Context: an optimization exercise on an open-source flow, tuned for small area. The choices shown serve that exercise and are no tape-out recipe.
In this exercise RTL edits were held to simulation tests only and were not proved equivalent to the original.
The series may have gaps, and a smaller design here may also do less where the tests do not look.

**constraint.sdc**
```tcl
create_clock -name core_clock -period 12.0 [get_ports {clk}]
set_input_delay 2.4000 -clock core_clock [delete_from_list [all_inputs] [get_ports {clk}]]
set_output_delay 2.4000 -clock core_clock [all_outputs]
set_load 0.01 [all_outputs]
```
**config.mk**
```make
export PLATFORM = sky130hd
export DESIGN_NAME = MIPS
export DESIGN_NICKNAME = MIPS
export VERILOG_FILES = /design/flow/design.v
export SDC_FILE = /design/flow/constraint.sdc
export NUM_CORES = 4
export LEC_CHECK = 0
export CAP_MARGIN = 20
export CORE_MARGIN = 2
export CORE_UTILIZATION = 40
export SLEW_MARGIN = 20
```
**run.sh**
```bash
#!/bin/bash
# synth_recipe.tcl (not shown) runs the flow's synth.tcl, then flattens the netlist and writes it again
# the make line also repeats each setting of config.mk as NAME=value (left out here)
make -C /OpenROAD-flow-scripts/flow DESIGN_CONFIG=/design/flow/config.mk WORK_HOME=/design/flow/orfs CLKGATE_MAP_FILE= SYNTH_SCRIPT=/design/flow/synth_recipe.tcl finish
```
**design.v**
```verilog
module ALU(q,a,b,opcode);
input [2:0]opcode;
input signed [31:0]a,b;
output reg signed [31:0]q;
always@(*)
begin 
	case(opcode)
		3'b000: q = ~a;
		3'b001: q = a & b;
		3'b010: q = a ^ b;
		3'b011: q = a | b;
		3'b100: begin
		q = a - 1;
		end
		3'b101: begin
		q = a + b;
		end
		3'b110: begin
		q = a - b;
		end
		3'b111: begin
		q = a + 1;
		end
	endcase
end
endmodule
module ALU_control(ALUop,ALUcon);
input [1:0] ALUop;
output reg [2:0]ALUcon;
always@(*)
begin 
case(ALUop)
	2'b10: ALUcon = 3'b001;
	2'b11: ALUcon = 3'b011;
	2'b00: ALUcon = 3'b101;
	2'b01: ALUcon = 3'b110;
	endcase
end
endmodule
module CONTROLLER(I,Regdst,RegW,ALUSrc,MemW,MemR,MemtoReg,ALUop,reset);
input [5:0] I;
output reg Regdst, RegW, ALUSrc,MemW,MemR,MemtoReg;
output reg [1:0] ALUop;
input reset;
always@(*)
begin
if(reset) begin
	ALUop = 0;
	Regdst = 0;
	MemR = 0;
	MemW = 0;
	MemtoReg = 0;
	ALUSrc =0;
	RegW = 0;
end else 
begin
case(I[5:0])
	6'b000001:
	begin
	ALUop = 2'b00;
	Regdst = 1;
	RegW = 1;
	MemR = 0;
	MemW = 0;
	MemtoReg =0;
	ALUSrc = 0;
	end
	6'b000011:
	begin
	ALUop = 2'b01;
	Regdst = 1;
	RegW = 1;
	MemR = 0;
	MemW = 0;
	MemtoReg =0;
	ALUSrc = 0;
	end
	6'b000101:
	begin
	ALUop = 2'b10;
	Regdst = 1;
	RegW = 1;
	MemR = 0;
	MemW = 0;
	MemtoReg =0;
	ALUSrc = 0;
	end
	6'b000111:
	begin
	ALUop = 2'b11;
	Regdst = 1;
	RegW = 1;
	MemR = 0;
	MemW = 0;
	MemtoReg =0;
	ALUSrc = 0;
	end
	6'b000010:
	begin
	ALUop = 2'b00;
	Regdst = 0;
	RegW = 1;
	MemR = 1;
	MemW = 0;
	MemtoReg =1;
	ALUSrc = 1;
	end
	6'b000100:
	begin
	ALUop = 2'b00;
	Regdst = 0;
	RegW = 1;
	MemR = 0;
	MemW = 1;
	MemtoReg =1;
	ALUSrc = 1;
	end
	default begin
	ALUop = 0;
	Regdst = 0;
	RegW = 0;
	MemR = 0;
	MemW = 0;
	MemtoReg =0;
	ALUSrc = 0;
	end
endcase
end
end
endmodule
module mux_2_to1_32bit (
   input [31:0] in0, 
   input [31:0] in1, 
   input sel,        
   output reg [31:0] out  
);
   always @(*) begin
      if (sel)
         out <= in0;
      else
         out <= in1;
   end
endmodule
module mux_2_to_1_5bit (
   input [4:0] in0, 
   input [4:0] in1, 
   input sel,        
   output reg [4:0] out  
);
   always @(*) begin
      if (sel)
         out <= in0;
      else
         out <= in1;
   end
endmodule
module register_file(ReadAddress1,ReadAddress2,WriteAddress,WriteData,ReadData1,ReadData2,ReadWriteEn,clk,reset);
input ReadWriteEn,clk,reset;
input [4:0] ReadAddress1,ReadAddress2,WriteAddress;
input [31:0]WriteData;
output [31:0]ReadData1,ReadData2;
reg [1023:0] registers;
genvar i;
generate
for (i = 0; i < 32; i = i + 1) begin : regs
	always@(posedge clk)
	begin
		if (reset)
			registers[32*i +: 32] <= (i == 1) ? 32'd5 : (i == 2) ? 32'd15 : (i == 3) ? 32'd2 : 32'd0;
		else if(ReadWriteEn && WriteAddress == i)
			registers[32*i +: 32] <= WriteData ;
	end
end
endgenerate
assign ReadData1 = (ReadWriteEn) ? registers[32*ReadAddress1 +: 32] : 32'b0;
assign ReadData2 = (ReadWriteEn) ? registers[32*ReadAddress2 +: 32] : 32'b0;
endmodule
module SRAM(clk,reset,Address,WriteData,ReadData,WriteEn,ReadEn,out);
input WriteEn,ReadEn,clk,reset;
input [31:0] WriteData;
input [31:0] Address;
output reg [31:0] ReadData;
output reg [31:0] out;
reg [1023:0] array;
wire inrange = (Address[31:5] == 27'd0);
wire [31:0] rdword = inrange ? array[32*Address[4:0] +: 32] : 32'd0;
genvar i;
generate
for (i = 0; i < 32; i = i + 1) begin : words
	always@(posedge clk)
	begin
		if (reset)
			array[32*i +: 32] <= (i == 15) ? 32'd9 : 32'd0;
		else if (WriteEn && !ReadEn && inrange && Address[4:0] == i)
			array[32*i +: 32] <= WriteData;
	end
end
endgenerate
always@(posedge clk)
begin
	if (reset) begin
		ReadData <= 32'd0;
		out <= 32'd0;
	end
	else if(WriteEn && !ReadEn) begin
		out <= inrange ? WriteData : 32'd0;
	end
	else if(ReadEn && !WriteEn) begin
		ReadData <= rdword;
	end
	else begin
		ReadData <= 32'b0;
	end
end
endmodule
module datapath (I,opcode,RegW,Regdst,MemR,MemW,MemtoReg,ALUSrc,clk,reset,alu_result,reg1,reg2,ReadData,out);
input [31:0] I;
input [2:0]opcode;
input Regdst, RegW, ALUSrc, MemW, MemR, MemtoReg;
input clk ;
input reset;
output [31:0]alu_result;
output [31:0]reg1,reg2;
output [31:0]ReadData;
output [31:0]out;
wire [31:0] outreg1, outreg2;
wire [4:0] mux11;
wire [31:0] mux33, mux22;
wire [31:0] ex32;
wire [31:0] ALUout, SRAMout;
assign ReadData = mux33;
assign ex32 = {{16{I[15]}}, I[15:0]}; 
assign alu_result = ALUout;
assign reg1 = outreg1;
assign reg2 = outreg2;
mux_2_to_1_5bit mux1 (
.in0(I[15:11]),
.in1(I[20:16]),
.sel(Regdst),
.out(mux11)
);
register_file register1 (
.ReadAddress1 (I[25:21]),
.ReadAddress2 (I[20:16]),
.WriteAddress (mux11),
.WriteData (mux33),
.ReadData1 (outreg1),
.ReadData2 (outreg2),
.ReadWriteEn (RegW),
.clk(clk),
.reset(reset)
);
mux_2_to1_32bit mux2 (
.in0(ex32),
.in1(outreg2),
.sel(ALUSrc),
.out(mux22)
);
ALU ALU1 (
.q(ALUout),
.a(outreg1),
.b(mux22),
.opcode(opcode)
);
SRAM SRAM1 (
.clk(clk),
.reset(reset),
.Address(ALUout),
.WriteData(outreg2),
.ReadData(SRAMout),
.WriteEn(MemW),
.ReadEn(MemR),
.out(out)
);
mux_2_to1_32bit mux3 (
.in0(SRAMout),
.in1(ALUout),
.sel(MemtoReg),
.out(mux33)
);
endmodule
module MIPS(clk,reset,In,Op,alu_result,reg1,reg2,ReadData,out);
input clk,reset;
input [31:0]In;
output [31:26] Op;
output [31:0] alu_result;
output [31:0]reg1,reg2;
output [31:0]ReadData;
output [31:0] out;
wire Regdst, RegW, ALUSrc,MemW,MemR,MemtoReg;
wire [1:0] ALUop;
wire [2:0] ALUcon;
assign Op = In[31:26];
CONTROLLER con(
   .I(In[31:26]),
	.reset(reset),
	.Regdst(Regdst),
	.RegW(RegW),
	.ALUSrc(ALUSrc),
	.MemW(MemW),
	.MemR(MemR),
	.MemtoReg(MemtoReg),
	.ALUop(ALUop)
);
ALU_control alu(
	.ALUop(ALUop),
	.ALUcon(ALUcon)
);
  datapath dp(
    .I(In),
    .opcode(ALUcon),
    .RegW(RegW),
    .Regdst(Regdst),
    .MemR(MemR),
    .MemW(MemW),
    .MemtoReg(MemtoReg),
    .ALUSrc(ALUSrc),
    .clk(clk),
    .reset(reset),
	 .alu_result(alu_result),
	 .reg1(reg1),
	 .reg2(reg2),
	 .ReadData(ReadData),
	 .out(out)
  );
endmodule
```
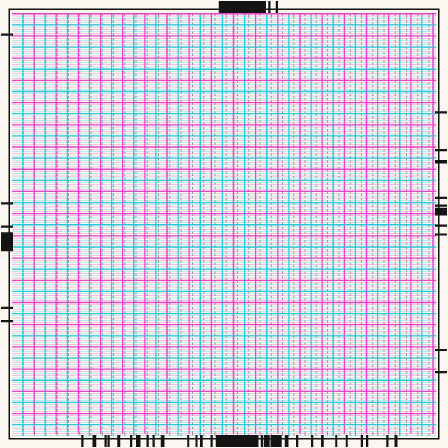
(run_1/power_grid.png)
Pins as bars on the die edge. Tap cells in grey.
VSS: in cyan. VDD: in magenta.
200 signal pins sit on the boundary. 38 straps on met5. The core has 190 rows. 191 met1 rails follow the rows.

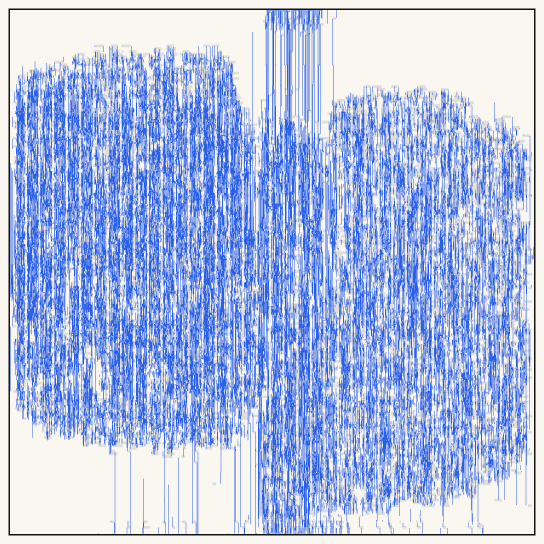
(run_1/layer_met2.png)
Scale: 1 px per um. Cells faint in the background.
The longest straight run is 198 um. The layer holds 44% of the routed length.

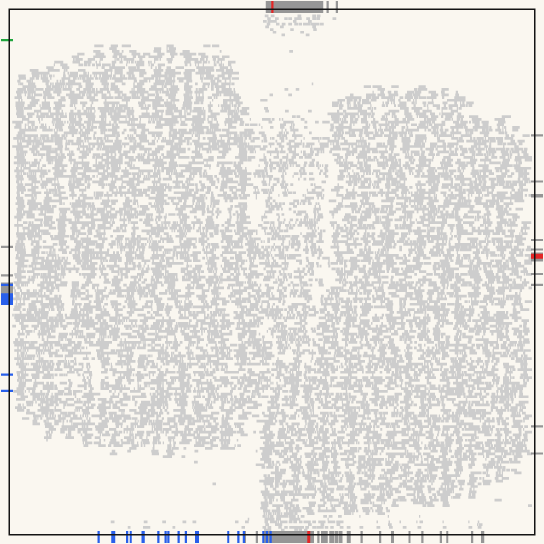
(run_1/io_placement.png)
Scale: 1 px per um. Pins as bars across the die edge, other pins in grey.
Op: in red, pins 6, direction output, edge 3 right, 2 bottom, 1 top. clk: in green, pins 1, direction input, edge left. ReadData: in blue, pins 32, direction output, edge 21 bottom, 11 left.
All pins by edge: 102 bottom, 61 top, 21 left, 16 right.

==> metrics.md, run 1 <==
| Metric | Value |
|---|---|
| Setup Buffers After CTS | 0 |
| Non-Filler Instances | 15.8k |
| Tap cells | 3,552 |
| Die H | 524 um |
| Initial Util | 0.403 |
| Seq/Total Area, Yosys | 0.391 |
| Die W | 524 um |
| Multi-input gates | 8,911 |
| YS warnings | 7 |
| Dpl cells | 15.4k |
| Largest area class, layout | multi-input combinational cells |
| Num sequential | 2,112 |
| Worst slew margin | 0.0838 |
| Cell variety after synth | 74 |
| Crit path from | In[28] |
| PortBufs | 199 |
| Post-layout util | 0.455 |
| Clock Sinks | 2,112 |
| H-tree depth | 4 |
| Vias in the first global route | 91.4k |
| Worst Setup EP | ReadData[31] |
| Crit path max-delay family | compound AO/OA/AOI/OAI gates |
| EDFF count, synth | 0 |
| Slew of the pin with the lowest slew margin | 1.37 ns |
| FMAX | 85.2 MHz |
| Outcome | no timing/DRC/antenna violations |
| Area of the multi-input gates | 0.0610 mm2 |
| R2R Path End | dp.SRAM1.array[510]$_SDFFE_PP0P_ |
| Worst hold endpoint | dp.SRAM1.ReadData[4]$_SDFFE_PP0N_ |
| Final Hold Fails | 0 |
| Maxcap violations | 0 |
| P&R area growth vs syn | 13.0% |
| CP max stage cell | o21ai_4 |
| Non-clock buffer share | 0.0515 |
| RSZ-0062 raised after global routing | no |
| DRC violations left | 0 |
| Die ar. | 0.275 mm2 |
| Cell repeated most along the worst path | buf_4 |
| Dpl ws | -0.117 ns |
| Post-DP HPWL | 275,000 um |
| ClkCell Share | 0.0623 |
| Worst setup SP type | input port |
| Routed length per placed instance | 28.2 um |
| Sequential share of cell area | 0.346 |
| DR vias/cell | 6.05 |
| Ant diodes | 15 |
| Clock Buffer Count | 333 |
| Hold Startpoint | dp.SRAM1.ReadData[4]$_SDFFE_PP0N_ |
| Most frequent cells after synthesis | 2,886 x nand2_1, 2,112 x dfxtp_1, 1,365 x mux2i_1 |
| Filler Cells Inserted | 25.6k |
-- run 1: kinds of logic (layout without fill, tap and decap cells) --
group	after synthesis	count (layout)	share of synthesized area
other cells	0	15	0
fa+ha+maj	97	97	0.0113
mux	1800	1800	0.215
simple gates	5043	5043	0.216
buf+inv	1323	1235	0.0529
xor+xnor	49	49	0.00397
compound gates	1922	1922	0.110
flops	2112	2112	0.391
-- run 1: worst register-to-register path: cells and delay by family, from the launching register on --
kind            cells  cell delay (ns)
compound gates     13             3.84
buf+inv             6             1.50
simple gates        6             1.46
fa+ha+maj           2             0.54
flops               1             0.40
xor+xnor            2             0.31
mux                 2             0.25
-- run 1: what timing repair did --
action / 4_1_cts / 5_1_grt
pin swaps: 0 / 0
resized for setup: 3 / 14
endpoints found under the setup margin: 2 / 11
hold buffers: 0 / 0
cloned: 0 / 0
-- run 1: state kept, by name, indices dropped and copies added, names as in the netlist --
name	count
dp.SRAM1.ReadData	32
dp.SRAM1.array	1024
dp.SRAM1.out	32
dp.register1.registers	1024
-- run 1: metal layers --
layer	track usage	wire length, um
met3	0.0732	45300
met4	0.218	36100
met5	0	126
met1	0.383	166000
met2	0.489	198000
-- run 1: placed cells by master, fill, tap and decap left out, types with 14 or more instances in the layout --
master / n
and3_1: 144
xnor2_1: 40
ha_1: 96
nor4_1: 16
diode_2: 15
bufinv_16: 19
clkbuf_1: 50
o32ai_1: 19
dfxtp_1: 2112
nand2b_1: 1066
nand4_4: 28
nor2b_1: 14
mux4_2: 420
clkinv_2: 39
a21o_1: 18
o31ai_1: 16
buf_12: 58
nor3_1: 45
inv_1: 147
nor2_4: 27
nand2_1: 2877
a311oi_1: 224
nand3_1: 320
o22ai_1: 17
o21ai_4: 16
buf_4: 426
clkdlybuf4s50_1: 181
mux2i_1: 1358
a211oi_1: 200
a22oi_1: 159
nor2_1: 358
o21ai_0: 141
clkbuf_16: 231
mux2_2: 15
a21oi_1: 962
nand4_1: 20
nand3b_1: 42
a31oi_1: 47
clkbuf_8: 52
==> run_1/ir_drop.png <==
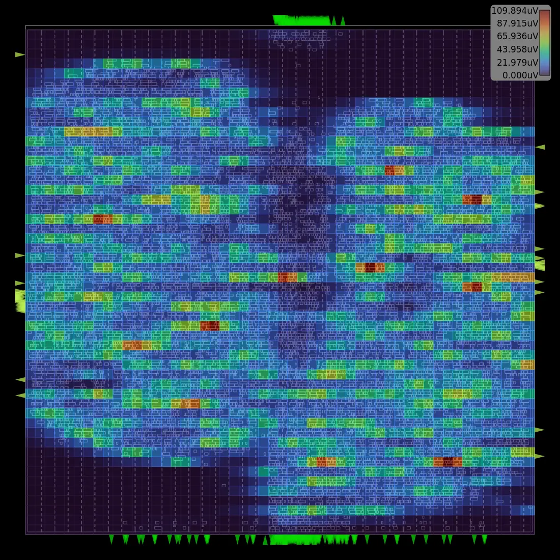

==> inputs of run 2 (changes only) <==
==> design.v (replaced) <==
module MIPS(clk,reset,In,Op,alu_result,reg1,reg2,ReadData,out);
input clk,reset;
input [31:0]In;
output [31:26] Op;
output [31:0] alu_result;
output [31:0] reg1,reg2;
output [31:0] ReadData;
output reg [31:0] out;
assign Op = In[31:26];
wire [5:0] op = In[31:26];
wire [4:0] rs = In[25:21];
wire [4:0] rt = In[20:16];
wire [4:0] rd = In[15:11];
wire [31:0] simm = {{16{In[15]}}, In[15:0]};
wire hi0   = ~reset & (op[5:3] == 3'b000);
wire is_add = hi0 & (op[2:0] == 3'd1);
wire is_sub = hi0 & (op[2:0] == 3'd3);
wire is_and = hi0 & (op[2:0] == 3'd5);
wire is_or  = hi0 & (op[2:0] == 3'd7);
wire is_lw  = hi0 & (op[2:0] == 3'd2);
wire is_sw  = hi0 & (op[2:0] == 3'd4);
wire is_r   = is_add | is_sub | is_and | is_or;
wire is_mem = is_lw | is_sw;
wire en     = is_r | is_mem;
reg [1023:0] R;    
reg [1023:0] M;    
reg [31:0] MRD;
reg [31:0] r1, r2;
integer k;
always @(*) begin
	r1 = 32'd0;
	r2 = 32'd0;
	for (k = 0; k < 32; k = k + 1) begin
		r1 = r1 | ({32{en & (rs == k)}} & R[32*k +: 32]);
		r2 = r2 | ({32{en & (rt == k)}} & R[32*k +: 32]);
	end
end
assign reg1 = r1;
assign reg2 = r2;
wire [31:0] b = is_mem ? simm : r2;
wire [31:0] sum = r1 + (b ^ {32{is_sub}}) + {31'd0, is_sub};
wire [31:0] alu = is_and ? (r1 & b) : is_or ? (r1 | b) : sum;
assign alu_result = alu;
wire inrange = (alu[31:5] == 27'd0);
reg [31:0] rdword;
always @(*) begin
	rdword = 32'd0;
	for (k = 0; k < 32; k = k + 1)
		rdword = rdword | ({32{is_lw & inrange & (alu[4:0] == k)}} & M[32*k +: 32]);
end
wire [31:0] wd = is_mem ? MRD : alu;
assign ReadData = wd;
wire [4:0] dst = is_r ? rd : rt;
genvar i;
generate
for (i = 0; i < 32; i = i + 1) begin : words
	wire [31:0] rinit = (i == 1) ? 32'd5 : (i == 2) ? 32'd15 : (i == 3) ? 32'd2 : 32'd0;
	wire [31:0] minit = (i == 15) ? 32'd9 : 32'd0;
	wire re = reset | (en & (dst == i));
	wire me = reset | (is_sw & inrange & (alu[4:0] == i));
	wire [31:0] rnew = wd | ({32{reset}} & rinit);
	wire [31:0] mnew = r2 | ({32{reset}} & minit);
	always @(posedge clk) begin
		R[32*i +: 32] <= ({32{re}} & rnew) | ({32{~re}} & R[32*i +: 32]);
		M[32*i +: 32] <= ({32{me}} & mnew) | ({32{~me}} & M[32*i +: 32]);
	end
end
endgenerate
wire oe = reset | is_sw;
always @(posedge clk) begin
	MRD <= rdword | ({32{is_sw}} & MRD);
	out <= ({32{oe}} & r2 & {32{inrange}}) | ({32{~oe}} & out);
end
endmodule
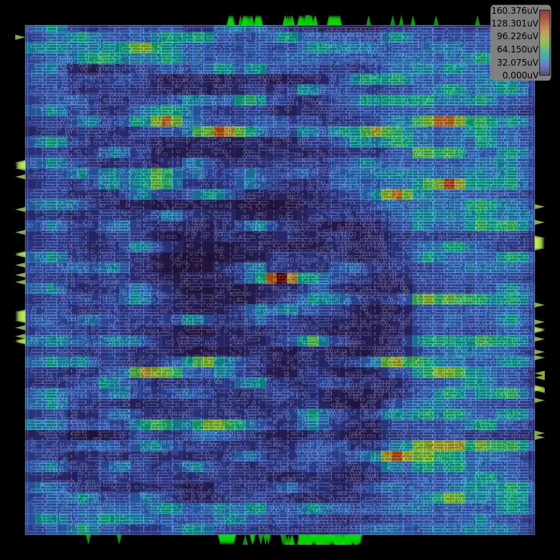
(run_2/ir_drop.png)

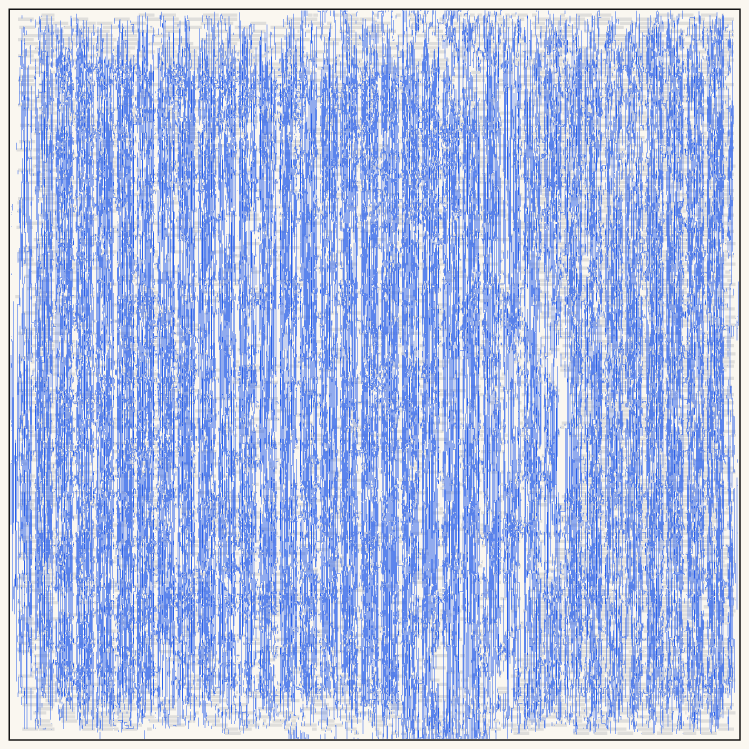
(run_2/layer_met2.png)
Scale: 1.5 px per um. Cells faint in the background.
The layer holds 42% of the routed length. The longest straight run is 156 um. The layer carries 265 mm of wire. 6,717 nets have wire on it.

==> run 2 against run 1 <==
The layout now fails its checks (setup timing). Design area fell by 4.0%. Count of clock-buffer cells in the layout fell by 72. Register-to-register slack improved by 0.66 ns. Wire length rose by 42%. Cell count fell by 30%. Global-route usage rose by 21 points. Clock skew rose by 0.041 ns. Highest routed layer unchanged.
==> metrics.md, run 2 <==
| Metric | Value |
|---|---|
| RSZ-0062 raised after global routing | no |
| Most frequent cells in the layout | 2,048 x edfxtp_1, 991 x buf_4, 571 x a22oi_1 |
| Routed length per placed instance | 57.3 um |
| Dpl ws | -0.273 ns |
| Io pins | 200 |
| FMAX | 83.0 MHz |
| Final Wtd Congestion | 1.11 |
| Violated Checks | setup timing |
| Seq/Total Area, Yosys | 0.675 |
| Slew of the pin with the lowest slew margin | 1.29 ns |
| Top sig layer | met5 |
| Die W | 486 um |
| Wl on met1 | 210,000 um |
| Setup-failing EPs final | 3 |
| Die ar. | 0.236 mm2 |
| Final Hold Fails | 0 |
| Largest net degree at the start of global routing | 82 |
| Crit path time final | 12.04 ns |
| Worst hold endpoint | out[19]$_DFF_P_ |
| Cell taking the most area after synthesis | edfxtp_1 |
| Die H | 486 um |
| Maxcap violations | 0 |
| H-tree depth | 4 |
| YS warnings | 1 |
| Met3 WL | 86,700 um |
| DRC violations left | 0 |
| Cell with the most instances after synthesis | edfxtp_1 |
| Most frequent cells after synthesis | 2,048 x edfxtp_1, 572 x a22oi_1, 390 x nand2_1 |
| Most common cell after layout, fill and taps aside | edfxtp_1 |
| Post-DP HPWL | 438,000 um |
| Hold Startpoint | out[19]$_DFF_P_ |
| First-pass GRT wire length | 797,000 um |
| Length of routed met2 wiring | 265,000 um |
| Outcome | finished with violations |
| Placement Cell Area | 0.109 mm2 |
| Worst slew margin | 0.140 |
| Worst EP arrival | 9.64 ns |
| EDFF count, synth | 2,048 |
| Hold buffers post-CTS | 0 |
| Critical Path Fanout Max | 13 |
| Vias in the first global route | 76.3k |
| Cell variety after synth | 116 |
| Clock Sinks | 2,112 |
| Cell repeated most along the worst path | buf_4 |
| Seq cells post-synth | 2,112 |
| Initial Util | 0.401 |
| Worst setup SP type | input port |
| Post-synth top area share | 0.661 |
| Final WS setup | -0.0427 ns |
| P&R area growth vs syn | 26.2% |
| PortBufs | 199 |
| CP max stage cell | clkdlybuf4s50_1 |
| Crit path max-delay family | buffers and inverters |
| Core area | 0.232 mm2 |
| Syn Area/Cell | 14.1 um2 |
| DR vias/cell | 7.58 |
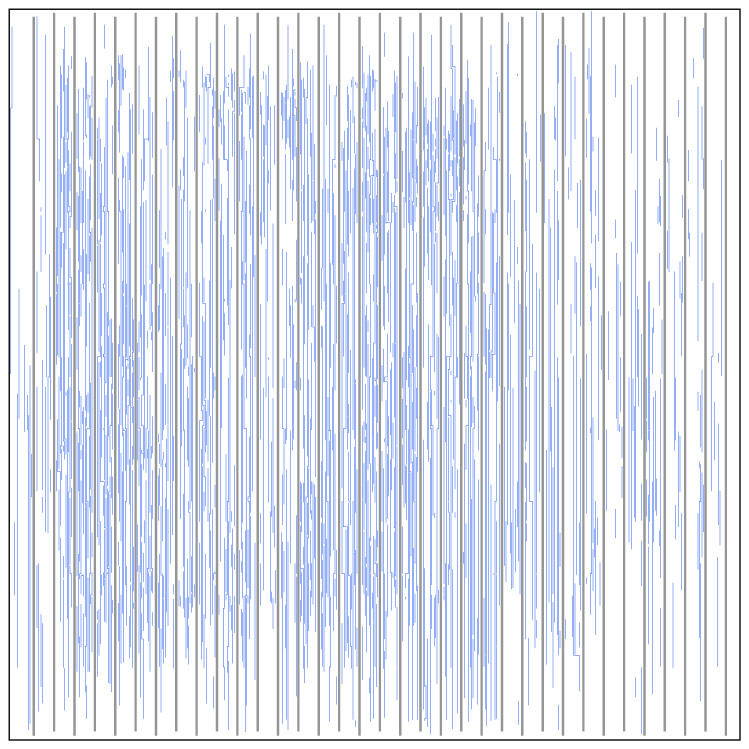
(run_2/layer_met4.png)
Scale: 1.5 px per um. Supply wires on this layer in grey.
675 nets have wire on it. The longest straight run is 302 um. The wires run mostly vertical. The layer carries 70.1 mm of wire. The layer holds 11% of the routed length.

==> run 2: routing by layer <==
layer  track usage  up-vias
met2         0.747     9044
met4         0.469       34
met3         0.198     2718
li1              -    29700
met5       0.00919        -
met1         0.603    42000
==> run 2: how the worst max path moves through the flow <==
stage / start / end / slack, ns
global placement: In[30] / alu_result[30] / -0.68
finish: In[30] / ReadData[29] / -0.04
floorplan: In[30] / ReadData[30] / 0.03
global route: In[28] / ReadData[28] / 0.003
detailed placement: In[30] / alu_result[30] / -0.27
CTS: In[29] / ReadData[28] / 0.01
==> run 2: cell families after synthesis <==
logic type / share of synthesized area
compound gates: 0.187
flops: 0.675
simple gates: 0.0762
buf+inv: 0.0288
mux: 0.0218
fa+ha+maj: 0.00652
xor+xnor: 0.00491
==> run 2: what timing repair did <==
action | CTS | global route
endpoints found under the hold margin | 0 | 0
buffers inserted | 0 | 10
pin swaps | 2 | 8
resized for setup | 11 | 18
setup endpoints to repair | 7 | 16
==> run 2: worst register-to-register path: cells and delay by family (launching register included) <==
family,cells,cell delay (ns)
buffers and inverters,11,2.01
XOR/XNOR,1,0.13
adder cells (fa/ha/maj),1,0.30
AO/OA/AOI/OAI,8,1.83
flip-flops,1,0.51
multiplexers,1,0.29
AND/OR/NAND/NOR,10,2.30
==> run 2: stage by stage <==
step | hold slack (ns) | utilization | setup TNS (ns) | cells
after global placement | 0.439 | 0.471 | -6.50 | 10500
final | 0.464 | 0.506 | -0.0627 | 11000
after global routing | 0.499 | 0.506 | 0 | 11000
after detailed placement | 0.445 | 0.472 | -0.564 | 10500
after CTS | 0.467 | 0.505 | 0 | 10900
after floorplan | 0.416 | - | 0 | 6596
==> run 2: cell type report <==
class                           count  area, um2
Clock inverter                    154       1870
Timing Repair Buffer             1411      13900
Multi-Input combinational cell   3917      28900
Sequential cell                  2112      62800
Clock buffer                      261       5750
Inverter                           49        195
Antenna cell                       68        170
Fill cell                       19700     114000
Tap cell                         3043       3810
==> run_2/io_placement.png <==
Scale: 1 px per um. Pins as bars across the die edge, other pins in grey.
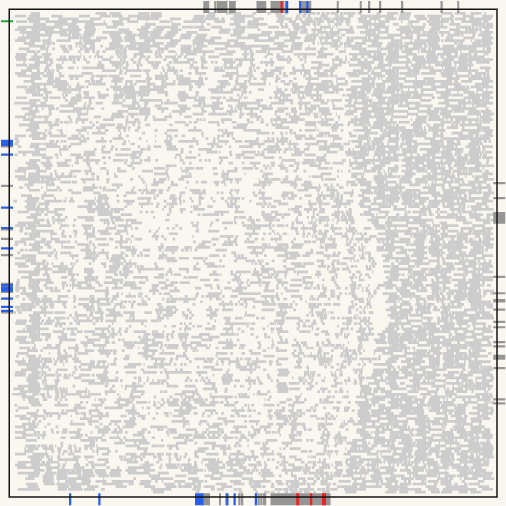

## Run 3: files that changed since run 2, shown whole
removed: run.sh
==> design.v <==
module hold_gate(e, en, d, q, y);
input e, en, d, q;
output y;
assign y = (e & d) | (en & q);
endmodule
module aoi222(a0, b0, a1, b1, a2, b2, y);
input a0, b0, a1, b1, a2, b2;
output y;
assign y = ~((a0 & b0) | (a1 & b1) | (a2 & b2));
endmodule
module aoi22(a0, b0, a1, b1, y);
input a0, b0, a1, b1;
output y;
assign y = ~((a0 & b0) | (a1 & b1));
endmodule
module rsel32(s, d, y);
input [31:0] s, d;
output y;
wire [10:0] t;
genvar g;
generate
for (g = 0; g < 10; g = g + 1) begin : g3
	aoi222 u(.a0(s[3*g]), .b0(d[3*g]), .a1(s[3*g+1]), .b1(d[3*g+1]),
	         .a2(s[3*g+2]), .b2(d[3*g+2]), .y(t[g]));
end
endgenerate
aoi22 u10(.a0(s[30]), .b0(d[30]), .a1(s[31]), .b1(d[31]), .y(t[10]));
assign y = ~&t;
endmodule
module MIPS(clk,reset,In,Op,alu_result,reg1,reg2,ReadData,out);
input clk,reset;
input [31:0]In;
output [31:26] Op;
output [31:0] alu_result;
output [31:0] reg1,reg2;
output [31:0] ReadData;
output reg [31:0] out;
assign Op = In[31:26];
wire [5:0] op = In[31:26];
wire [4:0] rs = In[25:21];
wire [4:0] rt = In[20:16];
wire [4:0] rd = In[15:11];
wire [31:0] simm = {{16{In[15]}}, In[15:0]};
wire hi0    = ~reset & (op[5:3] == 3'b000);
wire is_add = hi0 & (op[2:0] == 3'd1);
wire is_sub = hi0 & (op[2:0] == 3'd3);
wire is_and = hi0 & (op[2:0] == 3'd5);
wire is_or  = hi0 & (op[2:0] == 3'd7);
wire is_lw  = hi0 & (op[2:0] == 3'd2);
wire is_sw  = hi0 & (op[2:0] == 3'd4);
wire is_r   = is_add | is_sub | is_and | is_or;
wire is_mem = is_lw | is_sw;
wire en     = is_r | is_mem;
reg [1023:0] R;    
reg [1023:0] M;    
reg [31:0] MRD;
wire [31:0] s1, s2, sm;
wire [31:0] alu;
wire inrange = (alu[31:5] == 27'd0);
genvar i, j;
generate
for (i = 0; i < 32; i = i + 1) begin : sel
	assign s1[i] = (rs == i);
	assign s2[i] = (rt == i);
	assign sm[i] = is_lw & inrange & (alu[4:0] == i);
end
endgenerate
wire [31:0] r1raw, r2raw, rdword;
generate
for (j = 0; j < 32; j = j + 1) begin : rbit
	wire [31:0] rcol, mcol;
	for (i = 0; i < 32; i = i + 1) begin : col
		assign rcol[i] = R[32*i + j];
		assign mcol[i] = M[32*i + j];
	end
	rsel32 p1(.s(s1), .d(rcol), .y(r1raw[j]));
	rsel32 p2(.s(s2), .d(rcol), .y(r2raw[j]));
	rsel32 pm(.s(sm), .d(mcol), .y(rdword[j]));
end
endgenerate
wire [31:0] r1 = r1raw & {32{en}};
wire [31:0] r2 = r2raw & {32{en}};
assign reg1 = r1;
assign reg2 = r2;
wire [31:0] b = is_mem ? simm : r2;
wire [31:0] sum = r1 + (b ^ {32{is_sub}}) + {31'd0, is_sub};
assign alu = is_and ? (r1 & b) : is_or ? (r1 | b) : sum;
assign alu_result = alu;
wire [31:0] wd = is_mem ? MRD : alu;
assign ReadData = wd;
wire [4:0] dst = is_r ? rd : rt;
generate
for (i = 0; i < 32; i = i + 1) begin : words
	wire [31:0] rinit = (i == 1) ? 32'd5 : (i == 2) ? 32'd15 : (i == 3) ? 32'd2 : 32'd0;
	wire [31:0] minit = (i == 15) ? 32'd9 : 32'd0;
	wire re = reset | (en & (dst == i));
	wire me = reset | (is_sw & inrange & (alu[4:0] == i));
	wire ren = ~re;
	wire men = ~me;
	wire [31:0] rnew = wd | ({32{reset}} & rinit);
	wire [31:0] mnew = r2 | ({32{reset}} & minit);
	wire [31:0] rnext, mnext;
	for (j = 0; j < 32; j = j + 1) begin : b
		hold_gate hr(.e(re), .en(ren), .d(rnew[j]), .q(R[32*i + j]), .y(rnext[j]));
		hold_gate hm(.e(me), .en(men), .d(mnew[j]), .q(M[32*i + j]), .y(mnext[j]));
	end
	always @(posedge clk) begin
		R[32*i +: 32] <= rnext;
		M[32*i +: 32] <= mnext;
	end
end
endgenerate
wire oe = reset | is_sw;
wire oen = ~oe;
wire [31:0] onext;
generate
for (j = 0; j < 32; j = j + 1) begin : ob
	hold_gate ho(.e(oe), .en(oen), .d(r2[j] & inrange), .q(out[j]), .y(onext[j]));
end
endgenerate
always @(posedge clk) begin
	MRD <= rdword | ({32{is_sw}} & MRD);
	out <= onext;
end
endmodule
==> flow/run.sh <==
#!/bin/bash
# Layout flow: the standard synthesis, then a second synthesis of the same
# RTL whose final ABC mapping is area-oriented and sees the whole flattened
# design. The second netlist replaces the first only if it has exactly the
# same registers (names and cell types); then the standard flow continues
# from it to the final layout.
set -u
W=$(pwd)
R=$W/orfs/results/$FLOW_PLATFORM/MIPS/base

bash standard.sh synth > std_synth.log 2>&1 || exit 1
cp $R/1_2_yosys.v std_1_2_yosys.v

MY_ABC_SCRIPT=$W/flow/area.abc make -C $FLOW_HOME DESIGN_CONFIG=$W/config.mk \
  WORK_HOME=$W/orfs_area CLKGATE_MAP_FILE= SYNTH_SCRIPT=$W/flow/area_synth.tcl \
  $W/orfs_area/results/$FLOW_PLATFORM/MIPS/base/1_2_yosys.v > area_synth.log 2>&1
A=$W/orfs_area/results/$FLOW_PLATFORM/MIPS/base/1_2_yosys.v

regs() { grep -oE '^ *sky130_fd_sc_hd__(df|edf|sdf|dl)[a-z0-9_]* +[^ ]+' "$1" | sed -E 's/_[0-9]+ +/ /' | awk '{print $2, $1}' | sort; }
if [[ -s $A ]] && [[ -n "$(regs std_1_2_yosys.v)" ]] && diff <(regs std_1_2_yosys.v) <(regs $A) > regs_diff.txt; then
  echo "using the area netlist" > netlist_choice.txt
  cp $A $R/1_2_yosys.v
  rm -f $R/1_synth.odb $R/1_synth.sdc
else
  echo "registers differ; using the standard netlist" > netlist_choice.txt
fi

bash standard.sh BUFFER_PORTS_ARGS="-buffer_cell sky130_fd_sc_hd__buf_2" finish > std_finish.log 2>&1
==> flow/area.abc <==
strash; &get -n; &st; &dch; &nf -R 1000; &put; topo; stime -c
==> flow/area_synth.tcl <==
proc synth {args} { yosys synth -nofsm -noshare {*}$args }
# The final technology mapping: flatten first so ABC sees the whole design,
# and map with an area-oriented script.
proc abc {args} {
  set i [lsearch -exact $args -script]
  if {$i >= 0} { lset args [expr {$i + 1}] $::env(MY_ABC_SCRIPT) }
# left out here: clear keep_hierarchy, flatten, clean up
  yosys abc {*}$args
}
source $::env(SCRIPTS_DIR)/synth.tcl
# left out here: clear keep_hierarchy, flatten, clean up, hide names made inside functions, write 1_2_yosys.v
==> standard.sh <==
#!/bin/bash
# synth_recipe.tcl (not shown) runs the flow's synth.tcl, then flattens the netlist and writes it again
# the make line also repeats each setting of config.mk as NAME=value (left out here)
make -C /OpenROAD-flow-scripts/flow DESIGN_CONFIG=/design/flow/config.mk WORK_HOME=/design/flow/orfs CLKGATE_MAP_FILE= SYNTH_SCRIPT=/design/flow/synth_recipe.tcl "${@:-finish}"
==> config.mk <==
export PLATFORM = sky130hd
export DESIGN_NAME = MIPS
export DESIGN_NICKNAME = MIPS
export VERILOG_FILES = /design/flow/design.v
export SDC_FILE = /design/flow/constraint.sdc
export NUM_CORES = 4
export LEC_CHECK = 0
export CAP_MARGIN = 10
export CORE_MARGIN = 2
export CORE_UTILIZATION = 45
export CTS_BUF_LIST = sky130_fd_sc_hd__clkbuf_8
export SETUP_SLACK_MARGIN = 0.1
export SLEW_MARGIN = 10
export SYNTH_HIERARCHICAL = 1
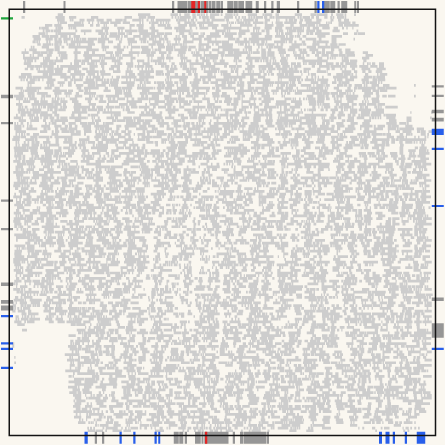
(run_3/io_placement.png)
Scale: 1 px per um. Pins as bars across the die edge, other pins in grey.
clk: in green, pins 1, direction input, edge left. Op: in red, pins 6, direction output, edge 5 top, 1 bottom. ReadData: in blue, pins 32, direction output, edge 19 bottom, 7 right, 4 left, 2 top.

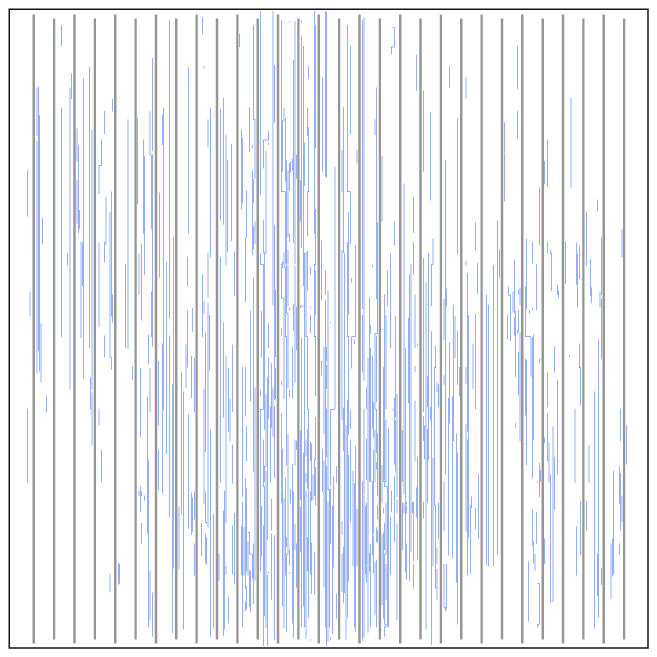
(run_3/layer_met4.png)
Scale: 1.5 px per um. Supply wires on this layer in grey.
The layer holds 8.1% of the routed length. 392 nets have wire on it. The layer carries 29.8 mm of wire. The wires run mostly vertical. The longest straight run is 250 um.

==> run 3 against run 2 <==
The run now finishes clean. Critical path depth fell by 6. Wire length fell by 42%. Via count fell by 4.1%. Non-clock buffer count fell by 809. Largest cell class unchanged. Critical endpoint is now ReadData[30]. Count of clock-buffer cells in the layout rose by 207. Die area fell by 24%. Global-route usage fell by 13 points. Core utilization rose by 3.6 points.
==> metrics.md, run 3 <==
| Metric | Value |
|---|---|
| FMAX | 88.0 MHz |
| Crit path max-delay family | compound AO/OA/AOI/OAI gates |
| Outcome | no timing/DRC/antenna violations |
| Largest regs | M x1024, R x1024 |
| H-tree depth | 5 |
| Crit path time final | 11.36 ns |
| Largest net degree at the start of global routing | 65 |
| Io pins | 200 |
| Hold buffers post-CTS | 0 |
| DRC violations left | 0 |
| Dpl ws | 0.851 ns |
| Filler Cells Inserted | 16.3k |
| Final Hold Fails | 0 |
| Hold Startpoint | M[55]$_DFF_P_ |
| Worst EP arrival | 8.96 ns |
| Routed length per placed instance | 29.7 um |
| Die ar. | 0.180 mm2 |
| R2R Path End | MRD[22]$_DFF_P_ |
| Post-layout util | 0.543 |
| Syn Area/Cell | 8.99 um2 |
| Core area | 0.176 mm2 |
| Most frequent cells in the layout | 2,112 x dfxtp_1, 2,076 x nand2_1, 2,040 x o21ai_0 |
| Critical Path Fanout Max | 33 |
| Vias in the first global route | 73.5k |
| Cell repeated most along the worst path | nor2_1 |
| CP max stage cell | a222oi_1 |
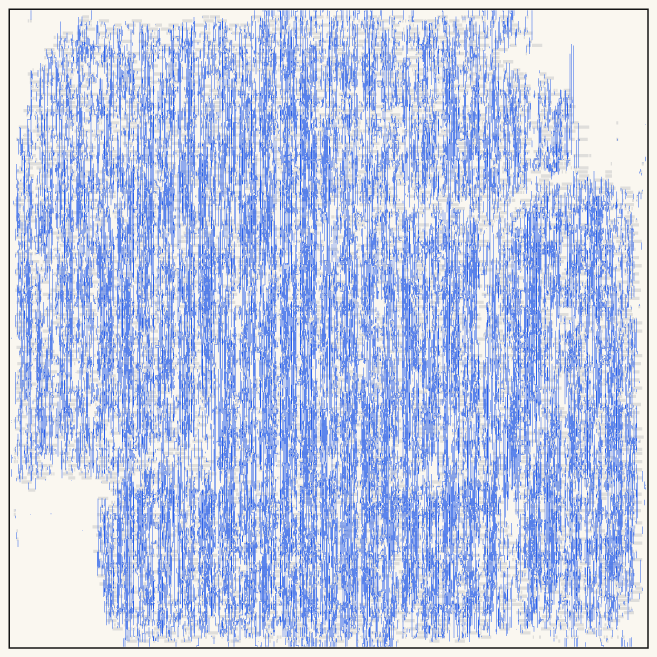
(run_3/layer_met2.png)
Scale: 1.5 px per um. Cells faint in the background.
The wires run mostly vertical. 7,603 nets have wire on it. The longest straight run is 135 um. The layer holds 41% of the routed length. The layer carries 151 mm of wire.

==> run 3: changes by cell type in the layout (fill, tap and decap cells not counted), moves of 95 or more <==
cell | before | now
buf_12 | 223 | 41
nand2_1 | 384 | 2076
dfxtp_1 | 64 | 2112
edfxtp_1 | 2048 | 0
a222oi_1 | 97 | 759
nand4_1 | 84 | 216
buf_2 | 7 | 198
clkbuf_16 | 221 | 0
buf_4 | 991 | 362
a22oi_1 | 571 | 140
o21ai_0 | 182 | 2040
clkdlybuf4s50_1 | 182 | 0
clkbuf_8 | 7 | 468
mux2_2 | 95 | 0
==> run 3: final cells by class <==
class	count	area, um2	share of cell area
timing repair buffer	602	4540	0.0475
antenna	27	67.6	0.000707
multi-input combinational	6576	38300	0.400
clock buffer	468	6440	0.0674
clock inverter	154	759	0.00795
inverter	73	274	0.00287
sequential	2112	42300	0.443
tap	2340	2930	0.0306
==> run 3: worst max-delay path by stage <==
stage | end | slack [ns]
after floorplan | MRD[12]$_DFF_P_ | -1.66
after global placement | MRD[9]$_DFF_P_ | 0.75
after detailed placement | MRD[22]$_DFF_P_ | 0.85
after CTS | ReadData[28] | 0.86
after global routing | ReadData[30] | 0.29
final | ReadData[30] | 0.64
==> run 3: tightest hold or removal path, cell delays in order (launching register included) <==
cell and delay, ns:
dfxtp_1 0.32, nand2_1 0.04, o21ai_0 0.05
==> run 3: routing by layer <==
layer / up-vias / track usage / wire length, um
met5: - / 0 / 258
met4: 38 / 0.283 / 29800
met3: 1218 / 0.113 / 45700
met2: 5297 / 0.563 / 151000
met1: 37700 / 0.499 / 140000
li1: 35900 / - / -
==> run 3: metrics by stage <==
stage | area [um2] | instances
after global placement | 88300 | 11700
final | 95500 | 12400
after detailed placement | 88300 | 11700
after global routing | 95500 | 12300
after floorplan | 79900 | 8863
after CTS | 95500 | 12300
==> run_3/power_grid.png <==
Scale: 1 px per um. Pins as bars on the die edge. Tap cells in grey.
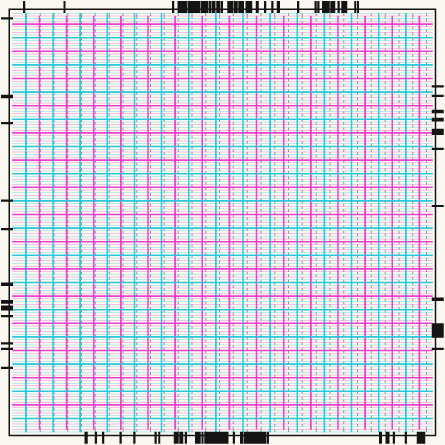

==> inputs of run 4 (changes only) <==
--- a/design.v
+++ b/design.v
@@ -3,4 +3,9 @@
 output y;
 assign y = (e & d) | (en & q);
+endmodule
+module flip_gate(e, en, d, q, y);
+input e, en, d, q;
+output y;
+assign y = ~((e | q) & (en | d));
 endmodule
 module aoi222(a0, b0, a1, b1, a2, b2, y);
@@ -52,4 +57,7 @@
 wire is_mem = is_lw | is_sw;
 wire en     = is_r | is_mem;
+reg ph;
+always @(posedge clk)
+	ph <= ~reset & ~ph;
 reg [1023:0] R;    
 reg [1023:0] M;    
@@ -63,8 +71,8 @@
 	assign s1[i] = (rs == i);
 	assign s2[i] = (rt == i);
-	assign sm[i] = is_lw & inrange & (alu[4:0] == i);
+	assign sm[i] = (alu[4:0] == i);
 end
 endgenerate
-wire [31:0] r1raw, r2raw, rdword;
+wire [31:0] x1, x2, xm;
 generate
 for (j = 0; j < 32; j = j + 1) begin : rbit
@@ -74,13 +82,14 @@
 		assign mcol[i] = M[32*i + j];
 	end
-	rsel32 p1(.s(s1), .d(rcol), .y(r1raw[j]));
-	rsel32 p2(.s(s2), .d(rcol), .y(r2raw[j]));
-	rsel32 pm(.s(sm), .d(mcol), .y(rdword[j]));
+	rsel32 p1(.s(s1), .d(rcol), .y(x1[j]));
+	rsel32 p2(.s(s2), .d(rcol), .y(x2[j]));
+	rsel32 pm(.s(sm), .d(mcol), .y(xm[j]));
 end
 endgenerate
-wire [31:0] r1 = r1raw & {32{en}};
-wire [31:0] r2 = r2raw & {32{en}};
+wire [31:0] r1 = (x1 ^ {32{ph}}) & {32{en}};
+wire [31:0] r2 = (x2 ^ {32{ph}}) & {32{en}};
 assign reg1 = r1;
 assign reg2 = r2;
+wire [31:0] rdword = (xm ^ {32{ph}}) & {32{is_lw & inrange}};
 wire [31:0] b = is_mem ? simm : r2;
 wire [31:0] sum = r1 + (b ^ {32{is_sub}}) + {31'd0, is_sub};
@@ -90,4 +99,8 @@
 assign ReadData = wd;
 wire [4:0] dst = is_r ? rd : rt;
+wire [31:0] rd0 = reset ? 32'hFFFFFFFF : (wd ^ {32{ph}});    
+wire [31:0] rd1 = reset ? 32'h00000000 : (wd ^ {32{ph}});    
+wire [31:0] md0 = reset ? 32'hFFFFFFFF : (r2 ^ {32{ph}});
+wire [31:0] md1 = reset ? 32'h00000000 : (r2 ^ {32{ph}});
 generate
 for (i = 0; i < 32; i = i + 1) begin : words
@@ -98,10 +111,8 @@
 	wire ren = ~re;
 	wire men = ~me;
-	wire [31:0] rnew = wd | ({32{reset}} & rinit);
-	wire [31:0] mnew = r2 | ({32{reset}} & minit);
 	wire [31:0] rnext, mnext;
 	for (j = 0; j < 32; j = j + 1) begin : b
-		hold_gate hr(.e(re), .en(ren), .d(rnew[j]), .q(R[32*i + j]), .y(rnext[j]));
-		hold_gate hm(.e(me), .en(men), .d(mnew[j]), .q(M[32*i + j]), .y(mnext[j]));
+		flip_gate hr(.e(re), .en(ren), .d(rinit[j] ? rd1[j] : rd0[j]), .q(R[32*i + j]), .y(rnext[j]));
+		flip_gate hm(.e(me), .en(men), .d(minit[j] ? md1[j] : md0[j]), .q(M[32*i + j]), .y(mnext[j]));
 	end
 	always @(posedge clk) begin
==> flow/area_synth.tcl (replaced) <==
proc synth {args} { yosys synth -nofsm -noshare {*}$args }
# The final technology mapping: flatten first (all but the flip gate) so ABC
# sees the whole design, and map with an area-oriented script.
proc abc {args} {
  set i [lsearch -exact $args -script]
  if {$i >= 0} { lset args [expr {$i + 1}] $::env(MY_ABC_SCRIPT) }
  yosys setattr -mod -unset keep_hierarchy
  # the per-bit flip gate is mapped on its own, so that its two enable
  # inputs stay two inputs and it maps to one OR-OR-AND-invert cell
  if {![catch {yosys select -assert-any flip_gate}]} {
    yosys setattr -mod -set keep_hierarchy 1 flip_gate
  }
  yosys select -clear
  yosys flatten
  yosys opt_clean -purge
  yosys abc {*}$args
}
source $::env(SCRIPTS_DIR)/synth.tcl
# left out here: clear keep_hierarchy, flatten, clean up, hide names made inside functions, write 1_2_yosys.v
--- a/config.mk
+++ b/config.mk
@@ -10,5 +10,7 @@
 export CORE_UTILIZATION = 45
 export CTS_BUF_LIST = sky130_fd_sc_hd__clkbuf_8
-export SETUP_SLACK_MARGIN = 0.1
+export CTS_CLUSTER_DIAMETER = 50
+export CTS_CLUSTER_SIZE = 14
+export SETUP_SLACK_MARGIN = 0.4
 export SLEW_MARGIN = 10
 export SYNTH_HIERARCHICAL = 1
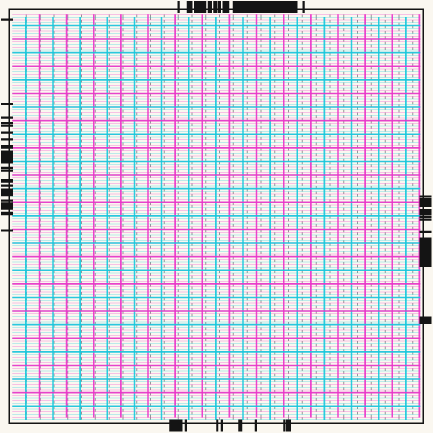
(run_4/power_grid.png)
Scale: 1 px per um. Pins as bars on the die edge. Tap cells in grey.
VSS: in cyan. VDD: in magenta.
150 met1 rails follow the rows. 200 signal pins sit on the boundary. 30 straps on met4. 29 straps on met5.

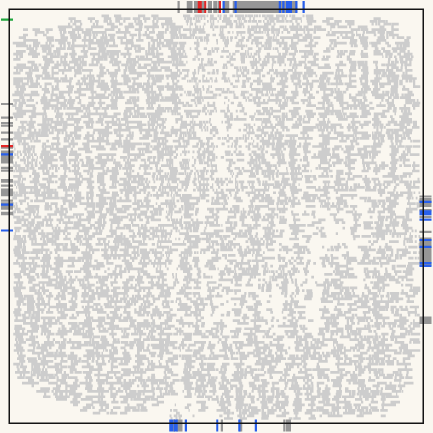
(run_4/io_placement.png)
Scale: 1 px per um. Pins as bars across the die edge, other pins in grey.
Die H: 413 um
Die W: 413 um

==> run 4 against run 3 <==
Highest routed layer unchanged. Critical endpoint is now ReadData[18]. Synthesized area is 5.7% lower. Still clean. Die area is 5.7% lower. Global-route usage is 3.4 points higher. Count of clock-buffer cells in the layout is 254 lower. Register-to-register slack worse by 0.15 ns. Critical path type unchanged. Sequential share of layout area is 3.6 points higher. Non-clock buffer count is 110 higher. Critical path depth is 10 higher. Setup slack worse by 0.14 ns. Wire length is 3.3% higher. Design area is 7.5% lower.
==> metrics.md, run 4 <==
| Metric | Value |
|---|---|
| YS warnings | 7 |
| Most common cell after layout, fill and taps aside | dfxtp_1 |
| Largest net degree at the start of global routing | 56 |
| Cell repeated most along the worst path | nand2_1 |
| Slew of the pin with the lowest slew margin | 1.27 ns |
| Outcome | no timing/DRC/antenna violations |
| Setup-failing EPs final | 0 |
| Worst slew margin | 0.150 |
| Final Hold Fails | 0 |
| Dpl ws | 0.349 ns |
| Initial Util | 0.454 |
| Largest regs | M x1024, R x1024 |
| Worst setup SP type | input port |
| Die ar. | 0.170 mm2 |
| Io pins | 200 |
| Final WS setup | 0.501 ns |
| Maxcap violations | 0 |
| RSZ-0062 raised after global routing | yes |
| Worst EP arrival | 9.10 ns |
| Post-route cell area | 0.0883 mm2 |
| FMAX | 87.0 MHz |
| Final Wtd Congestion | 1.06 |
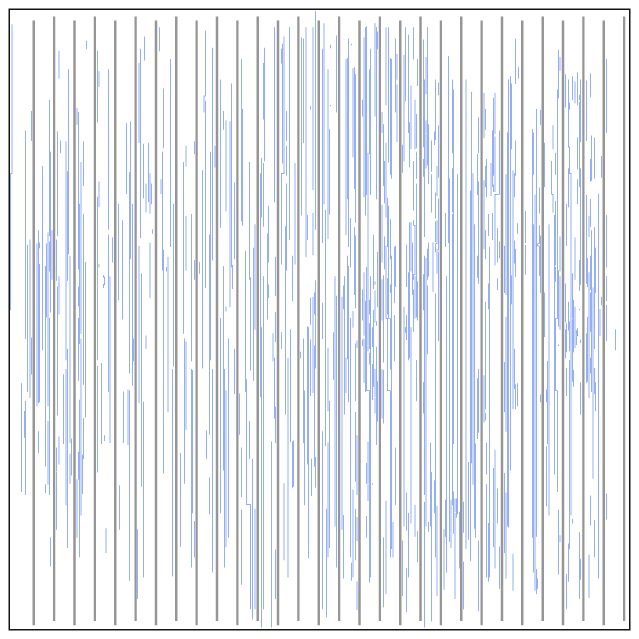
(run_4/layer_met4.png)
Scale: 1.5 px per um. Supply wires on this layer in grey.
The layer carries 34.9 mm of wire. 399 nets have wire on it. The wires run mostly vertical.

run 4: path summary, 6_finish.rpt:
path / startpoint / endpoint / slack [ns] / cells past startpoint
worst max-delay path: In[16] / ReadData[18] / 0.50 / 36
worst min-delay path: M[171]$_DFF_P_ / M[171]$_DFF_P_ / 0.45 / 1
worst max register to register: R[448]$_DFF_P_ / out[11]$_DFF_P_ / 3.27 / 40
worst min register to register: M[171]$_DFF_P_ / M[171]$_DFF_P_ / 0.45 / 1
run 4: worst max-delay path, delay by kind of cell:
family,cells,cell delay [ns]
and+or+nand+nor,15,2.24
xor gates and xnor gates,2,0.33
adders and majority gates,1,0.35
buffers and inverters,9,1.62
AOI/OAI and AO/OA,9,2.08
run 4: cell type report:
class / instances / area [um2]
Sequential cell: 2113 / 42300
Fill cell: 14900 / 77000
Multi-Input combinational cell: 4656 / 33200
Clock buffer: 214 / 2950
Timing Repair Buffer: 712 / 5590
Inverter: 161 / 607
Antenna cell: 6 / 15.0
Tap cell: 2189 / 2740
Clock inverter: 100 / 963
run 4: timing repair:
| item | 4_1_cts | 5_1_grt |
|---|---|---|
| buffers inserted | 2 | 14 |
| pin swaps | 3 | 28 |
| hold buffers | 0 | 0 |
| gates resized for setup | 2 | 51 |
| setup endpoints to repair | 2 | 14 |
run 4: routing by layer:
| metal | up-vias | track usage | share of wire |
|---|---|---|---|
| li1 | 32400 | - | - |
| met4 | 10 | 0.339 | 0.092 |
| met3 | 1320 | 0.122 | 0.13 |
| met2 | 6218 | 0.618 | 0.42 |
| met5 | - | 0 | 0.00029 |
| met1 | 38200 | 0.524 | 0.36 |
run 4: stage by stage:
stage | hold slack (ns) | util
2_1_floorplan | 0.420 | -
3_3_place_gp | 0.428 | 0.509
3_5_place_dp | 0.436 | 0.509
4_1_cts | 0.448 | 0.532
5_1_grt | 0.457 | 0.534
6_report | 0.445 | 0.534
==> run_4/ir_drop.png <==
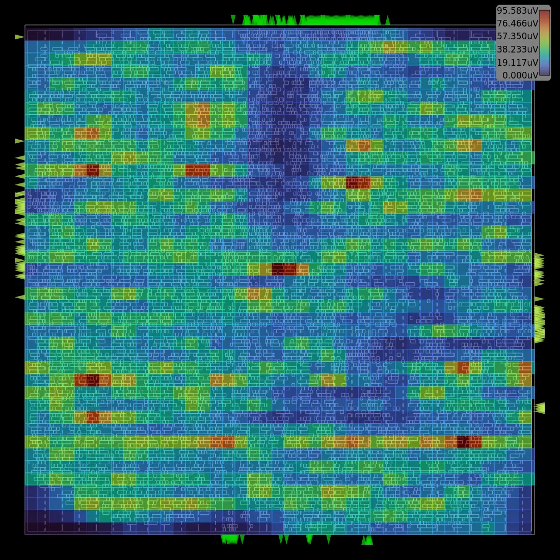

==> inputs of run 5 (changes only) <==
--- a/config.mk
+++ b/config.mk
@@ -12,5 +12,5 @@
 export CTS_CLUSTER_DIAMETER = 50
 export CTS_CLUSTER_SIZE = 14
-export SETUP_SLACK_MARGIN = 0.4
+export SETUP_SLACK_MARGIN = 0.25
 export SLEW_MARGIN = 10
 export SYNTH_HIERARCHICAL = 1
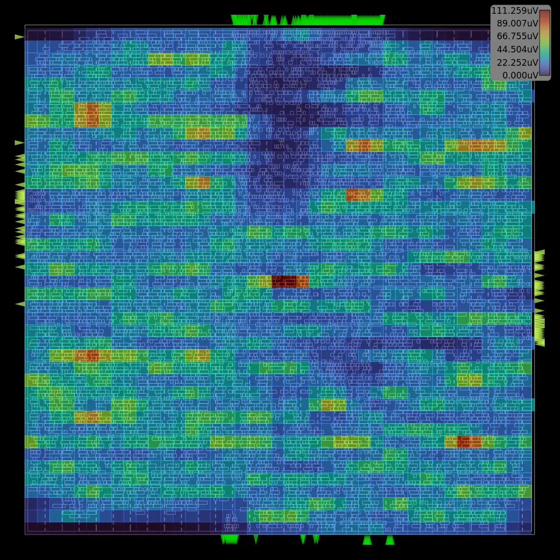
(run_5/ir_drop.png)

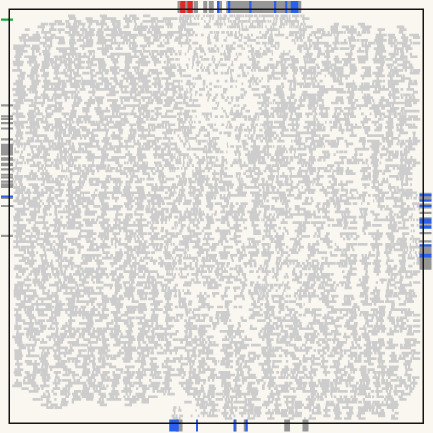
(run_5/io_placement.png)
Scale: 1 px per um. Pins as bars across the die edge, other pins in grey.
ReadData: in blue, pins 32, direction output, edge 11 right, 10 bottom, 10 top, 1 left. Op: in red, pins 6, direction output, edge top. clk: in green, pins 1, direction input, edge left.

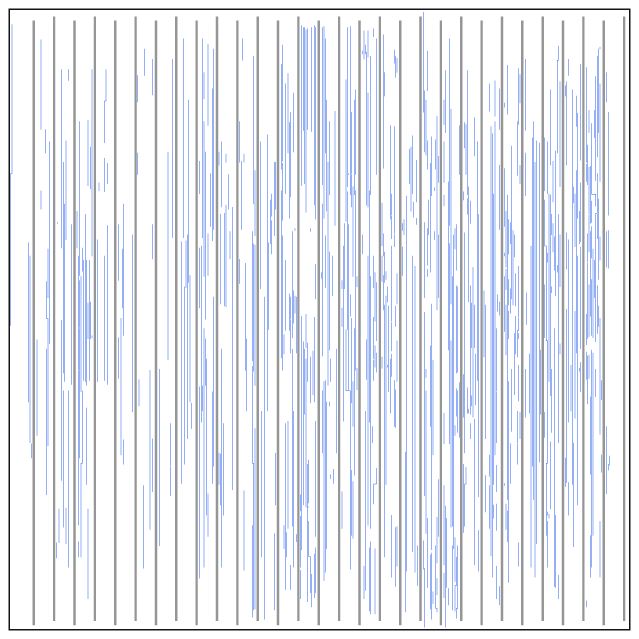
(run_5/layer_met4.png)
Scale: 1.5 px per um. Supply wires on this layer in grey.
The layer holds 8.7% of the routed length. The layer carries 33.2 mm of wire. The longest straight run is 296 um. The wires run mostly vertical. 395 nets have wire on it.

==> run 5 against run 4 <==
Still clean on timing, DRC and antenna. Non-clock buffer count is 3 lower. Flip-flop and latch count stayed put. Hold slack better by 0.0016 ns. Register-to-register slack worse by 0.16 ns. Core utilization is 0.073 points higher. Critical endpoint is now ReadData[20].
==> metrics.md, run 5 <==
| Metric | Value |
|---|---|
| Largest net degree at the start of global routing | 46 |
| Placement Cell Area | 0.0843 mm2 |
| Hold buffers post-CTS | 0 |
| Critical Path Fanout Max | 31 |
| Initial Util | 0.454 |
| Required time of the critical path | 9.60 ns |
| DRC violations left | 0 |
| Routed length per placed instance | 37.5 um |
| Worst EP arrival | 9.20 ns |
| Final Hold Fails | 0 |
| Vias in the first global route | 73.4k |
| Cell repeated most along the worst path | nand2_1 |
| Die ar. | 0.170 mm2 |
| First-pass GRT wire length | 534,000 um |
| YS warnings | 7 |
| Largest regs | M x1024, R x1024 |
| Final setup TNS | 0 ns |
| RSZ-0062 raised after global routing | no |
| PortBufs | 199 |
| P&R area growth vs syn | 17.7% |
| Die H | 413 um |
| Hold crit path type | flip-flop to flip-flop |
| Die W | 413 um |
| Register Area | 0.0423 mm2 |
| H-tree depth | 4 |
| Filler Cells Inserted | 15.0k |
| Slew of the pin with the lowest slew margin | 1.38 ns |
| Most frequent cells in the layout | 2,112 x dfxtp_1, 2,049 x o22ai_1, 960 x a222oi_1 |
| Post-DP HPWL | 239,000 um |
| Core area | 0.165 mm2 |
| Final Wtd Congestion | 1.02 |
| DR vias/cell | 7.71 |
| Syn Area/Cell | 10.8 um2 |
| Worst setup SP type | input port |
| CP max stage cell | a222oi_1 |
| Io pins | 200 |
| Crit path time final | 11.60 ns |
| CTS tree | yes |
| Area of the multi-input gates | 0.0332 mm2 |
| Most common cell after layout, fill and taps aside | dfxtp_1 |
| Worst slew margin | 0.0757 |
| Outcome | no timing/DRC/antenna violations |
| FMAX | 86.2 MHz |
| Setup-failing EPs final | 0 |
## run 5: cell count changes in the layout (fill, tap and decap cells not counted), sizes merged
cell,delta
diode,+5
clkbuf,+5
clkinv,-8
bufinv,-4
inv,+3
buf,-3
clkinvlp,+3
## run 5: worst max-delay path: cells and delay by family
family | cells | cell delay [ns]
AND/OR/NAND/NOR | 13 | 2.29
AO/OA/AOI/OAI | 8 | 1.89
buffers and inverters | 6 | 1.88
adder cells (fa/ha/maj) | 1 | 0.44
XOR/XNOR | 2 | 0.28
## run 5: cell type report
class | instances | area share
diodes | 11 | 0.000311
well taps | 2189 | 0.0310
flip-flops and latches | 2113 | 0.478
multi-input cells | 4656 | 0.375
inverters | 161 | 0.00686
clock buffers | 219 | 0.0341
repair buffers | 709 | 0.0647
clock inverters | 94 | 0.00952
## run 5: what timing repair did
item / CTS / global route
pin swaps: 1 / 33
endpoints found under the setup margin: 5 / 20
buffers inserted: 1 / 11
gates resized for setup: 6 / 70
endpoints found under the hold margin: 0 / 0
## run 5: per-stage QoR
stage	cells	setup slack (ns)	utilization	hold slack, ns
detailed placement	9816	-0.105	0.510	0.436
floorplan	6968	0.153	-	0.420
finish	10200	0.403	0.535	0.447
global route	10100	0.281	0.535	0.455
global placement	9816	-0.114	0.510	0.428
CTS	10100	0.172	0.533	0.448
## run 5: routing by layer
layer	vias to the layer above	wire [um]	GRT usage	share of wire
li1	32300	-	-	-
met2	6333	162000	0.632	0.43
met4	8	33200	0.325	0.087
met1	38300	136000	0.522	0.36
met5	-	56	0	0.00015
met3	1320	49900	0.128	0.13
## run 5: final timing paths
path	cells after the start	slack, ns	endpoint	from
max	30	0.40	ReadData[20]	In[24]
min	1	0.45	M[671]$_DFF_P_	M[671]$_DFF_P_
max reg2reg	38	3.11	M[68]$_DFF_P_	ph$_DFF_P_
min reg2reg	1	0.45	M[671]$_DFF_P_	M[671]$_DFF_P_
==> inputs of run 6 (changes only) <==
--- a/config.mk
+++ b/config.mk
@@ -6,5 +6,5 @@
 export NUM_CORES = 4
 export LEC_CHECK = 0
-export CAP_MARGIN = 10
+export CAP_MARGIN = 0
 export CORE_MARGIN = 2
 export CORE_UTILIZATION = 45
@@ -13,4 +13,4 @@
 export CTS_CLUSTER_SIZE = 14
 export SETUP_SLACK_MARGIN = 0.25
-export SLEW_MARGIN = 10
+export SLEW_MARGIN = 0
 export SYNTH_HIERARCHICAL = 1
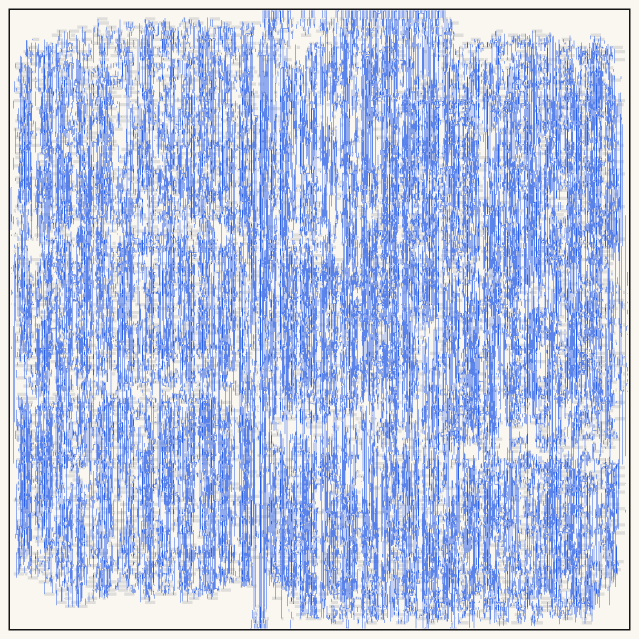
(run_6/layer_met2.png)
Scale: 1.5 px per um. Cells faint in the background.
The longest straight run is 211 um. The wires run mostly vertical. The layer carries 162 mm of wire.

==> run 6 against run 5 <==
Still clean on timing, DRC and antenna. Global-route usage unchanged. Design area unchanged. Sequential share of layout area unchanged. Register-to-register slack about the same. Setup slack unchanged. Critical path type unchanged.
==> metrics.md, run 6 <==
| Metric | Value |
|---|---|
| Outcome | no timing/DRC/antenna violations |
| Final Wtd Congestion | 1.02 |
| Final WS setup | 0.403 ns |
| CTS tree | yes |
| Post-DP HPWL | 239,000 um |
| Initial Util | 0.454 |
| Most common cell after layout, fill and taps aside | dfxtp_1 |
| Filler Cells Inserted | 15.0k |
| Largest regs | M x1024, R x1024 |
| Io pins | 200 |
| YS warnings | 7 |
| Slew of the pin with the lowest slew margin | 1.38 ns |
| P&R area growth vs syn | 17.7% |
| Cell repeated most along the worst path | nand2_1 |
| Die ar. | 0.170 mm2 |
| Die H | 413 um |
| Final setup TNS | 0 ns |
| Maxcap violations | 0 |
| Die W | 413 um |
| Required time of the critical path | 9.60 ns |
| Crit path time final | 11.60 ns |
| Setup-failing EPs final | 0 |
| Worst slew margin | 0.0757 |
| Non-Filler Instances | 10.2k |
| RSZ-0062 raised after global routing | no |
| Vias in the first global route | 73.4k |
| Register Area | 0.0423 mm2 |
| WHS | 0.447 ns |
| Final Hold Fails | 0 |
| DRC violations left | 0 |
| Worst EP arrival | 9.20 ns |
| Largest net degree at the start of global routing | 46 |
| Syn Area/Cell | 10.8 um2 |
| Hold buffers post-CTS | 0 |
| Routed length per placed instance | 37.5 um |
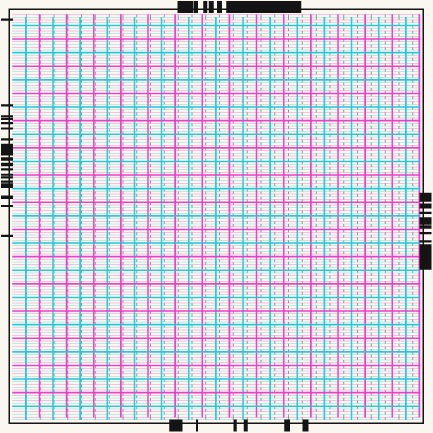
(run_6/power_grid.png)
Scale: 1 px per um. Pins as bars on the die edge. Tap cells in grey.
VSS: in cyan. VDD: in magenta.
29 straps on met5. The core has 149 rows. 30 straps on met4. 2,189 tap cells.

run 6: final timing paths:
check                   end            from  slack, ns  cells after the start
max            ReadData[20]          In[24]       0.40                     30
min          M[671]$_DFF_P_  M[671]$_DFF_P_       0.45                      1
max reg2reg   M[68]$_DFF_P_      ph$_DFF_P_       3.11                     38
min reg2reg  M[671]$_DFF_P_  M[671]$_DFF_P_       0.45                      1
run 6: worst max-delay path: cells and delay by family:
family | cells | cell delay, ns
XOR/XNOR | 2 | 0.28
buffers and inverters | 6 | 1.88
adder cells (fa/ha/maj) | 1 | 0.44
AO/OA/AOI/OAI | 8 | 1.89
AND/OR/NAND/NOR | 13 | 2.29
run 6: layer usage:
metal / vias up / track usage / share of wire
met5: - / 0 / 0.00015
met4: 8 / 0.325 / 0.087
met3: 1320 / 0.128 / 0.13
met2: 6333 / 0.632 / 0.43
met1: 38300 / 0.522 / 0.36
li1: 32300 / - / -
run 6: stage by stage:
stage                     area (um2)  utilization
after floorplan                75300            -
after global placement         84300        0.510
after detailed placement       84300        0.510
after CTS                      88100        0.533
after global routing           88400        0.535
final                          88500        0.535
run 6: cell type report:
cell class,instances,share of cell area
multi-input cells,4656,0.375
clock buffers,219,0.0341
diodes,11,0.000311
clock inverters,94,0.00952
flip-flops and latches,2113,0.478
well taps,2189,0.0310
repair buffers,709,0.0647
inverters,161,0.00686
run 6: what timing repair did:
item	in CTS	in global routing
setup buffers	1	11
pin swaps	1	33
endpoints found under the hold margin	0	0
gates resized for setup	6	70
setup endpoints to repair	5	20
==> inputs of run 7 (changes only) <==
--- a/config.mk
+++ b/config.mk
@@ -10,6 +10,6 @@
 export CORE_UTILIZATION = 45
 export CTS_BUF_LIST = sky130_fd_sc_hd__clkbuf_8
-export CTS_CLUSTER_DIAMETER = 50
-export CTS_CLUSTER_SIZE = 14
+export CTS_CLUSTER_DIAMETER = 55
+export CTS_CLUSTER_SIZE = 17
 export SETUP_SLACK_MARGIN = 0.25
 export SLEW_MARGIN = 0
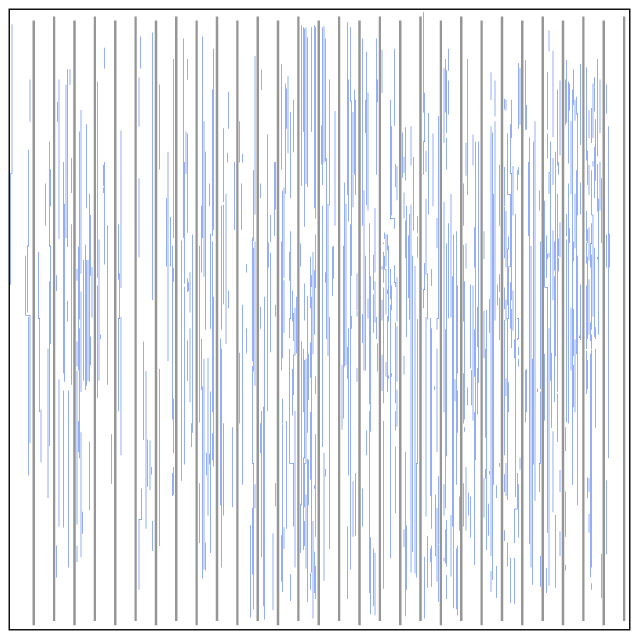
(run_7/layer_met4.png)
Scale: 1.5 px per um. Supply wires on this layer in grey.
The wires run mostly vertical. 405 nets have wire on it. The layer carries 34.3 mm of wire.

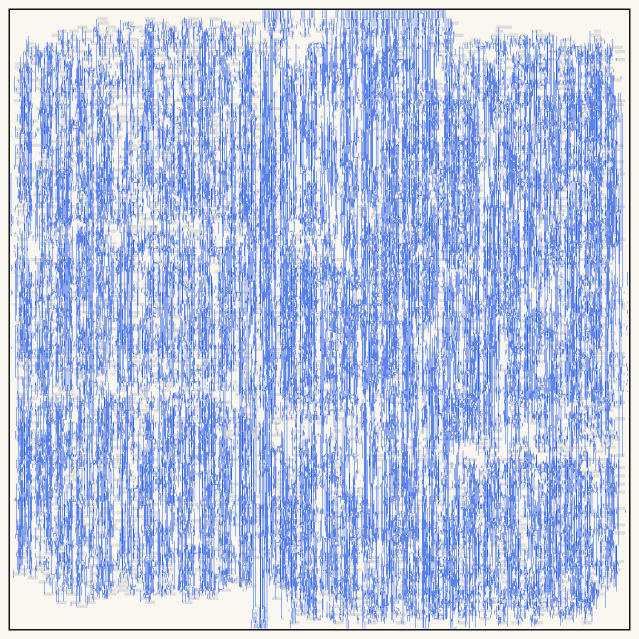
(run_7/layer_met2.png)
Scale: 1.5 px per um. Cells faint in the background.
met2 usage: 0.627
Vias: 78.1k
drt total wl: 380,000 um

==> run 7 against run 6 <==
Largest cell class unchanged. Global-route usage decreased by 0.084 points. Still clean. Critical endpoint is now ReadData[22]. Hold slack improved by 0.0014 ns. Fmax shrank 1.1%. Non-clock buffer count is 1 lower. Flip-flop and latch count did not move.
==> metrics.md, run 7 <==
| Metric | Value |
|---|---|
| Outcome | no timing/DRC/antenna violations |
| Die H | 413 um |
| Crit path time final | 11.72 ns |
| Initial Util | 0.454 |
| YS warnings | 7 |
| Core area | 0.165 mm2 |
| WHS | 0.448 ns |
| RSZ-0062 raised after global routing | no |
| Post-layout util | 0.534 |
| Dpl ws | -0.105 ns |
| Worst setup SP type | input port |
| FMAX | 85.3 MHz |
| Length of routed met2 wiring | 161,000 um |
| Most common cell after layout, fill and taps aside | dfxtp_1 |
| Clock Sinks | 2,113 |
| First-pass GRT wire length | 533,000 um |
| Met3 WL | 49,800 um |
| Register Area | 0.0423 mm2 |
| Wl on met1 | 135,000 um |
| Die ar. | 0.170 mm2 |
| Io pins | 200 |
| Largest regs | M x1024, R x1024 |
| Most frequent cells in the layout | 2,112 x dfxtp_1, 2,049 x o22ai_1, 960 x a222oi_1 |
| DR vias/cell | 7.72 |
| Worst EP arrival | 9.32 ns |
| Setup-failing EPs final | 0 |
| Placement Cell Area | 0.0843 mm2 |
| Vias in the first global route | 73.3k |
| Filler Cells Inserted | 15.0k |
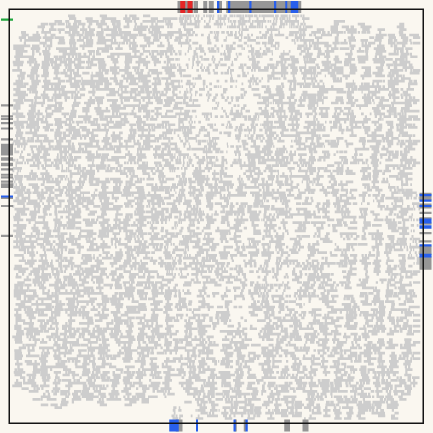
(run_7/io_placement.png)
Scale: 1 px per um. Pins as bars across the die edge, other pins in grey.
PortBufs: 199

==> run 7: layer usage <==
layer,vias up,track usage
met2,6185,0.627
met3,1322,0.129
met1,38300,0.519
li1,32300,-
met5,-,0
met4,10,0.336
==> run 7: worst max-delay path: stages <==
cell      delay (ns)
buf_2           0.21
and2_0          0.31
and3_1          0.27
buf_4           0.33
a222oi_1        0.64
nand4_1         0.44
nor3_1          0.89
xnor2_1         0.13
nand2_1         0.17
clkinv_1        0.23
ha_1            0.47
nand2_1         0.13
or3_1           0.38
o211ai_1        0.16
a21oi_1         0.17
or3_1           0.33
o211ai_1        0.12
xnor2_1         0.15
nor2_1          0.05
o21ai_0         0.43
buf_4           0.23
nand2_1         0.05
o21ai_0         0.10
buf_4           0.26
clkinv_1        0.09
buf_2           0.14
==> run 7: layout make-up <==
class / instances / share of cell area
Antenna cell: 11 / 0.000312
Clock buffer: 200 / 0.0312
Clock inverter: 86 / 0.0107
Inverter: 161 / 0.00687
Multi-Input combinational cell: 4656 / 0.376
Sequential cell: 2113 / 0.479
Tap cell: 2189 / 0.0310
Timing Repair Buffer: 708 / 0.0647
==> run 7: stage by stage <==
step	TNS, ns	std cells
2_1_floorplan	0	6968
3_3_place_gp	-0.188	9816
3_5_place_dp	-0.105	9816
4_1_cts	0	10100
5_1_grt	0	10100
6_report	0	10100
==> run 7: path summary, 6_finish.rpt <==
check | from | to | slack (ns) | cells past startpoint
hold / removal | M[645]$_DFF_P_ | M[645]$_DFF_P_ | 0.45 | 1
setup reg to reg | R[705]$_DFF_P_ | M[68]$_DFF_P_ | 3.04 | 40
hold reg to reg | M[645]$_DFF_P_ | M[645]$_DFF_P_ | 0.45 | 1
setup / recovery | In[21] | ReadData[22] | 0.28 | 26
==> run 7: timing repair <==
item                       in CTS  in global routing
buffers inserted                1                 10
pin swaps                       1                 31
setup endpoints to repair       5                 22
hold endpoints to repair        0                  0
gates resized for setup         6                 66
cloned                          0                  0

## re-timing with driven ports
The flow's constraints put no driver on any port. The routed layouts listed below were extracted and timed again, unchanged, in two steps. Step 1 (the two cells are an assumption about what drives the block):
set clk [get_ports {clk}]
set_driving_cell -lib_cell sky130_fd_sc_hd__clkbuf_16 $clk
set_driving_cell -lib_cell sky130_fd_sc_hd__buf_2 [delete_from_list [all_inputs] $clk]
Step 2, shift: input delay + t, output delay - t, t = (earliest + latest rising clock arrival at the registers) / 2. This alone moves slack from input paths to output paths. Slacks: no drivers / after step 1 / after step 2; pairs: no drivers / after step 1.
run	shift t [ns]	setup WS [ns]	hold WS [ns]	latest minus earliest clock arrival (ns)	worst register clock-pin slew, ns
run 1	0.990	0.269 / 0.229 / 0.229	0.461 / 0.461 / 0.461	0.077 / 0.078	0.07 / 0.07
run 2	1.003	-0.043 / -0.064 / -0.064	0.464 / 0.464 / 0.464	0.119 / 0.119	0.07 / 0.07
run 3	1.165	0.638 / 0.527 / 0.351	0.451 / 0.451 / 0.451	0.072 / 0.073	0.07 / 0.07
run 4	1.080	0.501 / 0.420 / 0.225	0.445 / 0.445 / 0.445	0.068 / 0.068	0.10 / 0.10
run 5	1.102	0.403 / 0.302 / 0.120	0.447 / 0.447 / 0.447	0.083 / 0.084	0.10 / 0.10
run 6	1.102	0.403 / 0.302 / 0.120	0.447 / 0.447 / 0.447	0.083 / 0.084	0.10 / 0.10
run 7	1.079	0.279 / 0.217 / -0.008	0.448 / 0.448 / 0.448	0.064 / 0.063	0.12 / 0.12
With both steps, setup timing fails in run 7, where it was met with ideal ports.
